Context: an optimization exercise on an open-source flow, tuned for small area, a short achievable clock period and few clock cycles per item. The choices shown serve that exercise and are no tape-out recipe.
At most, simulation tests tie the RTL to the original design; equivalence was not proved.
Not every run is shown, and edits may drop behaviour that the tests do not exercise.
The RTL of runs 4 to 12 was laid out without a check of its function.

**Run 1: routing congestion**

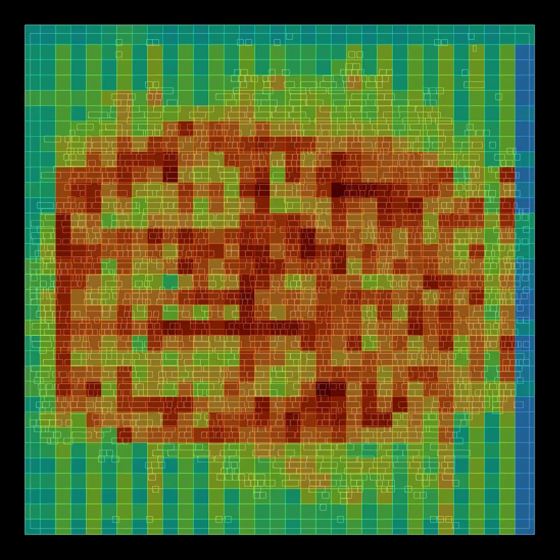
**Run 1: cells by drive strength**

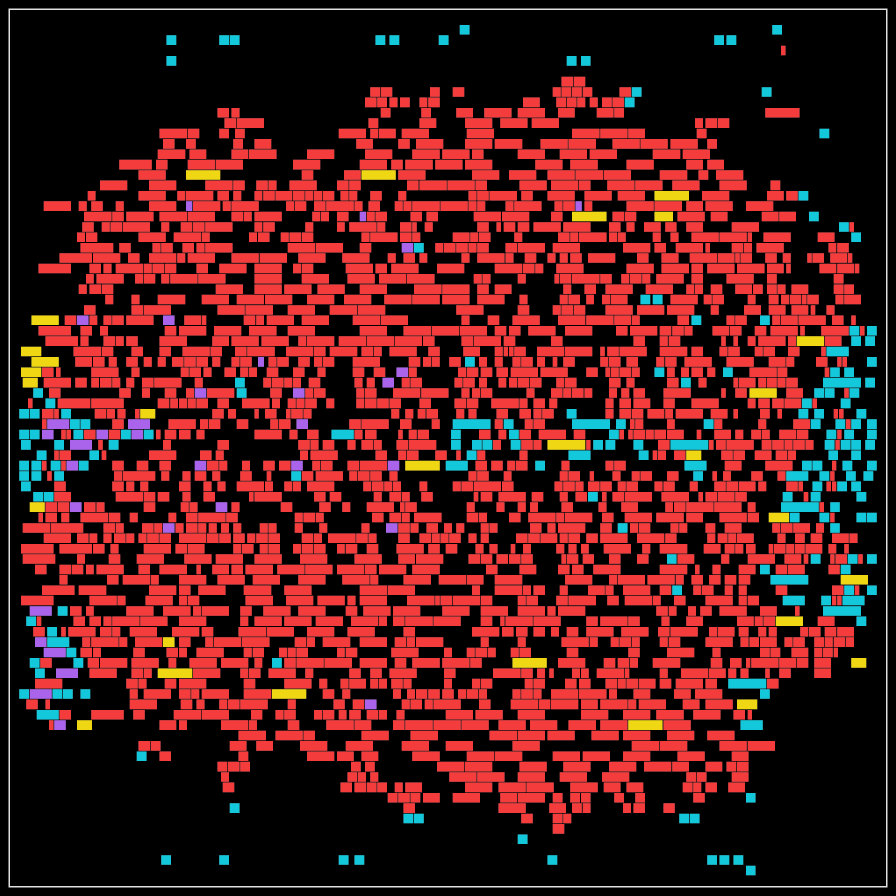
**Run 1: clock nets**

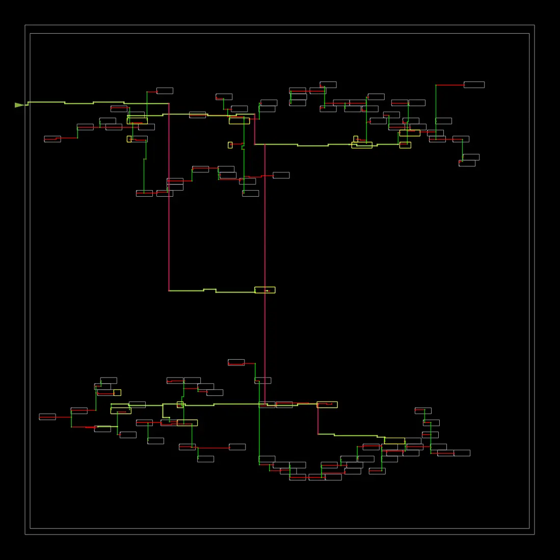
**Run 1: wires at chosen ports, followed through buffers**

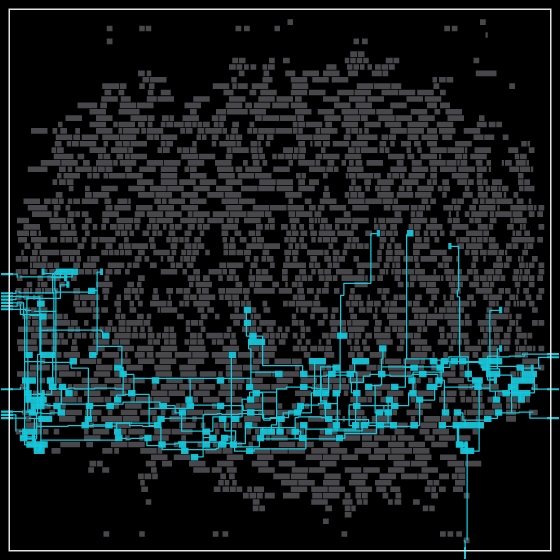
--- flow/design.v: outline only ---
// module complex_multiplier: 3377 lines
// module cm_enc: 4 lines
// module cm_sel: 3 lines
// module cm_sel0: 3 lines
// module cm_sels: 3 lines
// module cm_fa: 4 lines
// module cm_ha: 4 lines
// module cm_x3: 3 lines
// module cm_x2: 3 lines
// module cm_xn2: 3 lines
// module cm_g: 3 lines
// module cm_and2: 3 lines
module complex_multiplier #(
    parameter INT_WIDTH = 8,
    parameter FRAC_WIDTH = 8
) (
    input wire clk,
    input wire rst,
    input wire signed [INT_WIDTH+FRAC_WIDTH-1:0] a_real,
    input wire signed [INT_WIDTH+FRAC_WIDTH-1:0] a_imag,
    input wire signed [INT_WIDTH+FRAC_WIDTH-1:0] b_real,
    input wire signed [INT_WIDTH+FRAC_WIDTH-1:0] b_imag,
    output wire signed [INT_WIDTH+FRAC_WIDTH-1:0] out_real,
    output wire signed [INT_WIDTH+FRAC_WIDTH-1:0] out_imag,
    input wire start,
    output reg done
);
  // ...
==> flow/flow/run.sh <==
#!/bin/bash
# The standard layout (standard.sh, standard synthesis unchanged), with two
# placement/resizer settings changed: the input and output ports get a plain buffer
# (buf_4) instead of the resizer's default pick, and the resizer may swap a cell for one
# of another footprint when it repairs timing.
set -euo pipefail
bash standard.sh BUFFER_PORTS_ARGS="-buffer_cell sky130_fd_sc_hd__buf_4" MATCH_CELL_FOOTPRINT=0 finish > layout.log 2>&1
==> flow/standard.sh <==
#!/bin/bash
# synth_recipe.tcl (not shown) runs the flow's synth.tcl, then flattens the netlist and writes it again
# the make line also repeats each setting of config.mk as NAME=value (left out here)
make -C /OpenROAD-flow-scripts/flow DESIGN_CONFIG=/design/flow/config.mk WORK_HOME=/design/flow/orfs CLKGATE_MAP_FILE= SYNTH_SCRIPT=/design/flow/synth_recipe.tcl "${@:-finish}"
==> flow/config.mk <==
export PLATFORM = sky130hd
export DESIGN_NAME = complex_multiplier
export DESIGN_NICKNAME = complex_multiplier
export VERILOG_FILES = /design/flow/design.v
export SDC_FILE = /design/flow/constraint.sdc
export NUM_CORES = 4
export LEC_CHECK = 0
export CAP_MARGIN = 20
export CORE_MARGIN = 2
export CORE_UTILIZATION = 40
export SETUP_SLACK_MARGIN = 4.5
export SLEW_MARGIN = 20
export SYNTH_HIERARCHICAL = 1
export SYNTH_MINIMUM_KEEP_SIZE = 0
==> flow/constraint.sdc <==
create_clock -name core_clock -period 10.0 [get_ports {clk}]
set_input_delay 2.0000 -clock core_clock [delete_from_list [all_inputs] [get_ports {clk}]]
set_output_delay 2.0000 -clock core_clock [all_outputs]
set_load 0.01 [all_outputs]
==> flow_summary.ini, run 1 <==
[status]
run_status = no timing/DRC/antenna violations

[global_route]
grt_max_degree = 42
grt_pass1_wl_mm = 106
via_count_of_the_first_global_routing_pass = 18526
globalRoute.totalOverflow = 0
antenna_found_initial = 0

[worst_hold_path]
timing.hold.worst.class = in -> async

[final_layout]
final.fill_count = 4726
most-common-layout-cells = 496 x xor2_1, 432 x o22ai_1, 375 x fa_1
final_common_cell = xor2_1
area_growth_pct = 13.6
design.final.nets = 2579
antenna_cells = 0
drive_above_1_share_pct = 12.3

[cts]
cts_tree = yes
htreeDepth = 3
holdBufCountCts = 0
clk_root_buffer_cell = clkbuf_16
clock_tree.buffer_depth = 2
path_clk_slew_ps = 70
postCtsResizedCells = 21
postCtsSetupRepairBufs = 19

[synth]
netlist.area_leader.share_pct = 36.9
synth_area_leader_cell = fa_1
ys_warn_count = 7
flip_flop_and_latch_count_after_synthesis = 97
seq_area_frac_synth_pct = 9.57
syn-cell-area_sq_um = 20400
cell_types_occupying_the_most_area_after_synthesis = fa_1 37%, xor2_1 21%, o22ai_1 13%
yosys.cell_types.count = 16
syn_area_per_cell_sq_um = 11.1
post_synth_inst_count = 1839

[sta]
achievable-frequency_mhz = 184
tightest_slew_ps = 1070
relSlewSlack_pct = 28.6
final_min_period_over_clock_period_pct = 54.4
timing.final.hold_violations = 0
grt_setup_unrepaired = true
setup-violations-final = 0
final_slew_viol_count = 0
fin_setup_tns_ps = 0
finalWorstPathRequiredPeriod_ps = 5440

[detailed_routing]
route.detailed.drc = 0
drt_pass1_iterations = 6
detailedRoute.firstIterationViolations = 2018
routed_wirelength_mm = 68.5
routed-via-count = 16980
routed_via_density = 6.30
ant_nets = 0

[floorplanning]
initial_cell_density_of_the_core_pct = 40.6
die_w_microns = 230
dieArea_sq_um = 52700
num_rows = 82
die_height_microns = 230
ios = 100
core_sq_um = 50200

[placement]
gp_congestion = 0.868
port_buffers = 99
dp.final_hpwl_mm = 44.0

[setup_path]
critical_path.top_delay_family = adder cells
cp_cell_sequence = buf_12 > and3b_1 > a21oi_4 > buf_8 > o22ai_1 > xor2_1 > fa_1 > fa_1 > fa_1 > fa_1 > fa_1
critPathBufInv = 2
crit_path_capture_type = flop
cpPeakStageDelay_ps = 560
timing_worst_setup_path_type = in -> reg
worstSetupPathDepth = 11
cp_max_fo = 41
cpMaxStageDelayCell = fa_1
timing.critical_path.required_ps = 10270
timing.critical_path.mode_cell = fa_1
start_kind = input pin
crit_arrival_ps = 5720

[job]
cap_violations = 0
Testbench counts for the RTL of run 1, summed over its fixed seeds: cycles 4,000, items 4,000.
## Picture notes: 'routing congestion'
Total GRT Usage: 26.0%
final standard cell utilization of the core: 46.1%
met2 track utilization from global routing: 40.4%
WL/cell: 25.4 microns

## Picture notes: 'cells by drive strength'
x3 and x4: drawn in cyan, cells 188. x1 and smaller: drawn in red, cells 1776. x2: drawn in purple, cells 33. x6 and larger: drawn in yellow, cells 28.
area of all placed cells without fillers: 23100 sq um
buffer count excluding the clock tree in the final layout: 181

## Picture notes: 'clock nets'
Seq cells: 97
clock sink count: 97
total of clock buffers placed in the layout: 10
number of buffers created by CTS: 9

## Picture notes: 'wires at chosen ports, followed through buffers'
`b_imag`: drawn in cyan, bits 16, direction input, edge 11 left, 4 right, 1 bottom, end cells 168, wire 3140 microns.

==> run 1: cell type report <==
type / instances / area (sq um) / share of cell area [%]
clock buffer: 10 / 239 / 1.03
clock inverter: 5 / 31.3 / 0.135
inverter: 41 / 169 / 0.731
multi-input combinational: 1690 / 18400 / 79.5
sequential: 97 / 1950 / 8.42
tap: 672 / 841 / 3.64
timing repair buffer: 181 / 1510 / 6.52
timing repair inverter: 1 / 5.00 / 0.0216
==> run 1: synth_stat cells <==
| library cell | n |
|---|---|
| xor2_1 | 496 |
| o22ai_1 | 432 |
| fa_1 | 375 |
| ha_1 | 116 |
| dfxtp_1 | 96 |
| a21o_1 | 69 |
| nor2_1 | 48 |
| inv_1 | 41 |
| and2_1 | 35 |
| a21oi_2 | 32 |
| buf_4 | 32 |
| xnor2_1 | 32 |
| and3b_1 | 16 |
| xor3_1 | 16 |
| conb_1 | 2 |
| dfrtp_1 | 1 |
==> run 1: per-layer routing <==
| metal | up-vias | GRT usage [%] | part of all wire [%] |
|---|---|---|---|
| li1 | 6959 | - | - |
| met1 | 8593 | 34.1 | 39 |
| met2 | 1233 | 40.4 | 46 |
| met3 | 195 | 7.16 | 12 |
| met4 | 0 | 10.6 | 3.7 |
| met5 | - | 0 | 0 |
==> run 1: cell families (layout without fill, tap and decap cells) <==
| logic type | Yosys count | in the layout | share of synthesized area, % |
|---|---|---|---|
| xor gates and xnor gates | 544 | 544 | 24.6 |
| AOI/OAI and AO/OA | 533 | 534 | 17.2 |
| adders and majority gates | 491 | 491 | 44.0 |
| and+or+nand+nor | 99 | 99 | 2.65 |
| DFF | 97 | 97 | 9.57 |
| buffers and inverters | 73 | 238 | 1.94 |
| other | 2 | 22 | 0.0369 |
==> run 1: through the flow <==
step           hold WS [ps]  setup slack [ps]  cell area (sq um)  std cells
2_1_floorplan          1730              4500              20700       1859
3_3_place_gp           1850              3690              22500       2660
3_5_place_dp           1860              3560              22500       2661
4_1_cts                1440              4490              23000       2696
5_1_grt                1440              4470              23100       2697
6_report               1450              4560              23100       2697
**Run 1: placed cells, one colour a class**

The bar under the picture is 50 microns long.
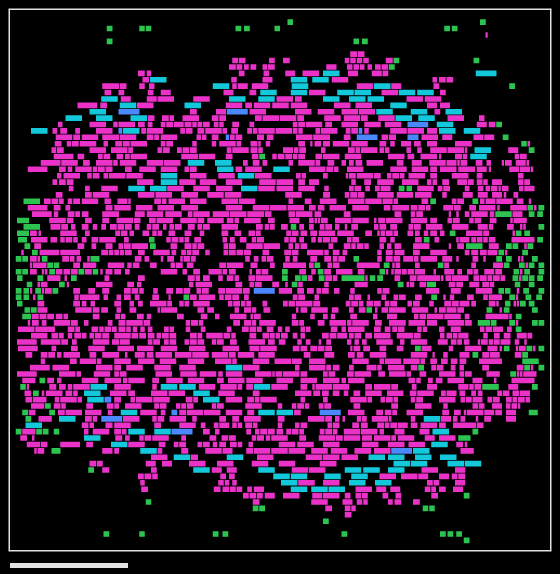

## Run 2: what changed since run 1
==> flow/run.sh (new file) <==
#!/bin/bash
# synth_recipe.tcl (not shown) runs the flow's synth.tcl, then flattens the netlist and writes it again
# the make line also repeats each setting of config.mk as NAME=value (left out here)
make -C /OpenROAD-flow-scripts/flow DESIGN_CONFIG=/design/flow/config.mk WORK_HOME=/design/flow/orfs CLKGATE_MAP_FILE= SYNTH_SCRIPT=/design/flow/synth_recipe.tcl finish
removed: flow/flow/run.sh
removed: flow/standard.sh
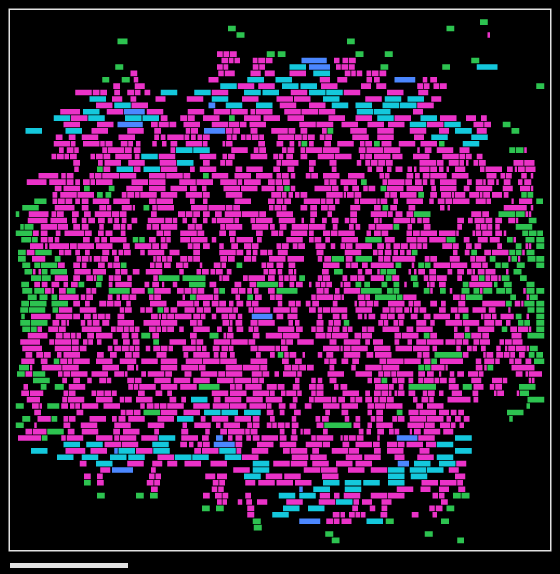
**Above:** run 2 (placed cells, one colour a class).
The bar under the picture is 50 microns long.
registers: drawn in cyan, cells 97. remaining logic cells: drawn in magenta, cells 1738. remaining buffers and delay cells: drawn in green, cells 241. clock drivers and dummy loads: drawn in blue, cells 16.
final standard cell utilization of the core: 48.7%
num rows: 82

==> run 2 against run 1 <==
Against the previous run: critical path type unchanged; still clean on timing, DRC and antenna; fmax shrank 0.85%; non-clock buffer count grew 60; highest routed layer is now met5; die area is the same.
==> flow_summary.ini, run 2 <==
[status]
run_status = no timing/DRC/antenna violations

[cts]
clk_root_buffer_cell = clkbuf_16
holdBufCountCts = 0
path_clk_slew_ps = 70
clock_tree.buffer_depth = 2
htreeDepth = 3
cts_tree = yes
cts_sinks = 97
number_of_buffers_created_by_cts = 9

[detailed_routing]
m1WireLength_mm = 28.3
routed_wirelength_mm = 72.2
met3_length_mm = 9.07
route.detailed.drc = 0
detailroute.wirelength.met2_mm = 31.5
routed_via_density = 6.29
routed-via-count = 17388
dr.max_layer_used = met5
detailedRoute.firstIterationViolations = 2353
ant_nets = 0
drt-wirelength-per-cell_microns = 26.1
drt_pass1_iterations = 6

[placement]
placed_cells = 2672
gp_congestion = 0.862
place_ws_ps = 3250
dpl_cell_area_sq_um = 22800
port_buffers = 99
dp.final_hpwl_mm = 44.3

[setup_path]
cp_max_fo = 30
timing.critical_path.required_ps = 10260
timing_worst_setup_path_type = in -> reg
crit_arrival_ps = 5750
crit_path_capture_type = flop
start_kind = input pin

[sta]
achievable-frequency_mhz = 182
timing.final.hold_violations = 0
hold-worst-slack_ps = 1750
final_min_period_over_clock_period_pct = 54.9
setup-violations-final = 0
final_slew_viol_count = 0
relSlewSlack_pct = 35.7
tightest_slew_ps = 964
grt_setup_unrepaired = true
finalWorstPathRequiredPeriod_ps = 5490
fin_setup_tns_ps = 0

[synth]
yosys.cell_types.count = 16
syn-cell-area_sq_um = 20400
seq_area_frac_synth_pct = 9.57
netlist.area_leader.share_pct = 36.9
flip_flop_and_latch_count_after_synthesis = 97
post_synth_inst_count = 1839
postSynth.topFlopCell = dfxtp_1
synthTopCellsByCount = 496 x xor2_1, 432 x o22ai_1, 375 x fa_1, 116 x ha_1, 96 x dfxtp_1
async_reset_ff_share_pct = 1.03
synth_edf_count = 0
synth_area_leader_cell = fa_1
syn_area_per_cell_sq_um = 11.1
ys_warn_count = 7
cell_types_occupying_the_most_area_after_synthesis = fa_1 37%, xor2_1 21%, o22ai_1 13%
synth_most_common_cell = xor2_1

[global_route]
globalRoute.totalOverflow = 0
grt_max_degree = 42
via_count_of_the_first_global_routing_pass = 18247
antenna_found_initial = 0
grt_use_total_pct = 27.0
grt_pass1_wl_mm = 109

[floorplanning]
die_w_microns = 230
ios = 100
core_sq_um = 50200
die_height_microns = 230
dieArea_sq_um = 52700
initial_cell_density_of_the_core_pct = 40.6

[final_layout]
final_cells = 2764
most-common-layout-cells = 496 x xor2_1, 430 x o22ai_1, 375 x fa_1
design.final.nets = 2645
drive_above_1_share_pct = 11.6
final_common_cell = xor2_1
antenna_cells = 0

[worst_hold_path]
timing.hold.worst.class = in -> async

[job]
cap_violations = 0
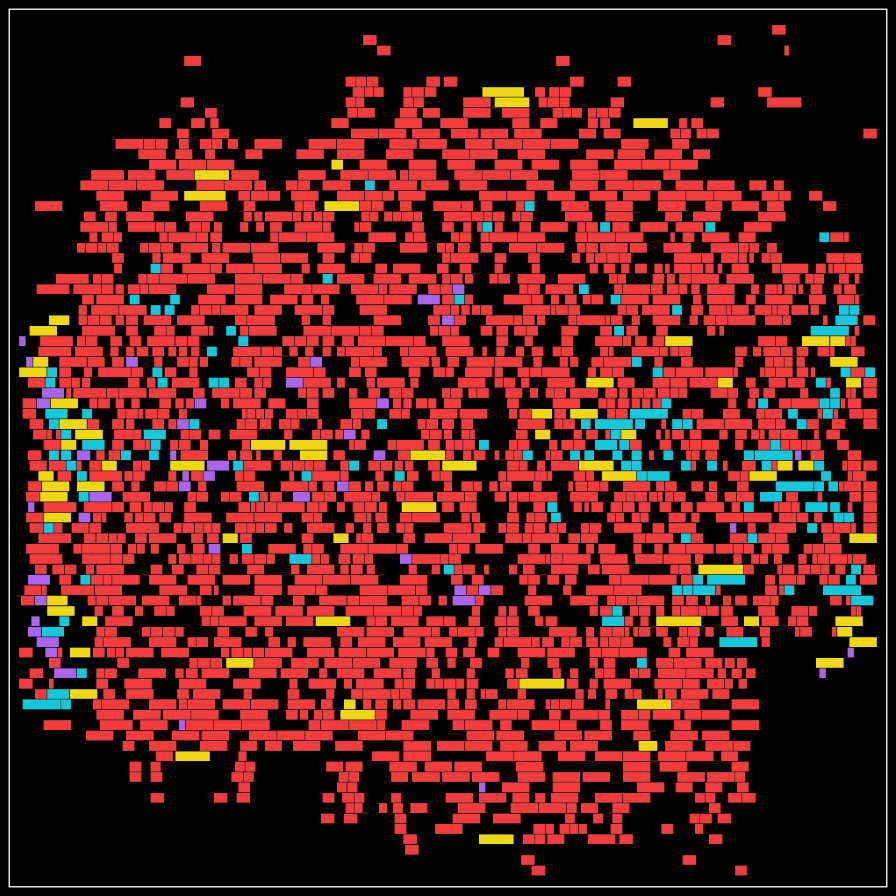
**Above:** run 2 (cells by drive strength).
x3 and x4: drawn in cyan, cells 131. x1 and smaller: drawn in red, cells 1849. x2: drawn in purple, cells 44. x6 and larger: drawn in yellow, cells 68.
Area Overhead vs Synth: 20.0%
buffer count excluding the clock tree in the final layout: 241
post-layout worst setup margin: 4510 ps
area of all placed cells without fillers: 24400 sq um

==> run 2: cell counts after synthesis <==
No cell type changed its count.
==> run 2: cell type report <==
class                      count  area [sq um]
timing repair inverter         7          45.0
multi-input combinational   1690         18400
fill                        4546         25800
clock buffer                  10           239
inverter                      41           191
clock inverter                 6          87.6
timing repair buffer         241          2620
sequential                    97          1950
tap                          672           841
==> run 2: routing by layer <==
metal	up-vias	track usage, %
met2	1311	40.9
met1	8738	36.5
met3	246	6.50
met4	2	12.3
met5	-	0.368
li1	7091	-
==> run 2: kinds of logic (layout without fill, tap and decap cells) <==
group	count (synthesis)	in the layout	synth area share, %
XOR/XNOR	544	544	24.6
AO/OA/AOI/OAI	533	534	17.2
adder cells (fa/ha/maj)	491	491	44.0
AND/OR/NAND/NOR	99	99	2.65
flip-flops	97	97	9.57
buffers and inverters	73	305	1.94
other	2	22	0.0369
==> run 2: worst max-delay path: stages <==
cell and delay [ps]:
buf_12 190, buf_12 210, and3b_1 220, a21oi_4 150
buf_12 220, o22ai_1 130, xor2_1 240, fa_1 500
fa_1 560, fa_1 430, fa_1 420, fa_1 430
==> run 2: what timing repair did <==
action | CTS | global route
buffers inserted | 52 | 6
gates resized for setup | 91 | 58
endpoints found under the setup margin | 94 | 44
pin swaps | 5 | 5
gates cloned | 10 | 8
**Run 2: wires at chosen ports, followed through buffers**

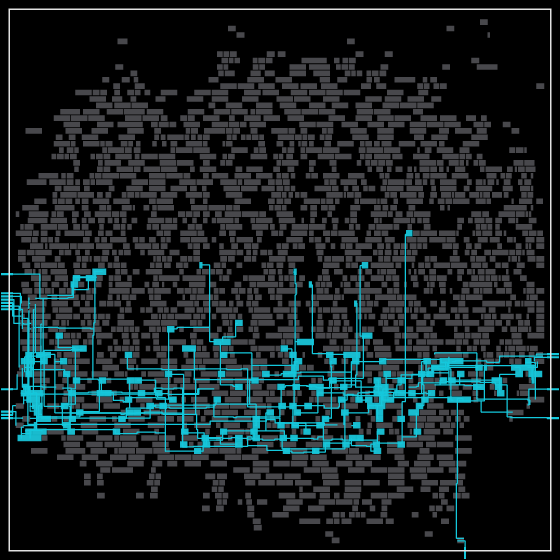

## Run 3: what changed since run 2
--- a/flow/config.mk
+++ b/flow/config.mk
@@ -9,5 +9,5 @@
 export CORE_MARGIN = 2
 export CORE_UTILIZATION = 40
-export SETUP_SLACK_MARGIN = 4.5
+export SETUP_SLACK_MARGIN = 5
 export SLEW_MARGIN = 20
 export SYNTH_HIERARCHICAL = 1
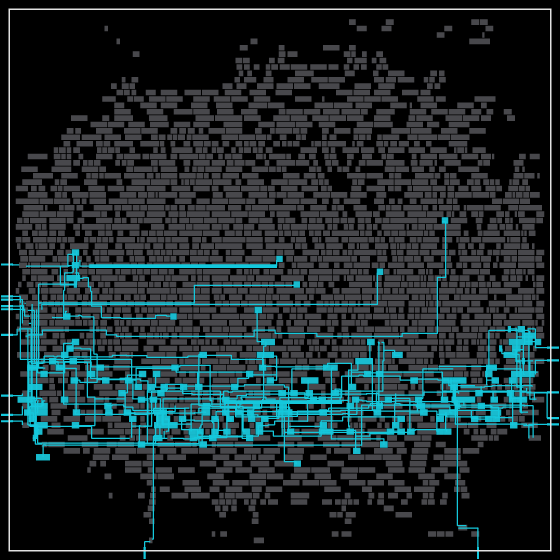
**Above:** run 3 (wires at chosen ports, followed through buffers).
`b_imag`: drawn in cyan, bits 16, direction input, edge 9 left, 5 right, 2 bottom, end cells 168, wire 5340 microns.
PortBufs: 99
I/O pin total: 100

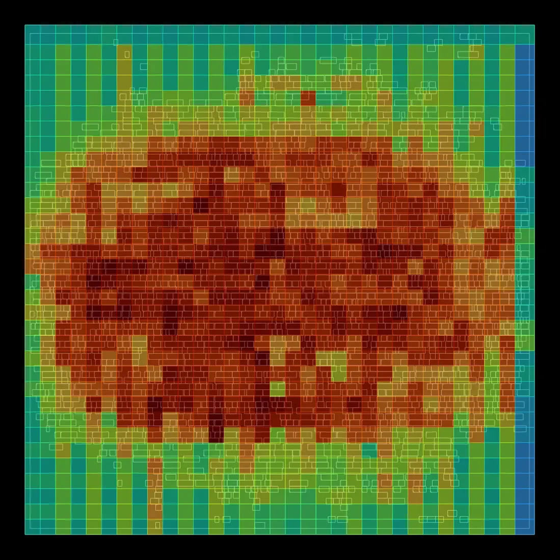
**Above:** run 3 (routing congestion).
met3 track demand over resource in global routing: 16.7%
met2 track utilization from global routing: 47.1%

==> run 3 against run 2 <==
Against the previous run: global-route usage rose by 6.5 points; fmax down 2.6%; final cell count up 7.8%; non-clock buffer count up 211; critical endpoint is now re_q1_10; largest cell class unchanged.
==> flow_summary.ini, run 3 <==
[final_layout]
area_growth_pct = 44.9
final_cells = 2980
drive_above_1_share_pct = 34.2
final.fill_count = 3849
final_common_cell = xor2_1
final_area_sq_um = 29500
most-common-layout-cells = 449 x xor2_1, 332 x o22ai_1, 259 x fa_1
design.final.nets = 2858

[floorplanning]
dieArea_sq_um = 52700
initial_cell_density_of_the_core_pct = 40.6
num_rows = 82
core_sq_um = 50200
die_w_microns = 230
die_height_microns = 230

[synth]
flip_flop_and_latch_count_after_synthesis = 97
seq_area_frac_synth_pct = 9.57
ys_warn_count = 7
postSynth.topFlopCell = dfxtp_1
netlist.area_leader.share_pct = 36.9
async_reset_ff_share_pct = 1.03
post_synth_inst_count = 1839
synth_area_leader_cell = fa_1
cell_types_occupying_the_most_area_after_synthesis = fa_1 37%, xor2_1 21%, o22ai_1 13%
syn_area_per_cell_sq_um = 11.1
syn-cell-area_sq_um = 20400
synth_most_common_cell = xor2_1
synth_edf_count = 0
synthTopCellsByCount = 496 x xor2_1, 432 x o22ai_1, 375 x fa_1, 116 x ha_1, 96 x dfxtp_1
yosys.cell_types.count = 16

[sta]
fin_setup_tns_ps = 0
grt_setup_unrepaired = true
relSlewSlack_pct = 35.6
timing.final.hold_violations = 0
finalWorstPathRequiredPeriod_ps = 5640
final_min_period_over_clock_period_pct = 56.4
hold-worst-slack_ps = 1750
setup_slack_ps = 4360
achievable-frequency_mhz = 177
setup-violations-final = 0
final_slew_viol_count = 0
tightest_slew_ps = 966

[global_route]
grt_max_degree = 35
antenna_found_initial = 9
grt_pass1_wl_mm = 131
grt_use_total_pct = 33.5
globalRoute.totalOverflow = 0
via_count_of_the_first_global_routing_pass = 20801

[detailed_routing]
route.detailed.drc = 0
drt-wirelength-per-cell_microns = 31.8
routed-via-count = 20464
routed_via_density = 6.87
ant_nets = 0
drt_pass1_iterations = 11
routed_wirelength_mm = 94.6
detailedRoute.firstIterationViolations = 3889

[setup_path]
cp_max_fo = 7
cpPeakStageDelay_ps = 740
cpMaxStageDelayCell = o22ai_1
crit_arrival_ps = 5910
worstSetupPathDepth = 10
crit_path_capture_type = flop
start_kind = input pin
cp_cell_sequence = clkdlybuf4s15_1 > clkinvlp_4 > buf_4 > buf_4 > o22ai_1 > xor2_2 > fa_1 > fa_1 > fa_1 > fa_2
critical_path.top_delay_family = adder cells
timing_worst_setup_path_type = in -> reg
timing.critical_path.mode_cell = fa_1
timing.critical_path.required_ps = 10270
critPathBufInv = 4

[cts]
clk_root_buffer_cell = clkbuf_16
path_clk_slew_ps = 70
clock_tree.buffer_depth = 2
htreeDepth = 3
cts_tree = yes
cts_sinks = 97
number_of_buffers_created_by_cts = 9

[placement]
gp_congestion = 0.846
dp.final_hpwl_mm = 43.8
place_ws_ps = 3290
dpl_cell_area_sq_um = 23000
placed_cells = 2668

[worst_hold_path]
timing.hold.worst.class = in -> async

[status]
run_status = no timing/DRC/antenna violations

[job]
cap_violations = 0
==> run 3: changes by cell type in the layout (fill, tap and decap cells not counted), sizes merged <==
| cell | previous run | this run |
|---|---|---|
| buf | 140 | 343 |
| clkdlybuf4s50 | 68 | 29 |
| bufbuf | 3 | 30 |
| dlygate4sd2 | 9 | 23 |
| clkbuf | 21 | 26 |
| clkdlybuf4s15 | 1 | 5 |
| diode | 0 | 3 |
| a21oi | 33 | 35 |
| dlymetal6s2s | 9 | 7 |
| inv | 33 | 31 |
| xnor2 | 32 | 34 |
| clkinv | 2 | 1 |
==> run 3: cells by family (layout without fill, tap and decap cells) <==
| group | count (synthesis) | after routing | synth area share (%) |
|---|---|---|---|
| xor gates and xnor gates | 544 | 546 | 24.6 |
| DFF | 97 | 97 | 9.57 |
| other | 2 | 25 | 0.0369 |
| buffers and inverters | 73 | 514 | 1.94 |
| adders and majority gates | 491 | 491 | 44.0 |
| AOI/OAI and AO/OA | 533 | 536 | 17.2 |
| and+or+nand+nor | 99 | 99 | 2.65 |
==> run 3: final cells by class <==
cell class	instances	area (sq um)	area share (%)
inverter	41	226	0.768
antenna	3	7.51	0.0255
timing repair inverter	5	37.5	0.127
timing repair buffer	452	5930	20.1
clock inverter	5	63.8	0.216
multi-input combinational	1694	20200	68.5
sequential	97	1950	6.60
clock buffer	11	233	0.789
tap	672	841	2.85
==> run 3: per-layer routing <==
metal / global-route usage, % / vias to the layer above / share of wire (%)
met5: 2.21 / - / 0.32
met4: 19.3 / 20 / 8.7
met3: 16.7 / 765 / 18
met2: 47.1 / 2192 / 40
met1: 41.1 / 9969 / 33
li1: - / 7518 / -
==> run 3: what timing repair did <==
action / 4_1_cts / 5_1_grt
buffers inserted: 180 / 53
setup endpoints to repair: 112 / 83
endpoints found under the hold margin: 0 / 0
gates resized for setup: 546 / 218
pin swaps: 158 / 159
gates cloned: 53 / 7
hold buffers: 0 / 0
==> run 3: stage by stage <==
stage,util (%)
after detailed placement,45.9
after floorplan,-
after global routing,58.8
after CTS,55.5
final,58.8
after global placement,45.9
**Run 3: placed cells, one colour a class**

The bar under the picture is 50 microns long.
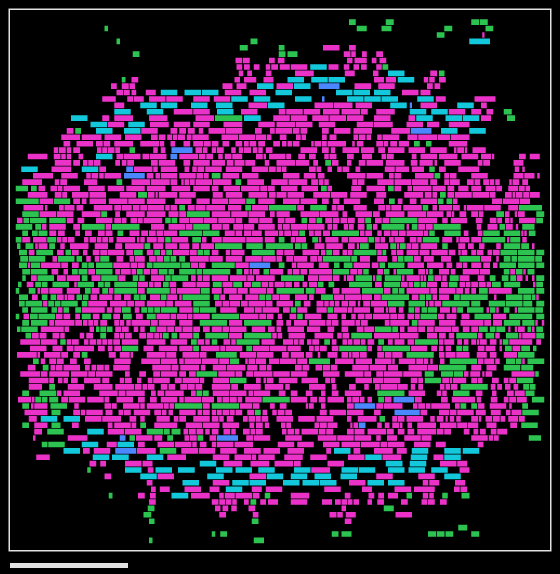

## Run 4: what changed since run 3
--- a/flow/design.v
+++ b/flow/design.v
@@ -15,5 +15,5 @@
 );
   wire onen1, twon1;
-  cm_enc u1 (.y2(b_real[1]), .y1(b_real[0]), .y0(1'b0), .onen(onen1), .twon(twon1));
+  cm_enc0 u1 (.y2(b_real[1]), .y1(b_real[0]), .onen(onen1), .twon(twon1));
   wire negn2 = ~b_real[1];
   wire onen3, twon3;
@@ -39,5 +39,5 @@
   wire negn16 = ~b_real[15];
   wire onen17, twon17;
-  cm_enc u17 (.y2(b_imag[1]), .y1(b_imag[0]), .y0(1'b0), .onen(onen17), .twon(twon17));
+  cm_enc0 u17 (.y2(b_imag[1]), .y1(b_imag[0]), .onen(onen17), .twon(twon17));
   wire negn18 = ~b_imag[1];
   wire onen19, twon19;
@@ -1084,40 +1084,34 @@
   wire g542;
   cm_g u542 (.g1(g536), .p1(p537), .g0(g541), .g(g542));
-  wire s543, c543;
-  cm_ha u543 (.a(1'b1), .b(negn22), .s(s543), .co(c543));
-  wire s544, c544;
-  cm_ha u544 (.a(1'b1), .b(pp284), .s(s544), .co(c544));
+  wire inv543 = ~negn22;
+  wire inv544 = ~pp284;
   wire s545, c545;
-  cm_fa u545 (.a(1'b1), .b(negn24), .c(pp286), .s(s545), .co(c545));
+  cm_fa1 u545 (.a(negn24), .b(pp286), .s(s545), .co(c545));
   wire s546, c546;
   cm_ha u546 (.a(pp316), .b(pp346), .s(s546), .co(c546));
   wire s547, c547;
-  cm_fa u547 (.a(1'b1), .b(pp288), .c(pp318), .s(s547), .co(c547));
+  cm_fa1 u547 (.a(pp288), .b(pp318), .s(s547), .co(c547));
   wire s548, c548;
   cm_ha u548 (.a(pp348), .b(pp378), .s(s548), .co(c548));
-  wire s549, c549;
-  cm_ha u549 (.a(1'b1), .b(negn20), .s(s549), .co(c549));
-  wire s550, c550;
-  cm_ha u550 (.a(1'b1), .b(pp280), .s(s550), .co(c550));
+  wire inv549 = ~negn20;
+  wire inv550 = ~pp280;
   wire s551, c551;
-  cm_fa u551 (.a(s543), .b(pp282), .c(pp312), .s(s551), .co(c551));
+  cm_fa u551 (.a(inv543), .b(pp282), .c(pp312), .s(s551), .co(c551));
   wire s552, c552;
-  cm_fa u552 (.a(c543), .b(pp314), .c(pp344), .s(s552), .co(c552));
+  cm_fa u552 (.a(negn22), .b(pp314), .c(pp344), .s(s552), .co(c552));
   wire s553, c553;
-  cm_fa u553 (.a(pp376), .b(c544), .c(s545), .s(s553), .co(c553));
+  cm_fa u553 (.a(pp376), .b(pp284), .c(s545), .s(s553), .co(c553));
   wire s554, c554;
   cm_fa u554 (.a(c545), .b(c546), .c(s547), .s(s554), .co(c554));
-  wire s555, c555;
-  cm_ha u555 (.a(1'b1), .b(negn18), .s(s555), .co(c555));
-  wire s556, c556;
-  cm_ha u556 (.a(1'b1), .b(pp276), .s(s556), .co(c556));
+  wire inv555 = ~negn18;
+  wire inv556 = ~pp276;
   wire s557, c557;
-  cm_fa u557 (.a(s549), .b(pp278), .c(pp308), .s(s557), .co(c557));
+  cm_fa u557 (.a(inv549), .b(pp278), .c(pp308), .s(s557), .co(c557));
   wire s558, c558;
-  cm_fa u558 (.a(c549), .b(pp310), .c(s550), .s(s558), .co(c558));
+  cm_fa u558 (.a(negn20), .b(pp310), .c(inv550), .s(s558), .co(c558));
   wire s559, c559;
-  cm_fa u559 (.a(pp342), .b(c550), .c(s551), .s(s559), .co(c559));
+  cm_fa u559 (.a(pp342), .b(pp280), .c(s551), .s(s559), .co(c559));
   wire s560, c560;
-  cm_fa u560 (.a(c551), .b(s544), .c(s552), .s(s560), .co(c560));
+  cm_fa u560 (.a(c551), .b(inv544), .c(s552), .s(s560), .co(c560));
   wire s561, c561;
   cm_fa u561 (.a(c552), .b(s546), .c(s553), .s(s561), .co(c561));
@@ -1125,9 +1119,9 @@
   cm_fa u562 (.a(s548), .b(c553), .c(s554), .s(s562), .co(c562));
   wire p563, g563;
-  cm_ha u563 (.a(s555), .b(pp274), .s(p563), .co(g563));
+  cm_ha u563 (.a(inv555), .b(pp274), .s(p563), .co(g563));
   wire p564, g564;
-  cm_ha u564 (.a(c555), .b(s556), .s(p564), .co(g564));
+  cm_ha u564 (.a(negn18), .b(inv556), .s(p564), .co(g564));
   wire p565, g565;
-  cm_ha u565 (.a(c556), .b(s557), .s(p565), .co(g565));
+  cm_ha u565 (.a(pp276), .b(s557), .s(p565), .co(g565));
   wire p566, g566;
   cm_ha u566 (.a(c557), .b(s558), .s(p566), .co(g566));
@@ -1207,5 +1201,5 @@
   cm_ha u603 (.a(pp396), .b(pp426), .s(s603), .co(c603));
   wire s604, c604;
-  cm_fa u604 (.a(1'b1), .b(pp128), .c(pp158), .s(s604), .co(c604));
+  cm_fa1 u604 (.a(pp128), .b(pp158), .s(s604), .co(c604));
   wire s605, c605;
   cm_fa u605 (.a(pp188), .b(pp216), .c(pp240), .s(s605), .co(c605));
@@ -1213,5 +1207,5 @@
   cm_fa u606 (.a(pp260), .b(pp338), .c(pp368), .s(s606), .co(c606));
   wire s607, c607;
-  cm_fa u607 (.a(1'b1), .b(pp100), .c(pp130), .s(s607), .co(c607));
+  cm_fa1 u607 (.a(pp100), .b(pp130), .s(s607), .co(c607));
   wire s608, c608;
   cm_fa u608 (.a(pp160), .b(pp190), .c(pp218), .s(s608), .co(c608));
@@ -1220,6 +1214,5 @@
   wire s610, c610;
   cm_fa u610 (.a(pp132), .b(pp162), .c(pp192), .s(s610), .co(c610));
-  wire s611, c611;
-  cm_ha u611 (.a(1'b1), .b(pp134), .s(s611), .co(c611));
+  wire inv611 = ~pp134;
   wire s612, c612;
   cm_fa u612 (.a(c514), .b(c547), .c(c548), .s(s612), .co(c612));
@@ -1327,5 +1320,5 @@
   cm_fa u663 (.a(pp436), .b(pp464), .c(pp488), .s(s663), .co(c663));
   wire s664, c664;
-  cm_fa u664 (.a(1'b1), .b(pp168), .c(pp198), .s(s664), .co(c664));
+  cm_fa1 u664 (.a(pp168), .b(pp198), .s(s664), .co(c664));
   wire s665, c665;
   cm_fa u665 (.a(pp226), .b(pp250), .c(pp270), .s(s665), .co(c665));
@@ -1407,11 +1400,11 @@
   cm_fa u703 (.a(c653), .b(c654), .c(c655), .s(s703), .co(c703));
   wire s704, c704;
-  cm_fa u704 (.a(s611), .b(s657), .c(s658), .s(s704), .co(c704));
+  cm_fa u704 (.a(inv611), .b(s657), .c(s658), .s(s704), .co(c704));
   wire s705, c705;
   cm_fa u705 (.a(s659), .b(c656), .c(s660), .s(s705), .co(c705));
   wire s706, c706;
-  cm_fa u706 (.a(pp508), .b(c611), .c(c657), .s(s706), .co(c706));
+  cm_fa u706 (.a(pp508), .b(c657), .c(c658), .s(s706), .co(c706));
   wire s707, c707;
-  cm_fa u707 (.a(c658), .b(c659), .c(s661), .s(s707), .co(c707));
+  cm_fa u707 (.a(c659), .b(pp134), .c(s661), .s(s707), .co(c707));
   wire s708, c708;
   cm_fa u708 (.a(s662), .b(s663), .c(c660), .s(s708), .co(c708));
@@ -2647,5 +2640,5 @@
   cm_ha u1323 (.a(pp825), .b(pp855), .s(s1323), .co(c1323));
   wire s1324, c1324;
-  cm_fa u1324 (.a(1'b1), .b(pp1067), .c(pp1097), .s(s1324), .co(c1324));
+  cm_fa1 u1324 (.a(pp1067), .b(pp1097), .s(s1324), .co(c1324));
   wire s1325, c1325;
   cm_fa u1325 (.a(pp1127), .b(pp1157), .c(pp1185), .s(s1325), .co(c1325));
@@ -2653,5 +2646,5 @@
   cm_fa u1326 (.a(pp1209), .b(pp1229), .c(pp827), .s(s1326), .co(c1326));
   wire s1327, c1327;
-  cm_fa u1327 (.a(1'b1), .b(pp1069), .c(pp1099), .s(s1327), .co(c1327));
+  cm_fa1 u1327 (.a(pp1069), .b(pp1099), .s(s1327), .co(c1327));
   wire s1328, c1328;
   cm_fa u1328 (.a(pp1129), .b(pp1159), .c(pp1187), .s(s1328), .co(c1328));
@@ -2660,6 +2653,5 @@
   wire s1330, c1330;
   cm_fa u1330 (.a(pp1101), .b(pp1131), .c(pp1161), .s(s1330), .co(c1330));
-  wire s1331, c1331;
-  cm_ha u1331 (.a(1'b1), .b(pp1103), .s(s1331), .co(c1331));
+  wire inv1331 = ~pp1103;
   wire s1332, c1332;
   cm_fa u1332 (.a(pp869), .b(pp899), .c(c1243), .s(s1332), .co(c1332));
@@ -2767,5 +2759,5 @@
   cm_fa u1383 (.a(pp925), .b(pp953), .c(pp977), .s(s1383), .co(c1383));
   wire s1384, c1384;
-  cm_fa u1384 (.a(1'b1), .b(pp1137), .c(pp1167), .s(s1384), .co(c1384));
+  cm_fa1 u1384 (.a(pp1137), .b(pp1167), .s(s1384), .co(c1384));
   wire s1385, c1385;
   cm_fa u1385 (.a(pp1195), .b(pp1219), .c(pp1239), .s(s1385), .co(c1385));
@@ -2847,11 +2839,11 @@
   cm_fa u1423 (.a(c1373), .b(c1374), .c(c1375), .s(s1423), .co(c1423));
   wire s1424, c1424;
-  cm_fa u1424 (.a(s1331), .b(s1377), .c(s1378), .s(s1424), .co(c1424));
+  cm_fa u1424 (.a(inv1331), .b(s1377), .c(s1378), .s(s1424), .co(c1424));
   wire s1425, c1425;
   cm_fa u1425 (.a(s1379), .b(c1376), .c(s1380), .s(s1425), .co(c1425));
   wire s1426, c1426;
-  cm_fa u1426 (.a(pp997), .b(c1331), .c(c1377), .s(s1426), .co(c1426));
+  cm_fa u1426 (.a(pp997), .b(c1377), .c(c1378), .s(s1426), .co(c1426));
   wire s1427, c1427;
-  cm_fa u1427 (.a(c1378), .b(c1379), .c(s1381), .s(s1427), .co(c1427));
+  cm_fa u1427 (.a(c1379), .b(pp1103), .c(s1381), .s(s1427), .co(c1427));
   wire s1428, c1428;
   cm_fa u1428 (.a(s1382), .b(s1383), .c(c1380), .s(s1428), .co(c1428));
@@ -3406,4 +3398,12 @@
   assign s = ~(a ^ b);
 endmodule
+module cm_fa1 (input wire a, input wire b, output wire s, output wire co);
+  assign s = ~(a ^ b);
+  assign co = a | b;
+endmodule
+module cm_enc0 (input wire y2, input wire y1, output wire onen, output wire twon);
+  assign onen = ~y1;
+  assign twon = ~(y2 & ~y1);
+endmodule
 module cm_g (input wire g1, input wire p1, input wire g0, output wire g);
   assign g = g1 | (p1 & g0);
==> flow/flow/run.sh (new file) <==
#!/bin/bash
# The standard layout (standard.sh, standard synthesis unchanged), with two
# placement/resizer settings changed: the input and output ports get a plain buffer
# (buf_4) instead of the resizer's default pick, and the resizer may swap a cell for one
# of another footprint when it repairs timing.
set -euo pipefail
bash standard.sh BUFFER_PORTS_ARGS="-buffer_cell sky130_fd_sc_hd__buf_4" MATCH_CELL_FOOTPRINT=0 finish > layout.log 2>&1
==> flow/standard.sh (new file) <==
#!/bin/bash
# synth_recipe.tcl (not shown) runs the flow's synth.tcl, then flattens the netlist and writes it again
# the make line also repeats each setting of config.mk as NAME=value (left out here)
make -C /OpenROAD-flow-scripts/flow DESIGN_CONFIG=/design/flow/config.mk WORK_HOME=/design/flow/orfs CLKGATE_MAP_FILE= SYNTH_SCRIPT=/design/flow/synth_recipe.tcl "${@:-finish}"
--- a/flow/config.mk
+++ b/flow/config.mk
@@ -9,5 +9,5 @@
 export CORE_MARGIN = 2
 export CORE_UTILIZATION = 40
-export SETUP_SLACK_MARGIN = 5
+export SETUP_SLACK_MARGIN = 4.5
 export SLEW_MARGIN = 20
 export SYNTH_HIERARCHICAL = 1
removed: flow/run.sh
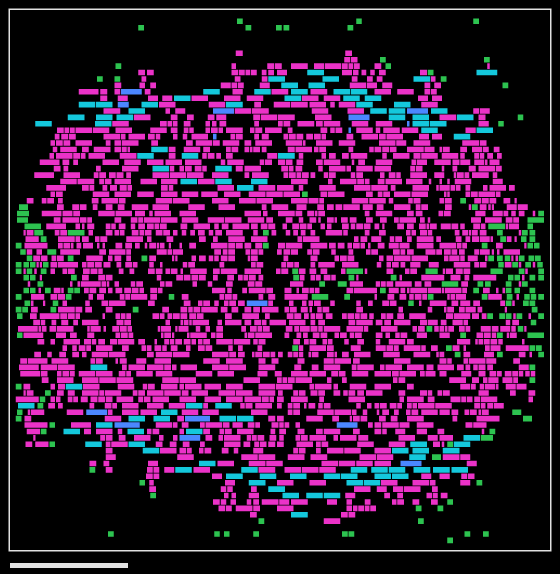
**Above:** run 4 (placed cells, one colour a class).
The bar under the picture is 50 microns long.
remaining logic cells: drawn in magenta, cells 1735. clock drivers and dummy loads: drawn in blue, cells 15. registers: drawn in cyan, cells 97. remaining buffers and delay cells: drawn in green, cells 178.
area of all placed cells without fillers: 23000 sq um
share of cell area taken by flip-flops and latches: 8.47%

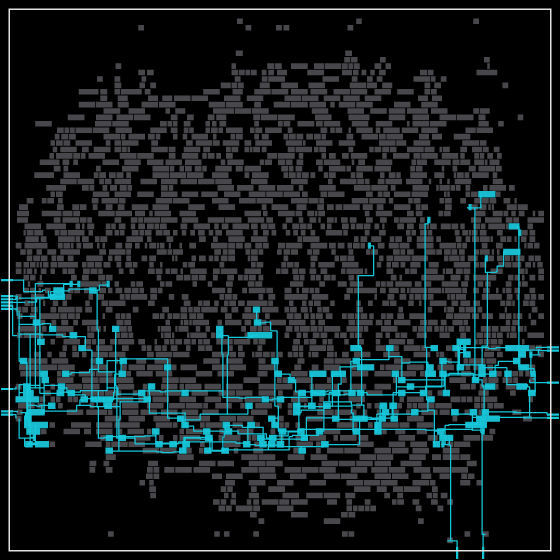
**Above:** run 4 (wires at chosen ports, followed through buffers).
`b_imag`: drawn in cyan, bits 16, direction input, edge 9 left, 5 right, 2 bottom, end cells 169, wire 3230 microns.

==> run 4 against run 3 <==
Against the previous run: still clean; critical path depth is the same; fmax rose by 3.5%; wire length is 28% lower; hold slack got worse by 290 ps; sequential cell count unchanged; global-route usage fell by 7.6 points; via count shrank 18%; area after synthesis is 0.34% lower; critical path type unchanged; critical endpoint is now re_q1_7.
==> flow_summary.ini, run 4 <==
[synth]
ys_warn_count = 7
yosys.cell_types.count = 16
post_synth_inst_count = 1862
postSynth.topFlopCell = dfxtp_1
synth_area_leader_cell = fa_1
seq_area_frac_synth_pct = 9.60
cell_types_occupying_the_most_area_after_synthesis = fa_1 36%, xor2_1 21%, o22ai_1 13%
synth_edf_count = 0
async_reset_ff_share_pct = 1.03
syn-cell-area_sq_um = 20300
syn_area_per_cell_sq_um = 10.9
netlist.area_leader.share_pct = 36.2
synth_most_common_cell = xor2_1
synthTopCellsByCount = 496 x xor2_1, 432 x o22ai_1, 367 x fa_1, 116 x ha_1, 96 x dfxtp_1
flip_flop_and_latch_count_after_synthesis = 97

[sta]
final_slew_viol_count = 0
timing.final.hold_violations = 0
hold-worst-slack_ps = 1450
fin_setup_tns_ps = 0
achievable-frequency_mhz = 184
tightest_slew_ps = 1090
relSlewSlack_pct = 27.1
setup-violations-final = 0
finalWorstPathRequiredPeriod_ps = 5450
final_min_period_over_clock_period_pct = 54.5
grt_setup_unrepaired = true

[setup_path]
cp_max_fo = 41
timing_worst_setup_path_type = in -> reg
crit_arrival_ps = 5710
timing.critical_path.required_ps = 10260
start_kind = input pin
crit_path_capture_type = flop

[final_layout]
most-common-layout-cells = 496 x xor2_1, 432 x o22ai_1, 367 x fa_1
design.final.nets = 2571
fin_util_pct = 45.9
final_common_cell = xor2_1
drive_above_1_share_pct = 11.8
antenna_cells = 0
area_growth_pct = 13.3

[floorplanning]
core_sq_um = 50100
ios = 100
num_rows = 82
dieArea_sq_um = 52500
die_height_microns = 229
die_w_microns = 229
initial_cell_density_of_the_core_pct = 40.5

[global_route]
use_met2_pct = 40.2
grt_use_met1_pct = 34.3
grt_pass1_wl_mm = 105
busiest_layer = met2
globalRoute.totalOverflow = 0
grt_max_degree = 42
antenna_found_initial = 0
grt_use_total_pct = 25.9
via_count_of_the_first_global_routing_pass = 18137
grtUsageMet3_pct = 7.23

[cts]
clock_tree.buffer_depth = 2
clk_root_buffer_cell = clkbuf_16
htreeDepth = 3
cts_tree = yes
path_clk_slew_ps = 60
cts_sinks = 97
holdBufCountCts = 0
number_of_buffers_created_by_cts = 9

[placement]
port_buffers = 99
gp_congestion = 0.888
dp.final_hpwl_mm = 43.8

[job]
cap_violations = 0

[worst_hold_path]
timing.hold.worst.class = in -> async

[detailed_routing]
route.detailed.drc = 0
ant_nets = 0
detailedRoute.firstIterationViolations = 2070
routed-via-count = 16875
drt-wirelength-per-cell_microns = 25.3
drt_pass1_iterations = 6
routed_wirelength_mm = 68.2
routed_via_density = 6.26

[status]
run_status = no timing/DRC/antenna violations
[run 4: repair_timing]
action / in CTS / in global routing
cloned: 1 / 1
buffers inserted: 8 / 9
setup endpoints to repair: 69 / 30
pin swaps: 2 / 3
gates resized for setup: 24 / 20
[run 4: kinds of logic after synthesis]
kind of cell	share of synthesized area, %
XOR/XNOR	24.6
buffers and inverters	2.66
AO/OA/AOI/OAI	17.2
AND/OR/NAND/NOR	2.60
adder cells (fa/ha/maj)	43.4
flip-flops	9.60
[run 4: per-layer routing]
layer,vias to the layer above,routed length (microns)
met2,1218,31500
li1,6956,-
met1,8511,26800
met3,190,7420
met5,-,0
met4,0,2520
[run 4: area by class of cell]
cell class,count,area [sq um]
fillers,4746,27100
multi-input cells,1654,18100
flip-flops and latches,97,1950
repair buffers,178,1500
well taps,672,841
inverters,80,308
clock buffers,12,246
clock inverters,3,65.1
repair inverters,1,5.00
[run 4: worst max-delay path, stage by stage]
cell	delay, ps
buf_12	170
xnor2_4	410
buf_4	370
o22ai_1	140
xor2_1	200
fa_1	530
fa_1	540
fa_1	430
fa_1	430
fa_1	430
[run 4: through the flow]
stage               area [sq um]  instances  setup slack [ps]
floorplan                  20500       1862              4500
global placement           22300       2663              3720
detailed placement         22300       2663              3620
CTS                        22800       2687              4500
global route               23000       2697              4490
finish                     23000       2697              4550
**Run 4: clock nets**

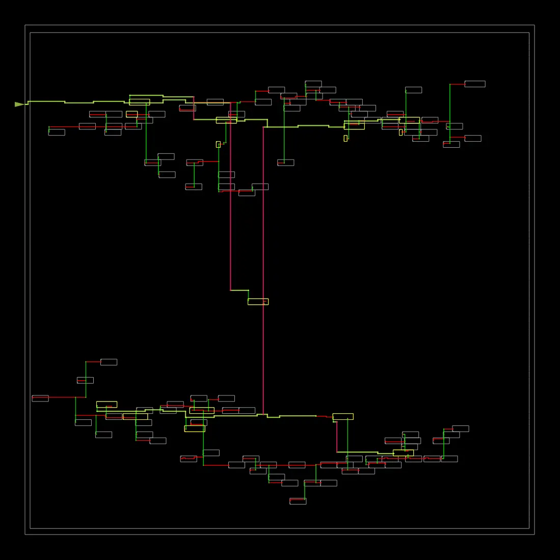

## Run 5: files that changed since run 4, shown whole
removed: flow/flow/run.sh
removed: flow/standard.sh
==> flow/design.v <==
module complex_multiplier #(
    parameter INT_WIDTH = 8,     
    parameter FRAC_WIDTH = 8     
) (
    input wire clk,
    input wire rst,
    input wire signed [INT_WIDTH+FRAC_WIDTH-1:0] a_real,
    input wire signed [INT_WIDTH+FRAC_WIDTH-1:0] a_imag,
    input wire signed [INT_WIDTH+FRAC_WIDTH-1:0] b_real,
    input wire signed [INT_WIDTH+FRAC_WIDTH-1:0] b_imag,
    output reg signed [INT_WIDTH+FRAC_WIDTH-1:0] out_real,
    output reg signed [INT_WIDTH+FRAC_WIDTH-1:0] out_imag,
    input wire start,
    output reg done
);
    reg signed [2*(INT_WIDTH+FRAC_WIDTH)-1:0] ac, bd, ad, bc;
    localparam IDLE = 2'b00;
    localparam CALC = 2'b01;
    localparam DONE = 2'b10;
    reg [1:0] state, next_state;
    always @(posedge clk or posedge rst) begin
        if (rst) begin
            state <= IDLE;
        end else begin
            state <= next_state;
        end
    end
    always @(*) begin
        case (state)
            IDLE: next_state = start ? CALC : IDLE;
            CALC: next_state = DONE;
            DONE: next_state = IDLE;
            default: next_state = IDLE;
        endcase
    end
    always @(posedge clk) begin
        case (state)
            IDLE: begin
                done <= 0;
            end
            CALC: begin
                ac <= (a_real * b_real) >>> FRAC_WIDTH;
                bd <= (a_imag * b_imag) >>> FRAC_WIDTH;
                ad <= (a_real * b_imag) >>> FRAC_WIDTH;
                bc <= (a_imag * b_real) >>> FRAC_WIDTH;
            end
            DONE: begin
                out_real <= ac - bd;
                out_imag <= ad + bc;
                done <= 1;
            end
        endcase
    end
endmodule
==> flow/run.sh <==
#!/bin/bash
# synth_recipe.tcl (not shown) runs the flow's synth.tcl, then flattens the netlist and writes it again
# the make line also repeats each setting of config.mk as NAME=value (left out here)
make -C /OpenROAD-flow-scripts/flow DESIGN_CONFIG=/design/flow/config.mk WORK_HOME=/design/flow/orfs CLKGATE_MAP_FILE= SYNTH_SCRIPT=/design/flow/synth_recipe.tcl finish
==> flow/config.mk <==
export PLATFORM = sky130hd
export DESIGN_NAME = complex_multiplier
export DESIGN_NICKNAME = complex_multiplier
export VERILOG_FILES = /design/flow/design.v
export SDC_FILE = /design/flow/constraint.sdc
export NUM_CORES = 4
export LEC_CHECK = 0
export CAP_MARGIN = 20
export CORE_MARGIN = 2
export CORE_UTILIZATION = 40
export SLEW_MARGIN = 20
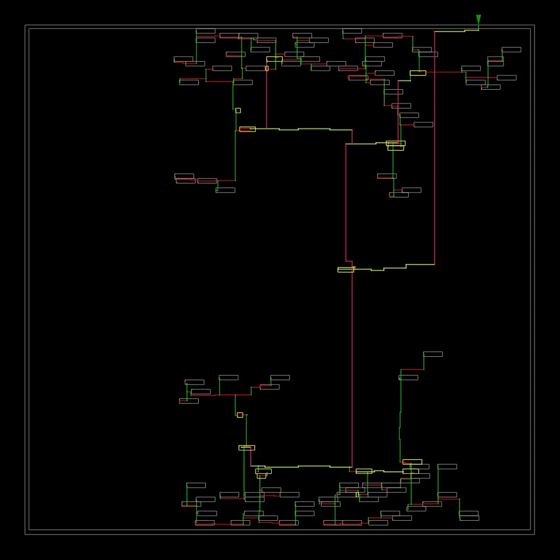
**Above:** run 5 (clock nets).
clock latency reported for the late side of the worst-skew pair: 400 ps
clock sink count: 99

==> run 5 against run 4 <==
Against the previous run: synthesized cell count rose by 100%; utilization fell by 2.5 points; global-route usage fell by 5.6 points; largest cell class unchanged; first-iteration DRC count fell by 45%; critical endpoint is now bc[14]; die area rose by 67%; count of clock-buffer cells in the layout did not move; highest routed layer is now met5; via count rose by 39%; area after synthesis rose by 68%; hold slack got worse by 940 ps.
==> flow_summary.ini, run 5 <==
[status]
run_status = no timing/DRC/antenna violations

[synth]
dominant_combinational_cell_family_by_area_after_synthesis = adder cells
syn-cell-area_sq_um = 34100
synth_edf_count = 97
synthTopCellsByCount = 1008 x inv_1, 746 x fa_1, 457 x nand2_1, 435 x and2_1, 310 x ha_1
flip_flop_and_latch_count_after_synthesis = 99
seq_area_frac_synth_pct = 8.70
yosys.area_share.adder_pct = 55.2
yosys.cell_types.count = 54
post_synth_inst_count = 3723
synth_simple_gate_area_share_pct = 15.7
synth_xor_xnor_area_share_pct = 4.29
cell_types_occupying_the_most_area_after_synthesis = fa_1 44%, ha_1 11%, inv_1 11%
syn_area_per_cell_sq_um = 9.15
postSynth.topFlopCell = edfxtp_1

[cts]
path_clk_slew_ps = 70
postCtsResizedCells = 0
holdBufCountCts = 0
htreeDepth = 3
postCtsSetupRepairBufs = 0
number_of_buffers_created_by_cts = 9
clock_tree.buffer_depth = 2
clk_root_buffer_cell = clkbuf_16

[detailed_routing]
routed-via-count = 23449
route.detailed.drc = 0
routed_via_density = 4.78
drt_pass1_iterations = 6
drt-wirelength-per-cell_microns = 16.7
detailedRoute.firstIterationViolations = 1140

[global_route]
grt_pass1_wl_mm = 137
globalRoute.totalOverflow = 0
via_count_of_the_first_global_routing_pass = 25249
grt_max_degree = 66

[floorplanning]
die_height_microns = 296
die_w_microns = 296
core_sq_um = 84700
ios = 100
num_rows = 107
initial_cell_density_of_the_core_pct = 40.2

[sta]
relSlewSlack_pct = 18.4
timing.final.hold_violations = 0
final_min_period_over_clock_period_pct = 84.9
achievable-frequency_mhz = 118
setup_slack_ps = 1510
setup-violations-final = 0
grt_setup_unrepaired = false

[final_layout]
area_growth_pct = 8.05
final_common_cell = inv_1
most-common-layout-cells = 1008 x inv_1, 746 x fa_1, 457 x nand2_1
fin_util_pct = 43.4

[setup_path]
timing_worst_setup_path_type = in -> reg
critPathBufInv = 5
critical_path.top_delay_family = adder cells
crit_arrival_ps = 8640
worstSetupPathDepth = 19
start_kind = input pin
cp_cell_sequence = clkdlybuf4s50_1 > buf_4 > nand2_1 > fa_1 > inv_1 > fa_1 > fa_1 > fa_1 > fa_1 > inv_1 > fa_1 > inv_1 > ha_1 > or4_1 > a31oi_1 > o31ai_2 > a31o_2 > a21oi_1 > xnor2_1
timing.critical_path.required_ps = 10150
timing.critical_path.mode_cell = fa_1

[placement]
place_ws_ps = 1100
dp.final_hpwl_mm = 66.6
gp_congestion = 0.848

[worst_hold_path]
timing.hold.worst.class = reg -> reg
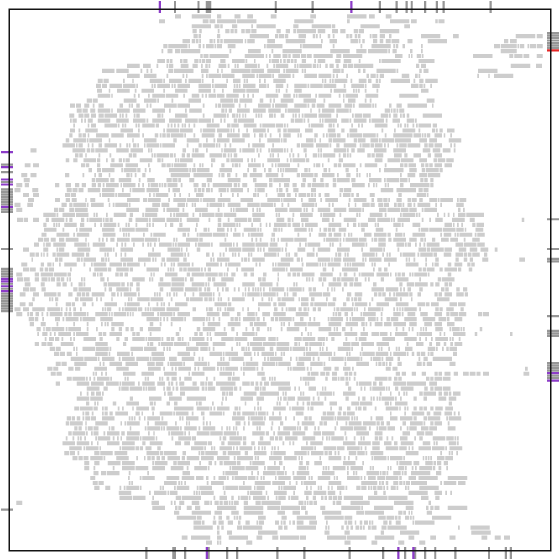
**Above:** run 5 (ports around the boundary).
Pins as bars across the die edge, other pins in grey.
`b_imag`: drawn in purple, pins 16, direction input, edge 9 left, 3 bottom, 2 right, 2 top. `rst`: drawn in red, pins 1, direction input, edge right.
All pins by edge: 37 left, 24 right, 22 bottom, 17 top.

-- run 5: final cells by class --
cell class,instances,area (sq um)
timing repair buffer,186,1600
inverter,1008,3780
sequential,99,2960
clock buffer,12,246
fill,8364,47900
multi-input combinational,2448,26700
tap,1144,1430
clock inverter,4,76.3
-- run 5: logic make-up (layout without fill, tap and decap cells) --
kind of cell	after synthesis	in the layout
adder cells (fa/ha/maj)	1056	1056
buffers and inverters	1176	1210
AND/OR/NAND/NOR	1070	1070
flip-flops	99	99
XOR/XNOR	167	167
AO/OA/AOI/OAI	155	155
-- run 5: stage by stage --
stage	std cells	hold slack [ps]	instance area, sq um
floorplan	3723	424	34100
global placement	4885	505	36500
detailed placement	4885	507	36500
CTS	4901	518	36800
global route	4901	538	36800
finish	4901	513	36800
-- run 5: layer usage --
layer / GRT usage (%) / wire [microns] / vias to the layer above
met4: 5.87 / 2280 / 2
met2: 32.5 / 37600 / 542
met3: 2.20 / 4080 / 81
met5: 0 / 13 / -
met1: 29.2 / 38000 / 12015
li1: - / - / 10809
**Run 5: routing congestion**

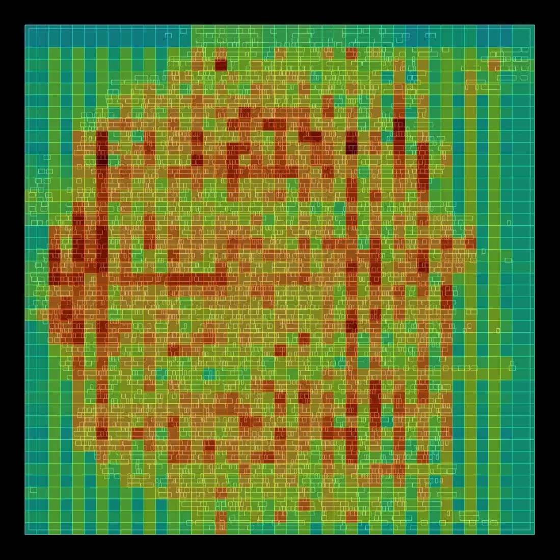

==> run 6: too many edits to list; what changed since run 5 <==
flow/design.v: 54 -> 1452 lines; modules unchanged: 0
  complex_multiplier: edited, 54 -> 1452 lines
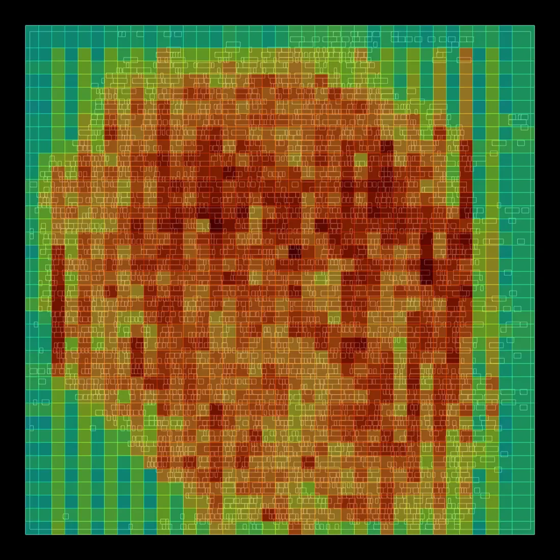
**Above:** run 6 (routing congestion).
met2 track utilization from global routing: 50.3%
GRT Max-Usage Layer: met2
met3 track demand over resource in global routing: 9.25%
final standard cell utilization of the core: 42.3%

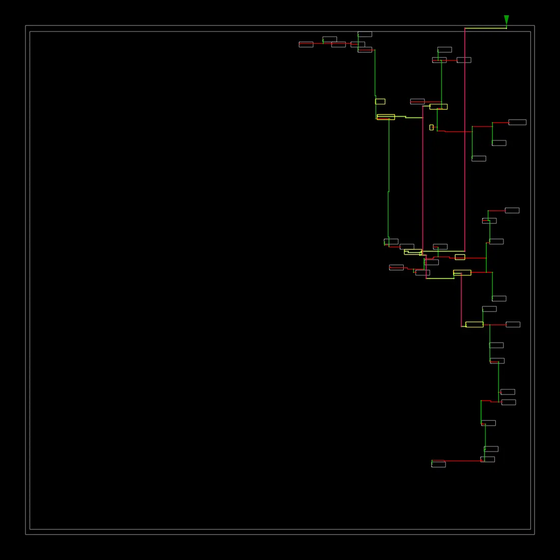
**Above:** run 6 (clock nets).
number of buffers created by CTS: 5
Seq cells: 33
total of clock buffers placed in the layout: 7
clock sink count: 33

==> run 6 against run 5 <==
Against the previous run: synthesized cell count increased by 3.6%; first-iteration DRC count grew to 4.1 times the previous value; die area decreased by 19%; non-clock buffer count increased by 61; sequential cell count decreased by 66; utilization down 1.1 points; via count increased by 24%; still clean; critical path depth rose by 2; sequential share of layout area shrank 5.8 points; critical path type unchanged.
==> flow_summary.ini, run 6 <==
[status]
run_status = no timing/DRC/antenna violations

[placement]
port_buffers = 99
gp_congestion = 1.03
dp.final_hpwl_mm = 93.8
dpl_cell_area_sq_um = 28900
place_ws_ps = 661

[detailed_routing]
ant_nets = 0
drt_pass1_iterations = 7
routed-via-count = 29118
route.detailed.drc = 0
drt-wirelength-per-cell_microns = 27.8
detailedRoute.firstIterationViolations = 4710
routed_via_density = 6.42
routed_wirelength_mm = 126

[final_layout]
final.fill_count = 7151
design.final.nets = 4150
antenna_cells = 0
final_common_cell = inv_1
multi_input_gate_area_sq_um = 23600
most-common-layout-cells = 402 x inv_1, 365 x fa_1, 352 x a21oi_1
drive_above_1_share_pct = 6.57
register_area_sq_um = 666
area_growth_pct = 4.94
final_area_sq_um = 29000

[floorplanning]
core_sq_um = 68600
num_rows = 96
die_w_microns = 267
dieArea_sq_um = 71300
initial_cell_density_of_the_core_pct = 40.3
ios = 100
die_height_microns = 267

[global_route]
antenna_found_initial = 4
grt_max_degree = 149
globalRoute.totalOverflow = 0
via_count_of_the_first_global_routing_pass = 26243
grt_use_total_pct = 35.1
grt_pass1_wl_mm = 185

[synth]
syn-cell-area_sq_um = 27700
syn_area_per_cell_sq_um = 7.17
flip_flop_and_latch_count_after_synthesis = 33
ys_warn_count = 1
post_synth_inst_count = 3857
synthTopCellsByCount = 402 x inv_1, 393 x clkbuf_1, 365 x fa_1, 352 x a21oi_1, 337 x nor2_1
synth_most_common_cell = inv_1
synth_area_leader_cell = fa_1
yosys.cell_types.count = 68
async_reset_ff_share_pct = 3.03
cell_types_occupying_the_most_area_after_synthesis = fa_1 26%, a21oi_1 6.4%, inv_1 5.5%
synth_edf_count = 0
netlist.area_leader.share_pct = 26.4
postSynth.topFlopCell = dfxtp_1
seq_area_frac_synth_pct = 2.41

[sta]
achievable-frequency_mhz = 109
finalWorstPathRequiredPeriod_ps = 9140
relSlewSlack_pct = 15.9
setup-violations-final = 0
fin_setup_tns_ps = 0
final_min_period_over_clock_period_pct = 91.4
tightest_slew_ps = 1260
grt_setup_unrepaired = false
final_slew_viol_count = 0
timing.final.hold_violations = 0
setup_slack_ps = 864
hold-worst-slack_ps = 1830

[job]
cap_violations = 0

[cts]
postCtsResizedCells = 0
holdBufCountCts = 0
cts_tree = yes
path_clk_slew_ps = 60
htreeDepth = 2
clk_root_buffer_cell = clkbuf_16
postCtsSetupRepairBufs = 0
clock_tree.buffer_depth = 2

[worst_hold_path]
timing.hold.worst.class = in -> async

[setup_path]
cp_max_fo = 17
timing.critical_path.required_ps = 10240
start_kind = input pin
crit_path_capture_type = flop
crit_arrival_ps = 9380
timing_worst_setup_path_type = in -> reg
==> run 6: cell types whose count changed after synthesis, moves of 178 or more <==
cell	delta
fa_1	-381
clkbuf_1	+228
o21ai_0	+272
nand2_1	-178
nor2_1	+264
a21oi_1	+309
and2_1	-412
ha_1	-199
inv_1	-606
==> run 6: cells by family after synthesis <==
group	count (synthesis)	share of synthesized area [%]
AOI/OAI and AO/OA	1392	32.4
xor gates and xnor gates	166	5.38
adders and majority gates	573	34.9
buffers and inverters	914	12.5
DFF	33	2.41
muxes	14	0.538
and+or+nand+nor	765	11.8
==> run 6: per-layer routing <==
layer	track usage, %	part of all wire (%)
met5	0	0.027
met4	19.2	6.9
met3	9.25	13
met2	50.3	41
met1	47.8	39
==> run 6: metrics by stage <==
stage / std cells
after floorplan: 3857
after global placement: 4531
after detailed placement: 4531
after CTS: 4539
after global routing: 4539
final: 4539
==> run 6: final cells by class <==
type | count | share of cell area (%)
clock buffers | 7 | 0.526
repair buffers | 247 | 6.68
well taps | 931 | 4.01
multi-input cells | 2910 | 81.2
inverters | 410 | 5.30
clock inverters | 1 | 0.0172
flip-flops and latches | 33 | 2.29
==> run 6: critical path, cell delays in order <==
cell and delay (ps):
clkdlybuf4s50_1 810, buf_4 310, and2_1 540, nand2_1 90
o21ai_0 100, a21oi_1 100, a221oi_1 350, fa_1 500
fa_1 430, fa_1 500, fa_1 520, inv_1 50
fa_1 510, fa_1 420, a21oi_1 370, o21bai_1 190
a2111oi_0 630, o31a_1 230, o21ai_0 170, or4_1 420
nand4_1 110
**Run 6: placed cells, one colour a class**

The bar under the picture is 100 microns long.
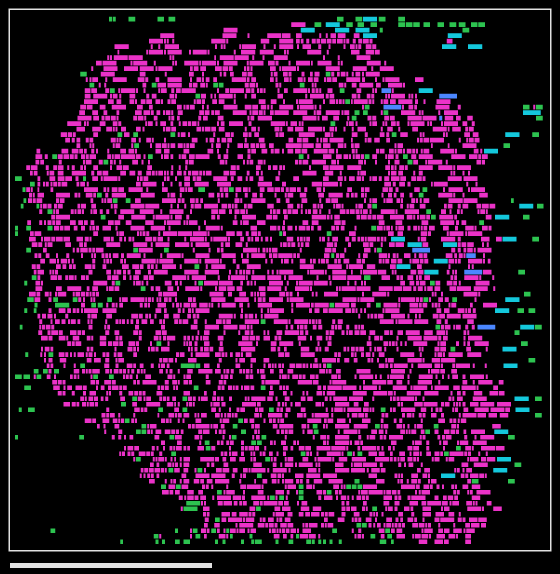

## Run 7: what changed since run 6
--- a/flow/design.v
+++ b/flow/design.v
@@ -9,6 +9,6 @@
     input wire signed [INT_WIDTH+FRAC_WIDTH-1:0] b_real,
     input wire signed [INT_WIDTH+FRAC_WIDTH-1:0] b_imag,
-    output reg signed [INT_WIDTH+FRAC_WIDTH-1:0] out_real,
-    output reg signed [INT_WIDTH+FRAC_WIDTH-1:0] out_imag,
+    output wire signed [INT_WIDTH+FRAC_WIDTH-1:0] out_real,
+    output wire signed [INT_WIDTH+FRAC_WIDTH-1:0] out_imag,
     input wire start,
     output reg done
@@ -1442,11 +1442,19 @@
     else done <= start;
   end
-  wire [15:0] re_r0 = {c736, c734, c732, c730, c728, c726, c724, c722, c720, c718, c716, c714, c712, c710, c708, s707};
-  wire [15:0] re_r1 = {s737, s735, s733, s731, s729, s727, s725, s723, s721, s719, s717, s715, s713, s711, s709, s675};
-  wire [15:0] im_r0 = {c1418, c1416, c1414, c1412, c1410, c1408, c1406, c1404, c1402, c1400, c1398, c1396, c1394, c1392, c1390, s1389};
-  wire [15:0] im_r1 = {s1419, s1417, s1415, s1413, s1411, s1409, s1407, s1405, s1403, s1401, s1399, s1397, s1395, s1393, s1391, s1357};
+  wire [15:0] re_d0 = {c736, c734, c732, c730, c728, c726, c724, c722, c720, c718, c716, c714, c712, c710, c708, s707};
+  reg [15:0] re_q0;
+  wire [15:0] re_d1 = {s737, s735, s733, s731, s729, s727, s725, s723, s721, s719, s717, s715, s713, s711, s709, s675};
+  reg [15:0] re_q1;
+  wire [15:0] im_d0 = {c1418, c1416, c1414, c1412, c1410, c1408, c1406, c1404, c1402, c1400, c1398, c1396, c1394, c1392, c1390, s1389};
+  reg [15:0] im_q0;
+  wire [15:0] im_d1 = {s1419, s1417, s1415, s1413, s1411, s1409, s1407, s1405, s1403, s1401, s1399, s1397, s1395, s1393, s1391, s1357};
+  reg [15:0] im_q1;
   always @(posedge clk) begin
-    out_real <= re_r0 + re_r1;
-    out_imag <= im_r0 + im_r1;
+    re_q0 <= re_d0;
+    re_q1 <= re_d1;
+    im_q0 <= im_d0;
+    im_q1 <= im_d1;
   end
+  assign out_real = re_q0 + re_q1;
+  assign out_imag = im_q0 + im_q1;
 endmodule
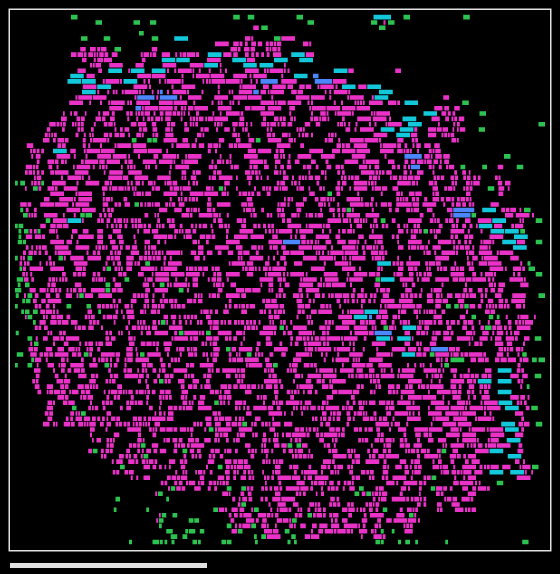
**Above:** run 7 (placed cells, one colour a class).
The bar under the picture is 100 microns long.
clock drivers and dummy loads: drawn in blue, cells 16. remaining logic cells: drawn in magenta, cells 3492. registers: drawn in cyan, cells 65. remaining buffers and delay cells: drawn in green, cells 208.

==> run 7 against run 6 <==
Against the previous run: still clean; critical path depth shrank 7; count of clock-buffer cells in the layout grew 3; largest cell class unchanged; critical endpoint is now re_q1[9].
==> flow_summary.ini, run 7 <==
[setup_path]
crit_arrival_ps = 7960
timing.critical_path.required_ps = 10250
timing_worst_setup_path_type = in -> reg
start_kind = input pin
cp_max_fo = 24
crit_path_capture_type = flop

[synth]
synth_most_common_cell = a21oi_1
post_synth_inst_count = 4089
synth_area_leader_cell = fa_1
flip_flop_and_latch_count_after_synthesis = 65
yosys.cell_types.count = 67
netlist.area_leader.share_pct = 25.0
ys_warn_count = 1
synthTopCellsByCount = 427 x a21oi_1, 415 x inv_1, 365 x clkbuf_1, 365 x fa_1, 343 x nand2_1
seq_area_frac_synth_pct = 4.47
syn_area_per_cell_sq_um = 7.14
async_reset_ff_share_pct = 1.54
cell_types_occupying_the_most_area_after_synthesis = fa_1 25%, a21oi_1 7.3%, inv_1 5.3%
synth_edf_count = 0
postSynth.topFlopCell = dfxtp_1
syn-cell-area_sq_um = 29200

[cts]
clock_tree.buffer_depth = 2
holdBufCountCts = 0
path_clk_slew_ps = 60
cts_sinks = 65
number_of_buffers_created_by_cts = 9
postCtsSetupRepairBufs = 0
htreeDepth = 3
postCtsResizedCells = 0
clk_root_buffer_cell = clkbuf_16
cts_tree = yes

[floorplanning]
dieArea_sq_um = 75200
ios = 100
initial_cell_density_of_the_core_pct = 40.2
die_w_microns = 274
num_rows = 99
die_height_microns = 274
core_sq_um = 72600

[sta]
finalWorstPathRequiredPeriod_ps = 7710
tightest_slew_ps = 1120
fin_setup_tns_ps = 0
final_min_period_over_clock_period_pct = 77.1
final_slew_viol_count = 0
achievable-frequency_mhz = 130
setup-violations-final = 0
relSlewSlack_pct = 25.1
grt_setup_unrepaired = false
timing.final.hold_violations = 0

[final_layout]
final.fill_count = 7584
design.final.nets = 4319
most-common-layout-cells = 427 x a21oi_1, 414 x inv_1, 365 x fa_1
antenna_cells = 0
final_common_cell = a21oi_1
drive_above_1_share_pct = 5.79
register_area_sq_um = 1310
multi_input_gate_area_sq_um = 24200
area_growth_pct = 3.56

[global_route]
grt_pass1_wl_mm = 190
via_count_of_the_first_global_routing_pass = 27340
antenna_found_initial = 1
globalRoute.totalOverflow = 0
grt_max_degree = 167

[detailed_routing]
routed_via_density = 6.44
route.detailed.drc = 0
ant_nets = 0
routed_wirelength_mm = 130
drt_pass1_iterations = 8
routed-via-count = 30526
detailedRoute.firstIterationViolations = 4777

[placement]
port_buffers = 99
dp.final_hpwl_mm = 92.4
gp_congestion = 1.02

[worst_hold_path]
timing.hold.worst.class = in -> async

[job]
cap_violations = 0

[status]
run_status = no timing/DRC/antenna violations
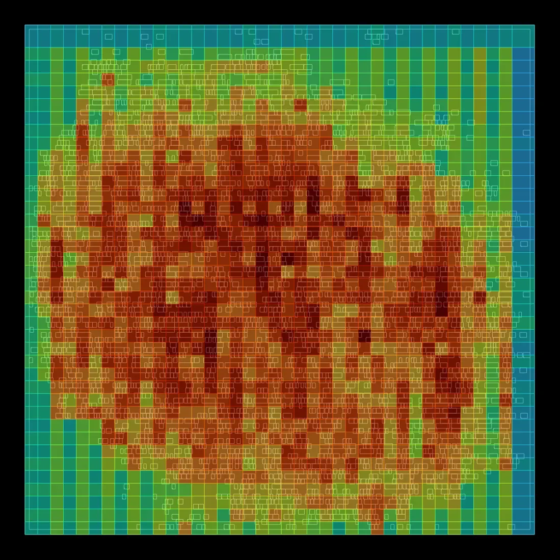
**Above:** run 7 (routing congestion).
final standard cell utilization of the core: 41.7%
WL/cell: 27.4 microns
Total GRT Usage: 34.2%
met2 track utilization from global routing: 49.6%
met3 track demand over resource in global routing: 7.13%

==> run 7: cell types whose count changed in the layout (fill, tap and decap cells not counted), sizes merged, moves of 27 or more <==
cell and change:
buf -34, nand2 +64, a21oi +75, dfxtp +32, o311a +27, o22ai +55
==> run 7: cell families after synthesis <==
logic type               synth area share, %
XOR/XNOR                                4.23
adder cells (fa/ha/maj)                 33.2
flip-flops                              4.47
AND/OR/NAND/NOR                         12.2
AO/OA/AOI/OAI                           32.3
multiplexers                           0.989
buffers and inverters                   12.6
==> run 7: layout make-up <==
class	count	share of cell area [%]
timing repair buffer	208	5.25
multi-input combinational	3062	80.1
clock inverter	6	0.219
clock buffer	10	0.790
tap	959	3.97
sequential	65	4.32
inverter	430	5.36
==> run 7: stage by stage <==
stage,hold slack (ps),area (sq um),std cells,utilization (%),setup WS [ps]
2_1_floorplan,1730,29200,4089,-,3600
3_3_place_gp,2140,30000,4724,41.3,2160
3_5_place_dp,2150,30000,4724,41.3,2070
4_1_cts,1740,30300,4740,41.7,2460
5_1_grt,1750,30300,4740,41.7,2160
6_report,1750,30300,4740,41.7,2290
==> run 7: layer usage <==
| metal | wire length, microns | global-route usage, % | vias up |
|---|---|---|---|
| met5 | 0 | 0 | - |
| met2 | 53400 | 49.6 | 2216 |
| met3 | 16500 | 7.13 | 409 |
| met1 | 49200 | 45.8 | 14427 |
| met4 | 10800 | 22.6 | 0 |
| li1 | - | - | 13474 |
==> run 7: critical path, stage by stage <==
cell	delay [ps]
clkdlybuf4s50_1	1160
nand2_1	940
buf_4	450
a211oi_1	240
nor2_1	60
a221oi_1	450
fa_1	530
fa_1	520
inv_1	50
fa_1	500
inv_1	50
fa_1	490
inv_1	50
fa_1	430
**Run 7: wires at chosen ports, followed through buffers**

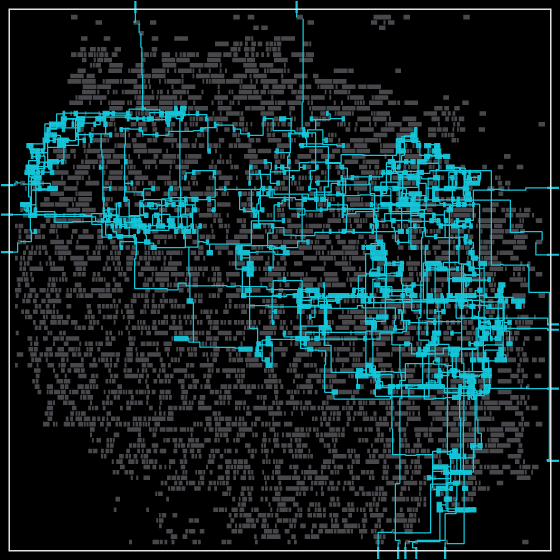

## Run 8: what changed since run 7
--- a/flow/config.mk
+++ b/flow/config.mk
@@ -9,3 +9,4 @@
 export CORE_MARGIN = 2
 export CORE_UTILIZATION = 40
+export SETUP_SLACK_MARGIN = 3
 export SLEW_MARGIN = 20
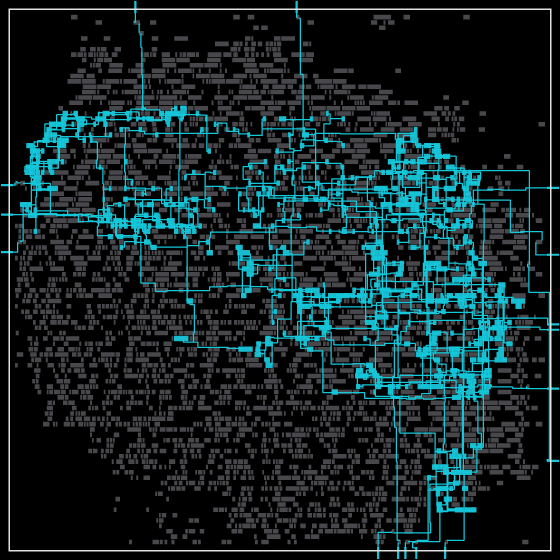
**Above:** run 8 (wires at chosen ports, followed through buffers).
`b_imag`: drawn in cyan, bits 16, direction input, edge 6 right, 5 bottom, 3 left, 2 top, end cells 630, wire 9280 microns.

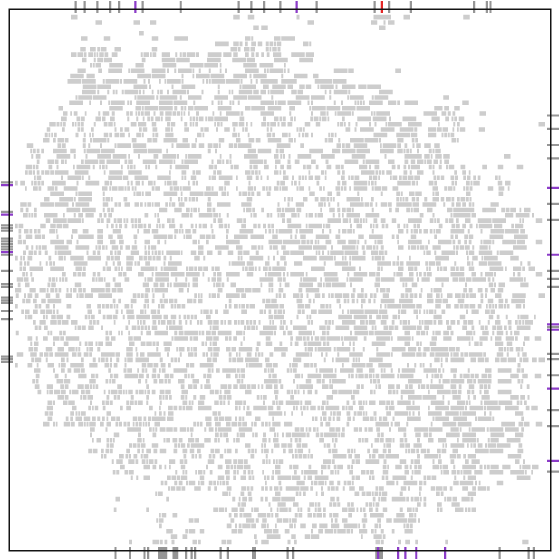
**Above:** run 8 (ports around the boundary).
Pins as bars across the die edge, other pins in grey.
`b_imag`: drawn in purple, pins 16, direction input, edge 6 right, 5 bottom, 3 left, 2 top. `rst`: drawn in red, pins 1, direction input, edge top.
die span in y: 274 microns
Die W: 274 microns

==> run 8 against run 7 <==
Against the previous run: global-route usage up 0.090 points; still clean; critical endpoint is now im_q1[15]; largest cell class unchanged; synthesized cell count stayed put; utilization is 0.21 points higher; die area did not move.
==> flow_summary.ini, run 8 <==
[status]
run_status = no timing/DRC/antenna violations

[synth]
ys_warn_count = 1
flip_flop_and_latch_count_after_synthesis = 65
synth_area_leader_cell = fa_1
async_reset_ff_share_pct = 1.54
post_synth_inst_count = 4089
postSynth.topFlopCell = dfxtp_1
netlist.area_leader.share_pct = 25.0
syn-cell-area_sq_um = 29200
seq_area_frac_synth_pct = 4.47
synthTopCellsByCount = 427 x a21oi_1, 415 x inv_1, 365 x clkbuf_1, 365 x fa_1, 343 x nand2_1
synth_most_common_cell = a21oi_1
yosys.cell_types.count = 67
syn_area_per_cell_sq_um = 7.14
synth_edf_count = 0
cell_types_occupying_the_most_area_after_synthesis = fa_1 25%, a21oi_1 7.3%, inv_1 5.3%

[final_layout]
final_cells = 4751
most-common-layout-cells = 427 x a21oi_1, 412 x inv_1, 365 x fa_1
drive_above_1_share_pct = 6.54
fin_util_pct = 41.9
design.final.nets = 4328
area_growth_pct = 4.07
final_common_cell = a21oi_1

[global_route]
grt_use_total_pct = 34.3
via_count_of_the_first_global_routing_pass = 27301
antenna_found_initial = 2
grt_max_degree = 167
grt_pass1_wl_mm = 191
globalRoute.totalOverflow = 0

[floorplanning]
num_rows = 99
core_sq_um = 72600
ios = 100
dieArea_sq_um = 75200
initial_cell_density_of_the_core_pct = 40.2

[sta]
grt_setup_unrepaired = true
timing.final.hold_violations = 0
final_min_period_over_clock_period_pct = 69.8
setup-violations-final = 0
tightest_slew_ps = 1060
final_slew_viol_count = 0
fin_setup_tns_ps = 0
achievable-frequency_mhz = 143
relSlewSlack_pct = 29.2
finalWorstPathRequiredPeriod_ps = 6980

[cts]
cts_tree = yes
path_clk_slew_ps = 60
htreeDepth = 3
clk_root_buffer_cell = clkbuf_16
cts_sinks = 65
number_of_buffers_created_by_cts = 9
clock_tree.buffer_depth = 2

[detailed_routing]
detailedRoute.firstIterationViolations = 4644
ant_nets = 0
drt_pass1_iterations = 7
drt-wirelength-per-cell_microns = 27.4
routed_wirelength_mm = 130
routed-via-count = 30719
routed_via_density = 6.47
route.detailed.drc = 0

[setup_path]
timing_worst_setup_path_type = in -> reg
crit_arrival_ps = 7230
timing.critical_path.required_ps = 10250
crit_path_capture_type = flop
cp_max_fo = 43
start_kind = input pin

[placement]
gp_congestion = 1.02
dp.final_hpwl_mm = 92.4
port_buffers = 99
placed_cells = 4724

[worst_hold_path]
timing.hold.worst.class = in -> async

[job]
cap_violations = 0
-- run 8: kinds of logic (layout without fill, tap and decap cells) --
group / Yosys count / in the layout / synth area share [%]
AO/OA/AOI/OAI: 1480 / 1480 / 32.3
XOR/XNOR: 138 / 138 / 4.23
adder cells (fa/ha/maj): 576 / 576 / 33.2
buffers and inverters: 962 / 663 / 12.6
flip-flops: 65 / 65 / 4.47
multiplexers: 27 / 27 / 0.989
other: 0 / 2 / 0
AND/OR/NAND/NOR: 841 / 841 / 12.2
-- run 8: per-layer routing --
| layer | vias to the layer above | wire, microns | track usage [%] |
|---|---|---|---|
| li1 | 13509 | - | - |
| met1 | 14606 | 49200 | 45.8 |
| met2 | 2192 | 53800 | 49.7 |
| met3 | 412 | 16800 | 7.68 |
| met4 | 0 | 10600 | 22.0 |
| met5 | - | 0 | 0 |
-- run 8: metrics by stage --
stage	worst slack (ps)	area [sq um]	hold slack [ps]
after detailed placement	2070	30000	2150
after global placement	2160	30000	2140
after CTS	3000	30300	1740
after global routing	2800	30400	1740
after floorplan	3600	29200	1730
final	3020	30400	1750
-- run 8: area by class of cell --
| class | count | area [sq um] |
|---|---|---|
| fill | 7573 | 42200 |
| multi-input combinational | 3062 | 24300 |
| timing repair buffer | 217 | 1670 |
| inverter | 430 | 1630 |
| sequential | 65 | 1310 |
| tap | 959 | 1200 |
| clock buffer | 10 | 239 |
| clock inverter | 6 | 66.3 |
| antenna | 2 | 5.00 |
-- run 8: repair_timing --
item,4_1_cts,5_1_grt
pin swaps,0,1
gates resized for setup,17,13
endpoints found under the setup margin,46,28
hold buffers,0,0
buffers inserted,0,9
cloned,0,0
-- run 8: worst max-delay path, cell delays in order --
cell and delay [ps]:
buf_2 490, buf_4 600, nor2_2 70, buf_4 290, a22oi_1 220, o21ai_0 320
fa_1 570, fa_1 520, fa_1 510, fa_1 420, xnor2_1 140, xnor2_1 180
xnor2_1 150, xnor2_1 150, xnor2_1 170, xnor3_1 340
**Run 8: placed cells, one colour a class**

The bar under the picture is 100 microns long.
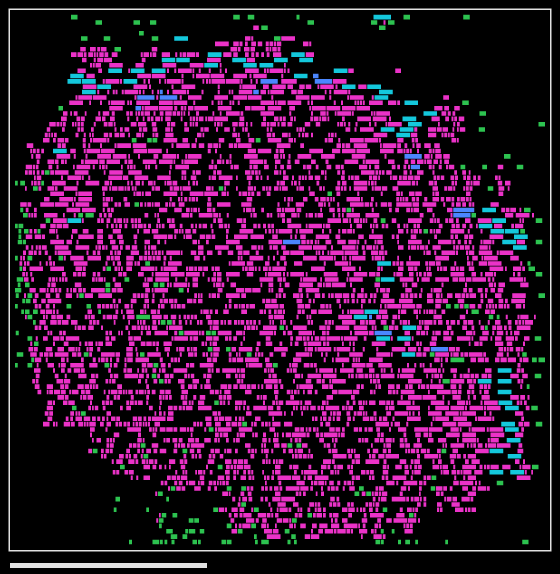

## Run 9: what changed since run 8
--- a/flow/config.mk
+++ b/flow/config.mk
@@ -6,4 +6,5 @@
 export NUM_CORES = 4
 export LEC_CHECK = 0
+export ABC_AREA = 1
 export CAP_MARGIN = 20
 export CORE_MARGIN = 2
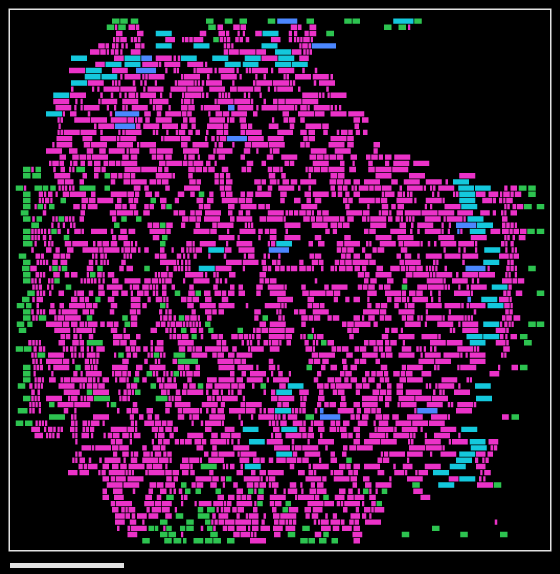
**Above:** run 9 (placed cells, one colour a class).
The bar under the picture is 50 microns long.
remaining logic cells: drawn in magenta, cells 2358. clock drivers and dummy loads: drawn in blue, cells 16. registers: drawn in cyan, cells 65. remaining buffers and delay cells: drawn in green, cells 195.

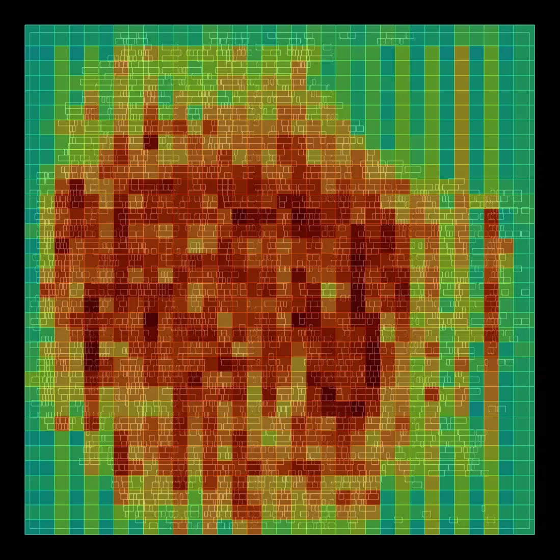
**Above:** run 9 (routing congestion).
final standard cell utilization of the core: 44.7%
grt met1 use: 39.9%
WL/cell: 27.1 microns

==> run 9 against run 8 <==
Against the previous run: still clean on timing, DRC and antenna; first-iteration DRC count fell by 48%; final area fell by 21%; worst setup slack improved by 11 ps; die area fell by 25%.
==> flow_summary.ini, run 9 <==
[detailed_routing]
ant_nets = 0
routed_wirelength_mm = 90.2
route.detailed.drc = 0
routed_via_density = 6.12
routed-via-count = 20379
detailedRoute.firstIterationViolations = 2418
drt_pass1_iterations = 8

[global_route]
grt_use_total_pct = 32.1
globalRoute.totalOverflow = 0
via_count_of_the_first_global_routing_pass = 21012
grt_pass1_wl_mm = 133
grtUsageMet3_pct = 9.74
antenna_found_initial = 1
grt_max_degree = 33
use_met2_pct = 47.9
busiest_layer = met2

[synth]
syn_area_per_cell_sq_um = 8.28
syn-cell-area_sq_um = 21800
netlist.area_leader.share_pct = 33.5
synth_most_common_cell = inv_1
post_synth_inst_count = 2631
seq_area_frac_synth_pct = 5.99
synth_area_leader_cell = fa_1
postSynth.topFlopCell = dfxtp_1
async_reset_ff_share_pct = 1.54
synthTopCellsByCount = 498 x inv_1, 464 x xor2_1, 410 x o22ai_1, 365 x fa_1, 229 x nand2_1
ys_warn_count = 1
cell_types_occupying_the_most_area_after_synthesis = fa_1 34%, xor2_1 19%, o22ai_1 12%
yosys.cell_types.count = 47
synth_edf_count = 0
flip_flop_and_latch_count_after_synthesis = 65

[setup_path]
crit_path_capture_type = flop
timing.critical_path.required_ps = 10280
timing_worst_setup_path_type = in -> reg
crit_arrival_ps = 7240
start_kind = input pin
cp_max_fo = 10

[floorplanning]
dieArea_sq_um = 56400
ios = 100
num_rows = 85
initial_cell_density_of_the_core_pct = 40.5
die_height_microns = 237
die_w_microns = 237
core_sq_um = 53800

[sta]
grt_setup_unrepaired = true
final_slew_viol_count = 0
achievable-frequency_mhz = 144
setup-violations-final = 0
fin_setup_tns_ps = 0
setup_slack_ps = 3040
hold-worst-slack_ps = 1750
relSlewSlack_pct = 26.8
finalWorstPathRequiredPeriod_ps = 6960
tightest_slew_ps = 1090
final_min_period_over_clock_period_pct = 69.6
timing.final.hold_violations = 0

[final_layout]
register_area_sq_um = 1310
area_growth_pct = 10.5
final_common_cell = inv_1
multi_input_gate_area_sq_um = 17700
drive_above_1_share_pct = 6.99
most-common-layout-cells = 482 x inv_1, 464 x xor2_1, 410 x o22ai_1
design.final.nets = 3172
antenna_cells = 0
final.fill_count = 5319

[cts]
clock_tree.buffer_depth = 2
number_of_buffers_created_by_cts = 9
htreeDepth = 3
cts_tree = yes
cts_sinks = 65
clk_root_buffer_cell = clkbuf_16
holdBufCountCts = 0
path_clk_slew_ps = 70

[placement]
gp_congestion = 1.01
port_buffers = 99
place_ws_ps = 2050
dp.final_hpwl_mm = 62.9

[job]
cap_violations = 0

[status]
run_status = no timing/DRC/antenna violations

[worst_hold_path]
timing.hold.worst.class = in -> async
==> run 9: cell types whose count changed in the layout (fill, tap and decap cells not counted), sizes merged, moves of 100 or more <==
cell / before / now
xor2: 46 / 464
a21oi: 427 / 42
nor2: 336 / 56
o21ai: 280 / 46
o22ai: 193 / 410
a22oi: 165 / 0
a211oi: 124 / 0
nand2: 343 / 236
maj3: 100 / 0
==> run 9: cells by family after synthesis <==
kind of cell	share of synthesized area, %
buffers and inverters	13.2
AOI/OAI and AO/OA	14.9
xor gates and xnor gates	19.2
adders and majority gates	39.9
and+or+nand+nor	6.68
DFF	5.99
muxes	0.0459
==> run 9: routing by layer <==
layer  share of wire [%]  vias to the layer above
met5               0.014                        -
met4                 8.3                        2
met3                  13                      459
met2                  42                     1576
met1                  37                     9968
li1                    -                     8374
==> run 9: area by class of cell <==
type                            count  area share, %
Multi-Input combinational cell   1833           73.6
Sequential cell                    65           5.43
Inverter                          525           8.48
Clock inverter                      5          0.327
Clock buffer                       11           1.01
Timing Repair Buffer              195           7.56
Tap cell                          696           3.62
==> run 9: critical path, cell delays in order <==
cell and delay [ps]:
clkdlybuf4s50_1 450, buf_4 310, nor2_1 90, nor2_1 580
clkinvlp_4 220, buf_4 210, buf_4 150, o22ai_1 170
xor2_1 210, fa_1 480, fa_1 490, fa_1 520
inv_1 50, fa_1 360, inv_1 70, fa_1 400
inv_1 80, fa_1 390
==> run 9: stage by stage <==
| stage | instances | util [%] | instance area, sq um |
|---|---|---|---|
| finish | 3330 | 44.7 | 24100 |
| floorplan | 2631 | - | 21800 |
| global placement | 3295 | 43.5 | 23400 |
| CTS | 3322 | 44.3 | 23900 |
| detailed placement | 3295 | 43.5 | 23400 |
| global route | 3330 | 44.7 | 24100 |
==> run 9: timing repair <==
action,CTS,global route
gates resized for setup,19,47
endpoints found under the hold margin,0,0
buffers inserted,11,7
endpoints found under the setup margin,49,37
cloned,0,1
pin swaps,0,1
**Run 9: wires at chosen ports, followed through buffers**

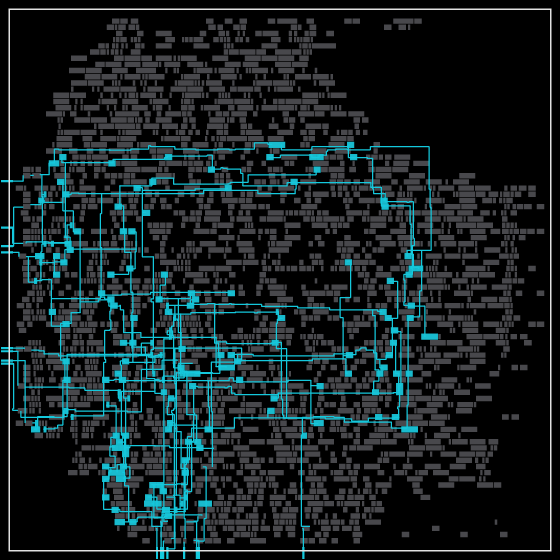

--- run 10: outline of the changes from run 9 ---
flow/design.v: 1460 -> 2936 lines; modules unchanged: 0
  complex_multiplier: edited, 1460 -> 2906 lines
  cm_enc: new, 4 lines
  cm_sel: new, 3 lines
  cm_sel0: new, 3 lines
  cm_sels: new, 3 lines
  cm_fa: new, 4 lines
  cm_ha: new, 4 lines
  cm_x3: new, 3 lines
  cm_x2: new, 3 lines
  cm_xn2: new, 3 lines
==> module cm_sels as of run 10 <==
module cm_sels (input wire onen, input wire twon, input wire xn1, output wire s);
  assign s = ~((onen & twon) | xn1);
endmodule
==> module cm_ha as of run 10 <==
module cm_ha (input wire a, input wire b, output wire s, output wire co);
  assign s = a ^ b;
  assign co = a & b;
endmodule
==> module cm_sel0 as of run 10 <==
module cm_sel0 (input wire onen, input wire xn1, output wire s);
  assign s = ~(onen | xn1);
endmodule
==> module cm_sel as of run 10 <==
module cm_sel (input wire onen, input wire twon, input wire xn1, input wire xn0, output wire s);
  assign s = ~((onen | xn1) & (twon | xn0));
endmodule
==> module cm_x3 as of run 10 <==
module cm_x3 (input wire a, input wire b, input wire c, output wire s);
  assign s = a ^ b ^ c;
endmodule
==> module cm_x2 as of run 10 <==
module cm_x2 (input wire a, input wire b, output wire s);
  assign s = a ^ b;
endmodule
==> module cm_xn2 as of run 10 <==
module cm_xn2 (input wire a, input wire b, output wire s);
  assign s = ~(a ^ b);
endmodule
==> module cm_fa as of run 10 <==
module cm_fa (input wire a, input wire b, input wire c, output wire s, output wire co);
  assign s = a ^ b ^ c;
  assign co = (a & b) | (a & c) | (b & c);
endmodule
==> module cm_enc as of run 10 <==
module cm_enc (input wire y2, input wire y1, input wire y0, output wire onen, output wire twon);
  assign onen = ~(y1 ^ y0);
  assign twon = ~((y2 & ~y1 & ~y0) | (~y2 & y1 & y0));
endmodule
--- a/flow/config.mk
+++ b/flow/config.mk
@@ -6,5 +6,4 @@
 export NUM_CORES = 4
 export LEC_CHECK = 0
-export ABC_AREA = 1
 export CAP_MARGIN = 20
 export CORE_MARGIN = 2
@@ -12,2 +11,4 @@
 export SETUP_SLACK_MARGIN = 3
 export SLEW_MARGIN = 20
+export SYNTH_HIERARCHICAL = 1
+export SYNTH_MINIMUM_KEEP_SIZE = 0
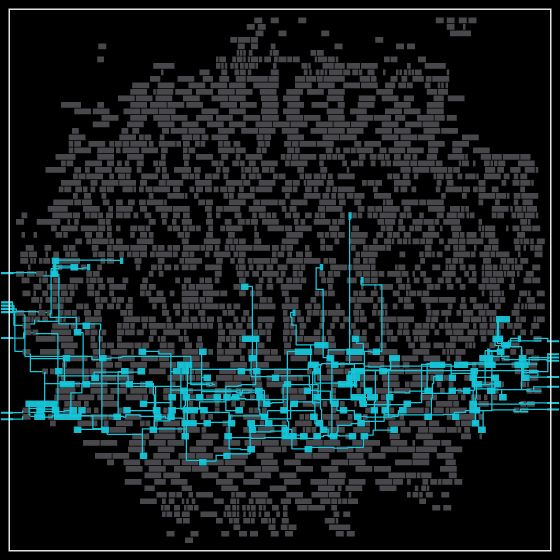
**Above:** run 10 (wires at chosen ports, followed through buffers).
`b_imag`: drawn in cyan, bits 16, direction input, edge 8 right, 8 left, end cells 168, wire 3280 microns.

==> run 10 against run 9 <==
Against the previous run: sequential cell count did not move; wire length fell by 26%; non-clock buffer count fell by 18; utilization rose by 1.6 points; critical path type unchanged; area after synthesis fell by 9.5%; final cell count fell by 19%.
==> flow_summary.ini, run 10 <==
[global_route]
antenna_found_initial = 0
grt_max_degree = 42
grt_pass1_wl_mm = 104
grt_use_total_pct = 26.5
globalRoute.totalOverflow = 0
via_count_of_the_first_global_routing_pass = 18339

[detailed_routing]
detailedRoute.firstIterationViolations = 1991
ant_nets = 0
routed-via-count = 17195
routed_wirelength_mm = 66.5
met3_length_mm = 7.11
drt-wirelength-per-cell_microns = 24.5
dr.max_layer_used = met4
m1WireLength_mm = 26.7
route.detailed.drc = 0
routed_via_density = 6.34
drt_pass1_iterations = 7
detailroute.wirelength.met2_mm = 29.9

[synth]
syn-cell-area_sq_um = 19700
yosys.cell_types.count = 53
async_reset_ff_share_pct = 1.54
syn_area_per_cell_sq_um = 10.7
synthTopCellsByCount = 472 x xor2_1, 433 x o22ai_1, 377 x fa_1, 112 x ha_1, 69 x nor2_1
synth_most_common_cell = xor2_1
synth_edf_count = 0
synth_area_leader_cell = fa_1
cell_types_occupying_the_most_area_after_synthesis = fa_1 38%, xor2_1 21%, o22ai_1 14%
ys_warn_count = 7
seq_area_frac_synth_pct = 6.62
flip_flop_and_latch_count_after_synthesis = 65
postSynth.topFlopCell = dfxtp_1
post_synth_inst_count = 1839
netlist.area_leader.share_pct = 38.3

[sta]
fin_setup_tns_ps = 0
timing.final.hold_violations = 0
final_min_period_over_clock_period_pct = 68.6
tightest_slew_ps = 1130
relSlewSlack_pct = 24.7
grt_setup_unrepaired = false
final_slew_viol_count = 0
setup-violations-final = 0
finalWorstPathRequiredPeriod_ps = 6860
achievable-frequency_mhz = 146

[final_layout]
final.fill_count = 4647
final_area_sq_um = 22600
final_cells = 2713
register_area_sq_um = 1310
most-common-layout-cells = 472 x xor2_1, 433 x o22ai_1, 377 x fa_1
design.final.nets = 2600
antenna_cells = 0
multi_input_gate_area_sq_um = 18400
area_growth_pct = 14.7
drive_above_1_share_pct = 7.42
final_common_cell = xor2_1

[placement]
dpl_cell_area_sq_um = 22300
port_buffers = 99
dp.final_hpwl_mm = 45.4
placed_cells = 2697
gp_congestion = 0.887

[cts]
clk_root_buffer_cell = clkbuf_16
clock_tree.buffer_depth = 2
path_clk_slew_ps = 50
postCtsResizedCells = 0
number_of_buffers_created_by_cts = 9
cts_tree = yes
holdBufCountCts = 0
cts_sinks = 65
postCtsSetupRepairBufs = 0
htreeDepth = 3

[setup_path]
start_kind = input pin
crit_arrival_ps = 7100
crit_path_capture_type = flop
timing_worst_setup_path_type = in -> reg
cp_max_fo = 32
timing.critical_path.required_ps = 10240

[floorplanning]
initial_cell_density_of_the_core_pct = 40.4
dieArea_sq_um = 51100
die_w_microns = 226
core_sq_um = 48800
num_rows = 81
ios = 100
die_height_microns = 226

[worst_hold_path]
timing.hold.worst.class = in -> async

[status]
run_status = no timing/DRC/antenna violations

[job]
cap_violations = 0
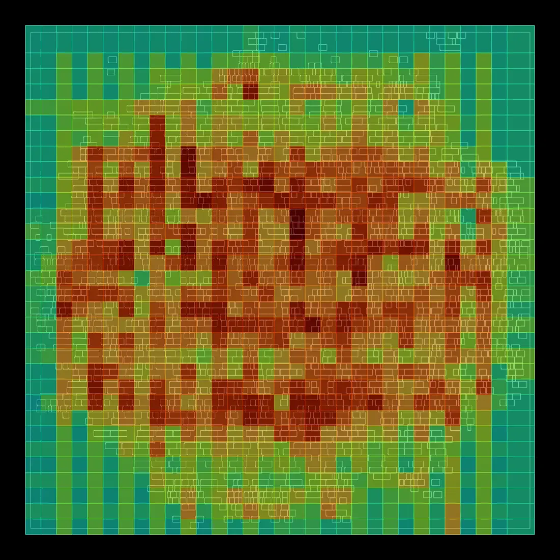
**Above:** run 10 (routing congestion).
grt met1 use: 35.1%
met3 track demand over resource in global routing: 6.84%
met2 track utilization from global routing: 40.6%

==> run 10: changes by cell type after synthesis, moves of 16 or more <==
cell	previous run	this run
inv_1	498	53
xor3_1	0	16
nand2_1	229	15
and3b_1	0	16
a21oi_2	0	32
o21ai_0	33	16
nor2_1	51	69
buf_1	36	0
buf_2	47	1
o22ai_1	410	433
a21oi_1	42	22
nand3_1	38	6
clkbuf_1	115	2
xnor2_1	15	50
==> run 10: area by class of cell <==
type                       count  share of cell area [%]
sequential                    65                    5.77
tap                          664                    3.67
inverter                      53                   0.879
clock inverter                 2                   0.155
timing repair buffer         177                    6.82
clock buffer                  14                    1.21
multi-input combinational   1738                    81.5
==> run 10: logic make-up (layout without fill, tap and decap cells) <==
group	count (synthesis)	after routing	synth area share (%)
and+or+nand+nor	124	124	3.06
xor gates and xnor gates	538	538	25.1
buffers and inverters	56	246	1.07
muxes	2	2	0.127
DFF	65	65	6.62
AOI/OAI and AO/OA	563	563	18.6
other	2	22	0.0381
adders and majority gates	489	489	45.4
==> run 10: worst max-delay path: stages <==
cell     delay [ps]
buf_2           440
buf_4           540
and3b_1         250
a21oi_2         110
buf_4           410
o22ai_1         150
xor2_1          200
fa_1            540
fa_1            650
fa_1            460
fa_1            400
fa_1            510
fa_1            400
==> run 10: stage by stage <==
step	hold WS [ps]	utilization, %	setup slack, ps
after floorplan	1730	-	3260
after global placement	2140	45.7	2750
after detailed placement	2150	45.7	2670
after CTS	1740	46.3	3040
after global routing	1750	46.3	3050
final	1760	46.3	3140
==> run 10: metal layers <==
| layer | vias to the layer above | track usage, % |
|---|---|---|
| met5 | - | 0 |
| met4 | 0 | 12.2 |
| li1 | 7119 | - |
| met2 | 1232 | 40.6 |
| met3 | 191 | 6.84 |
| met1 | 8653 | 35.1 |
**Run 10: placed cells, one colour a class**

The bar under the picture is 50 microns long.
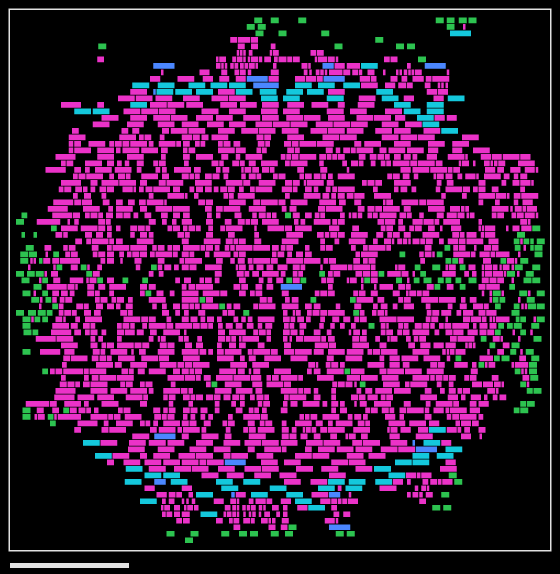

==> run 11: too many edits to list; what changed since run 10 <==
flow/design.v: 2936 -> 2820 lines; modules unchanged: 9
  complex_multiplier: edited, 2906 -> 2790 lines
--- a/flow/config.mk
+++ b/flow/config.mk
@@ -9,5 +9,5 @@
 export CORE_MARGIN = 2
 export CORE_UTILIZATION = 40
-export SETUP_SLACK_MARGIN = 3
+export SETUP_SLACK_MARGIN = 4
 export SLEW_MARGIN = 20
 export SYNTH_HIERARCHICAL = 1
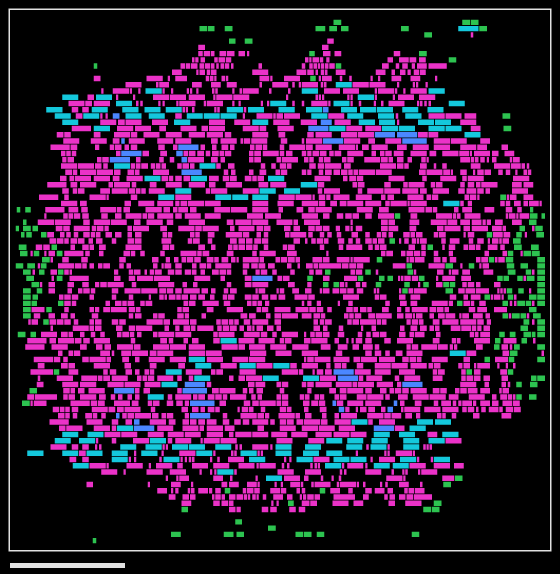
**Above:** run 11 (placed cells, one colour a class).
The bar under the picture is 50 microns long.
clock drivers and dummy loads: drawn in blue, cells 32. registers: drawn in cyan, cells 129. remaining logic cells: drawn in magenta, cells 1923. remaining buffers and delay cells: drawn in green, cells 179.

==> run 11 against run 10 <==
Against the previous run: final area grew 9.2%; critical path type unchanged; still clean; via count grew 5.6%; wire length grew 6.0%; sequential cell count grew 64.
==> flow_summary.ini, run 11 <==
[setup_path]
cp_max_fo = 39
crit_arrival_ps = 6190
timing_worst_setup_path_type = in -> reg
cpPeakStageDelay_ps = 790
crit_path_capture_type = flop
critical_path.top_delay_family = adder cells
start_kind = input pin
timing.critical_path.mode_cell = fa_1
critPathBufInv = 2
cpMaxStageDelayCell = a21oi_4
worstSetupPathDepth = 10
timing.critical_path.required_ps = 10330
cp_cell_sequence = buf_2 > buf_4 > and3b_1 > a21oi_4 > o22ai_1 > xor2_1 > fa_1 > fa_1 > fa_1 > fa_1

[synth]
flip_flop_and_latch_count_after_synthesis = 129
syn_area_per_cell_sq_um = 10.5
ys_warn_count = 7
yosys.cell_types.count = 44
seq_area_frac_synth_pct = 12.1
cell_types_occupying_the_most_area_after_synthesis = fa_1 35%, xor2_1 19%, o22ai_1 13%
synthTopCellsByCount = 473 x xor2_1, 433 x o22ai_1, 379 x fa_1, 204 x inv_1, 128 x dfxtp_1
syn-cell-area_sq_um = 21400
synth_most_common_cell = xor2_1
netlist.area_leader.share_pct = 35.5
async_reset_ff_share_pct = 0.775
synth_edf_count = 0
synth_area_leader_cell = fa_1
postSynth.topFlopCell = dfxtp_1
post_synth_inst_count = 2032

[job]
cap_violations = 0

[detailed_routing]
routed_wirelength_mm = 70.5
routed_via_density = 6.15
routed-via-count = 18153
drt_pass1_iterations = 6
detailedRoute.firstIterationViolations = 2081
ant_nets = 0
drt-wirelength-per-cell_microns = 23.9
route.detailed.drc = 0

[floorplanning]
core_sq_um = 52800
dieArea_sq_um = 55300
initial_cell_density_of_the_core_pct = 40.5
num_rows = 84
ios = 100
die_w_microns = 235
die_height_microns = 235

[cts]
cts_sinks = 129
clock_tree.buffer_depth = 2
clk_root_buffer_cell = clkbuf_16
holdBufCountCts = 0
path_clk_slew_ps = 60
cts_tree = yes
htreeDepth = 4

[final_layout]
design.final.nets = 2804
final_common_cell = xor2_1
area_growth_pct = 15.5
fin_util_pct = 46.8
antenna_cells = 0
most-common-layout-cells = 473 x xor2_1, 433 x o22ai_1, 377 x fa_1
drive_above_1_share_pct = 8.40

[sta]
setup-violations-final = 0
fin_setup_tns_ps = 0
final_slew_viol_count = 0
relSlewSlack_pct = 17.4
tightest_slew_ps = 1240
achievable-frequency_mhz = 170
timing.final.hold_violations = 0
final_min_period_over_clock_period_pct = 58.7
grt_setup_unrepaired = true
finalWorstPathRequiredPeriod_ps = 5870

[global_route]
antenna_found_initial = 2
via_count_of_the_first_global_routing_pass = 19426
grt_use_met1_pct = 33.8
grt_max_degree = 42
grtUsageMet3_pct = 6.45
grt_use_total_pct = 25.4
grt_pass1_wl_mm = 110
use_met2_pct = 39.5
globalRoute.totalOverflow = 0
busiest_layer = met2

[status]
run_status = no timing/DRC/antenna violations

[worst_hold_path]
timing.hold.worst.class = in -> async

[placement]
port_buffers = 99
dp.final_hpwl_mm = 45.2
gp_congestion = 0.853
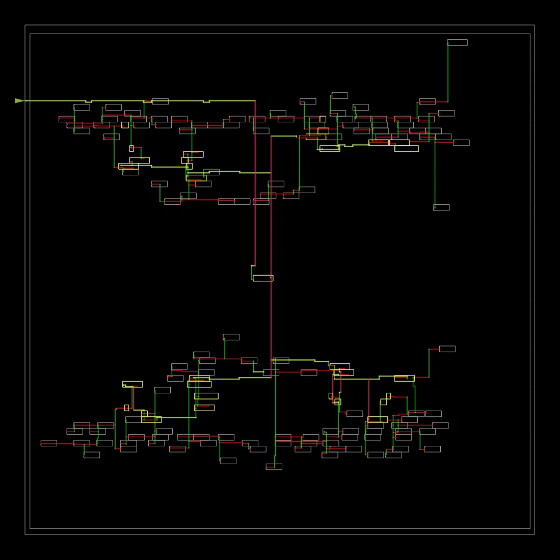
**Above:** run 11 (clock nets).
Seq cells: 129
number of buffers created by CTS: 17
total of clock buffers placed in the layout: 18

-- run 11: changes by cell type after synthesis, moves of 7 or more --
cell,delta
inv_1,+151
dfxtp_1,+64
nor2_1,-10
xnor2_1,+7
nand2_1,-7
-- run 11: kinds of logic after synthesis --
kind of cell             synth area share [%]
flip-flops                               12.1
other                                  0.0351
XOR/XNOR                                 23.0
AND/OR/NAND/NOR                          2.60
AO/OA/AOI/OAI                            16.9
adder cells (fa/ha/maj)                  41.8
buffers and inverters                    3.58
-- run 11: repair_timing --
action | CTS | global route
endpoints found under the setup margin | 7 | 13
setup buffers | 2 | 4
resized for setup | 10 | 18
pin swaps | 3 | 11
-- run 11: layout make-up --
type                    count  area [sq um]
multi-input cells        1719         18300
repair buffers            179          1550
well taps                 688           861
flip-flops and latches    129          2590
clock inverters            14           165
inverters                 204           766
clock buffers              18           439
fillers                  4972         28100
-- run 11: metal layers --
| layer | share of wire [%] | wire length (microns) |
|---|---|---|
| met1 | 40 | 27900 |
| met2 | 45 | 31700 |
| met3 | 11 | 7780 |
| met4 | 4.5 | 3200 |
| met5 | 0 | 0 |
-- run 11: per-stage QoR --
step	instance area (sq um)	hold slack, ps	std cells	setup slack [ps]
after global routing	24700	1690	2951	3980
after floorplan	21500	1730	2052	4110
after CTS	24600	1670	2947	3930
after detailed placement	24000	2150	2913	3780
after global placement	24000	2140	2913	3850
final	24700	1690	2951	4130
**Run 11: routing congestion**

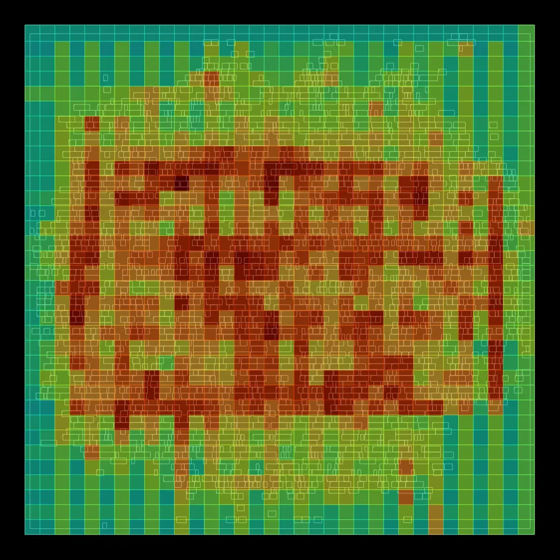

==> run 12: too many edits to list; what changed since run 11 <==
flow/design.v: 2820 -> 2878 lines; modules unchanged: 9
  complex_multiplier: edited, 2790 -> 2848 lines
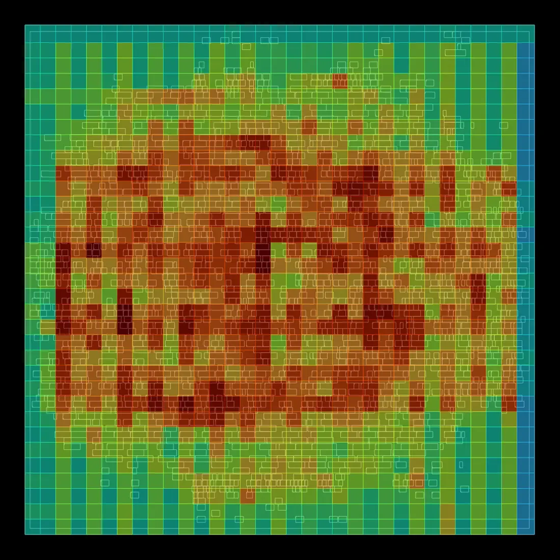
**Above:** run 12 (routing congestion).
WL/cell: 25.2 microns
met3 track demand over resource in global routing: 6.44%
final standard cell utilization of the core: 46.6%
Total GRT Usage: 26.6%
met2 track utilization from global routing: 40.5%

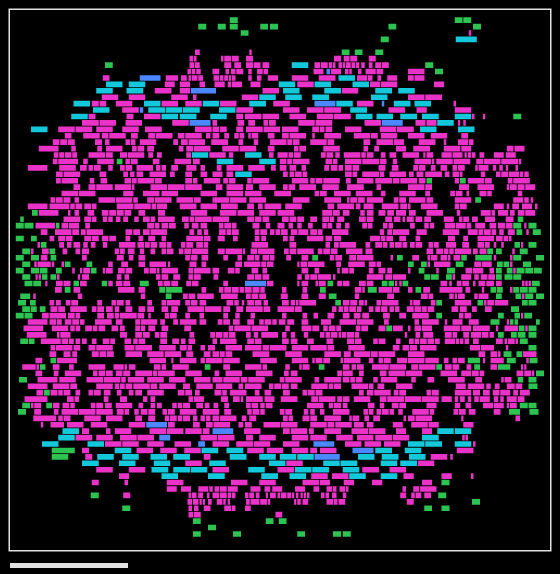
**Above:** run 12 (placed cells, one colour a class).
The bar under the picture is 50 microns long.
remaining logic cells: drawn in magenta, cells 1773. remaining buffers and delay cells: drawn in green, cells 185. registers: drawn in cyan, cells 97. clock drivers and dummy loads: drawn in blue, cells 16.

==> run 12 against run 11 <==
Against the previous run: critical endpoint is now re_q1[11]; via count fell by 3.8%; final cell count fell by 7.0%; critical path type unchanged; sequential share of layout area fell by 2.1 points; highest routed layer unchanged.
==> flow_summary.ini, run 12 <==
[status]
run_status = no timing/DRC/antenna violations

[setup_path]
timing.critical_path.required_ps = 10250
timing.critical_path.mode_cell = fa_1
start_kind = input pin
cp_max_fo = 32
cpPeakStageDelay_ps = 560
crit_path_capture_type = flop
cpMaxStageDelayCell = fa_1
cp_cell_sequence = clkdlybuf4s50_1 > clkbuf_8 > and3b_1 > a21oi_2 > buf_8 > o22ai_1 > xor2_1 > fa_1 > fa_1 > fa_1 > fa_1 > fa_1
crit_arrival_ps = 6180
timing_worst_setup_path_type = in -> reg

[cts]
cts_sinks = 97
cts_tree = yes
clk_root_buffer_cell = clkbuf_16
number_of_buffers_created_by_cts = 9
clock_tree.buffer_depth = 2
holdBufCountCts = 0
htreeDepth = 3
path_clk_slew_ps = 60

[floorplanning]
ios = 100
num_rows = 82
die_w_microns = 229
dieArea_sq_um = 52300
initial_cell_density_of_the_core_pct = 40.4
die_height_microns = 229
core_sq_um = 50000

[final_layout]
most-common-layout-cells = 472 x xor2_1, 432 x o22ai_1, 379 x fa_1
antenna_cells = 0
final_common_cell = xor2_1
drive_above_1_share_pct = 7.73
final.fill_count = 4661
multi_input_gate_area_sq_um = 18300
final_area_sq_um = 23300
design.final.nets = 2620
register_area_sq_um = 1950
area_growth_pct = 15.4
final_cells = 2743

[placement]
gp_congestion = 0.866
dp.final_hpwl_mm = 43.7
port_buffers = 99
dpl_cell_area_sq_um = 22800
placed_cells = 2715

[global_route]
via_count_of_the_first_global_routing_pass = 18793
grt_pass1_wl_mm = 108
grt_max_degree = 42
globalRoute.totalOverflow = 0
antenna_found_initial = 0

[sta]
tightest_slew_ps = 1120
finalWorstPathRequiredPeriod_ps = 5930
timing.final.hold_violations = 0
final_min_period_over_clock_period_pct = 59.3
grt_setup_unrepaired = false
final_slew_viol_count = 0
fin_setup_tns_ps = 0
achievable-frequency_mhz = 169
setup-violations-final = 0
relSlewSlack_pct = 25.3

[synth]
syn_area_per_cell_sq_um = 10.9
synth_most_common_cell = xor2_1
synthTopCellsByCount = 472 x xor2_1, 432 x o22ai_1, 379 x fa_1, 108 x ha_1, 96 x dfxtp_1
postSynth.topFlopCell = dfxtp_1
netlist.area_leader.share_pct = 37.6
seq_area_frac_synth_pct = 9.64
syn-cell-area_sq_um = 20200
cell_types_occupying_the_most_area_after_synthesis = fa_1 38%, xor2_1 20%, o22ai_1 13%
flip_flop_and_latch_count_after_synthesis = 97
synth_edf_count = 0
yosys.cell_types.count = 47
post_synth_inst_count = 1851
synth_area_leader_cell = fa_1
async_reset_ff_share_pct = 1.03
ys_warn_count = 7

[worst_hold_path]
timing.hold.worst.class = in -> async

[detailed_routing]
routed-via-count = 17456
route.detailed.drc = 0
ant_nets = 0
drt_pass1_iterations = 8
detailedRoute.firstIterationViolations = 2385
routed_via_density = 6.36
routed_wirelength_mm = 69.2

[job]
cap_violations = 0
-- run 12: cell count changes after synthesis, moves of 3 or more --
cell | previous run | this run
o21ai_1 | 2 | 8
o21ai_0 | 17 | 12
inv_1 | 204 | 58
a211o_1 | 3 | 0
xnor2_1 | 57 | 52
nand4_1 | 1 | 10
a21o_1 | 10 | 15
nor2b_1 | 8 | 2
dfxtp_1 | 128 | 96
-- run 12: logic make-up (layout without fill, tap and decap cells) --
logic type / after synthesis / after routing / synth area share, %
XOR/XNOR: 538 / 538 / 24.4
other: 2 / 22 / 0.0372
flip-flops: 97 / 97 / 9.64
adder cells (fa/ha/maj): 487 / 487 / 44.3
AND/OR/NAND/NOR: 113 / 113 / 2.87
buffers and inverters: 60 / 259 / 1.15
AO/OA/AOI/OAI: 554 / 555 / 17.7
-- run 12: critical path: cells and delay by family --
family | cells | cell delay, ps
compound gates | 2 | 290
xor+xnor | 1 | 220
fa+ha+maj | 5 | 2290
buf+inv | 3 | 1090
simple gates | 1 | 230
-- run 12: metal layers --
metal,vias up,routed length [microns],global-route usage (%)
li1,7150,-,-
met1,8709,27600,35.9
met2,1349,30500,40.5
met3,248,7890,6.44
met4,0,3200,11.6
met5,-,0,0
-- run 12: through the flow --
| stage | util [%] | hold slack (ps) | setup slack, ps |
|---|---|---|---|
| after floorplan | - | 1730 | 4030 |
| final | 46.6 | 1760 | 4070 |
| after CTS | 46.2 | 1740 | 4020 |
| after global routing | 46.6 | 1760 | 4000 |
| after global placement | 45.5 | 2140 | 3570 |
| after detailed placement | 45.5 | 2150 | 3530 |
-- run 12: timing repair --
action | in CTS | in global routing
cloned | 1 | 0
endpoints found under the setup margin | 8 | 55
setup buffers | 0 | 10
pin swaps | 0 | 0
gates resized for setup | 4 | 17
-- run 12: layout make-up --
class,count,area share [%]
clock buffer,11,1.04
timing repair buffer,185,7.36
tap,672,3.61
clock inverter,5,0.338
sequential,97,8.36
multi-input combinational,1715,78.3
inverter,58,0.951

separate check: timing with driven ports:
Ports are ideal in the flow. The routed layouts listed here were re-timed in OpenROAD.
Step 1 assumes that a clkbuf_16 drives the clock port and a buf_2 every other input.
Step 2 adds t to the input delays and takes it off the output delays; t is the mean of the earliest and latest rising clock arrival at the registers after step 1. Input paths then give back, and output paths get back, about the clock's delay inside the block.
a / b / c = ideal / step 1 / step 2; a / b = the first two.
| run | shift t [ns] | setup slack, ns | worst register clock-pin slew, ns |
|---|---|---|---|
| run 1 | 0.438 | 4.555 / 4.528 / 4.090 | 0.07 / 0.07 |
| run 2 | 0.438 | 4.508 / 4.503 / 4.066 | 0.07 / 0.07 |
| run 3 | 0.439 | 4.359 / 4.390 / 3.951 | 0.07 / 0.07 |
| run 4 | 0.433 | 4.552 / 4.548 / 4.114 | 0.07 / 0.07 |
| run 5 | 0.451 | 1.511 / 1.544 / 1.094 | 0.08 / 0.08 |
| run 6 | 0.353 | 0.864 / 0.895 / 0.541 | 0.06 / 0.06 |
| run 7 | 0.445 | 2.293 / 2.312 / 1.868 | 0.07 / 0.07 |
| run 8 | 0.443 | 3.024 / 3.072 / 2.629 | 0.07 / 0.07 |
| run 9 | 0.439 | 3.035 / 3.068 / 2.629 | 0.07 / 0.07 |
| run 10 | 0.420 | 3.135 / 3.158 / 2.738 | 0.05 / 0.05 |
| run 11 | 0.499 | 4.134 / 4.122 / 3.663 | 0.07 / 0.07 |
| run 12 | 0.418 | 4.070 / 4.094 / 3.676 | 0.06 / 0.06 |
After both steps every run listed still meets setup and hold. For run 11, which loses most, drivers alone change the setup slack by -0.012 ns; drivers and shift together by -0.471 ns.
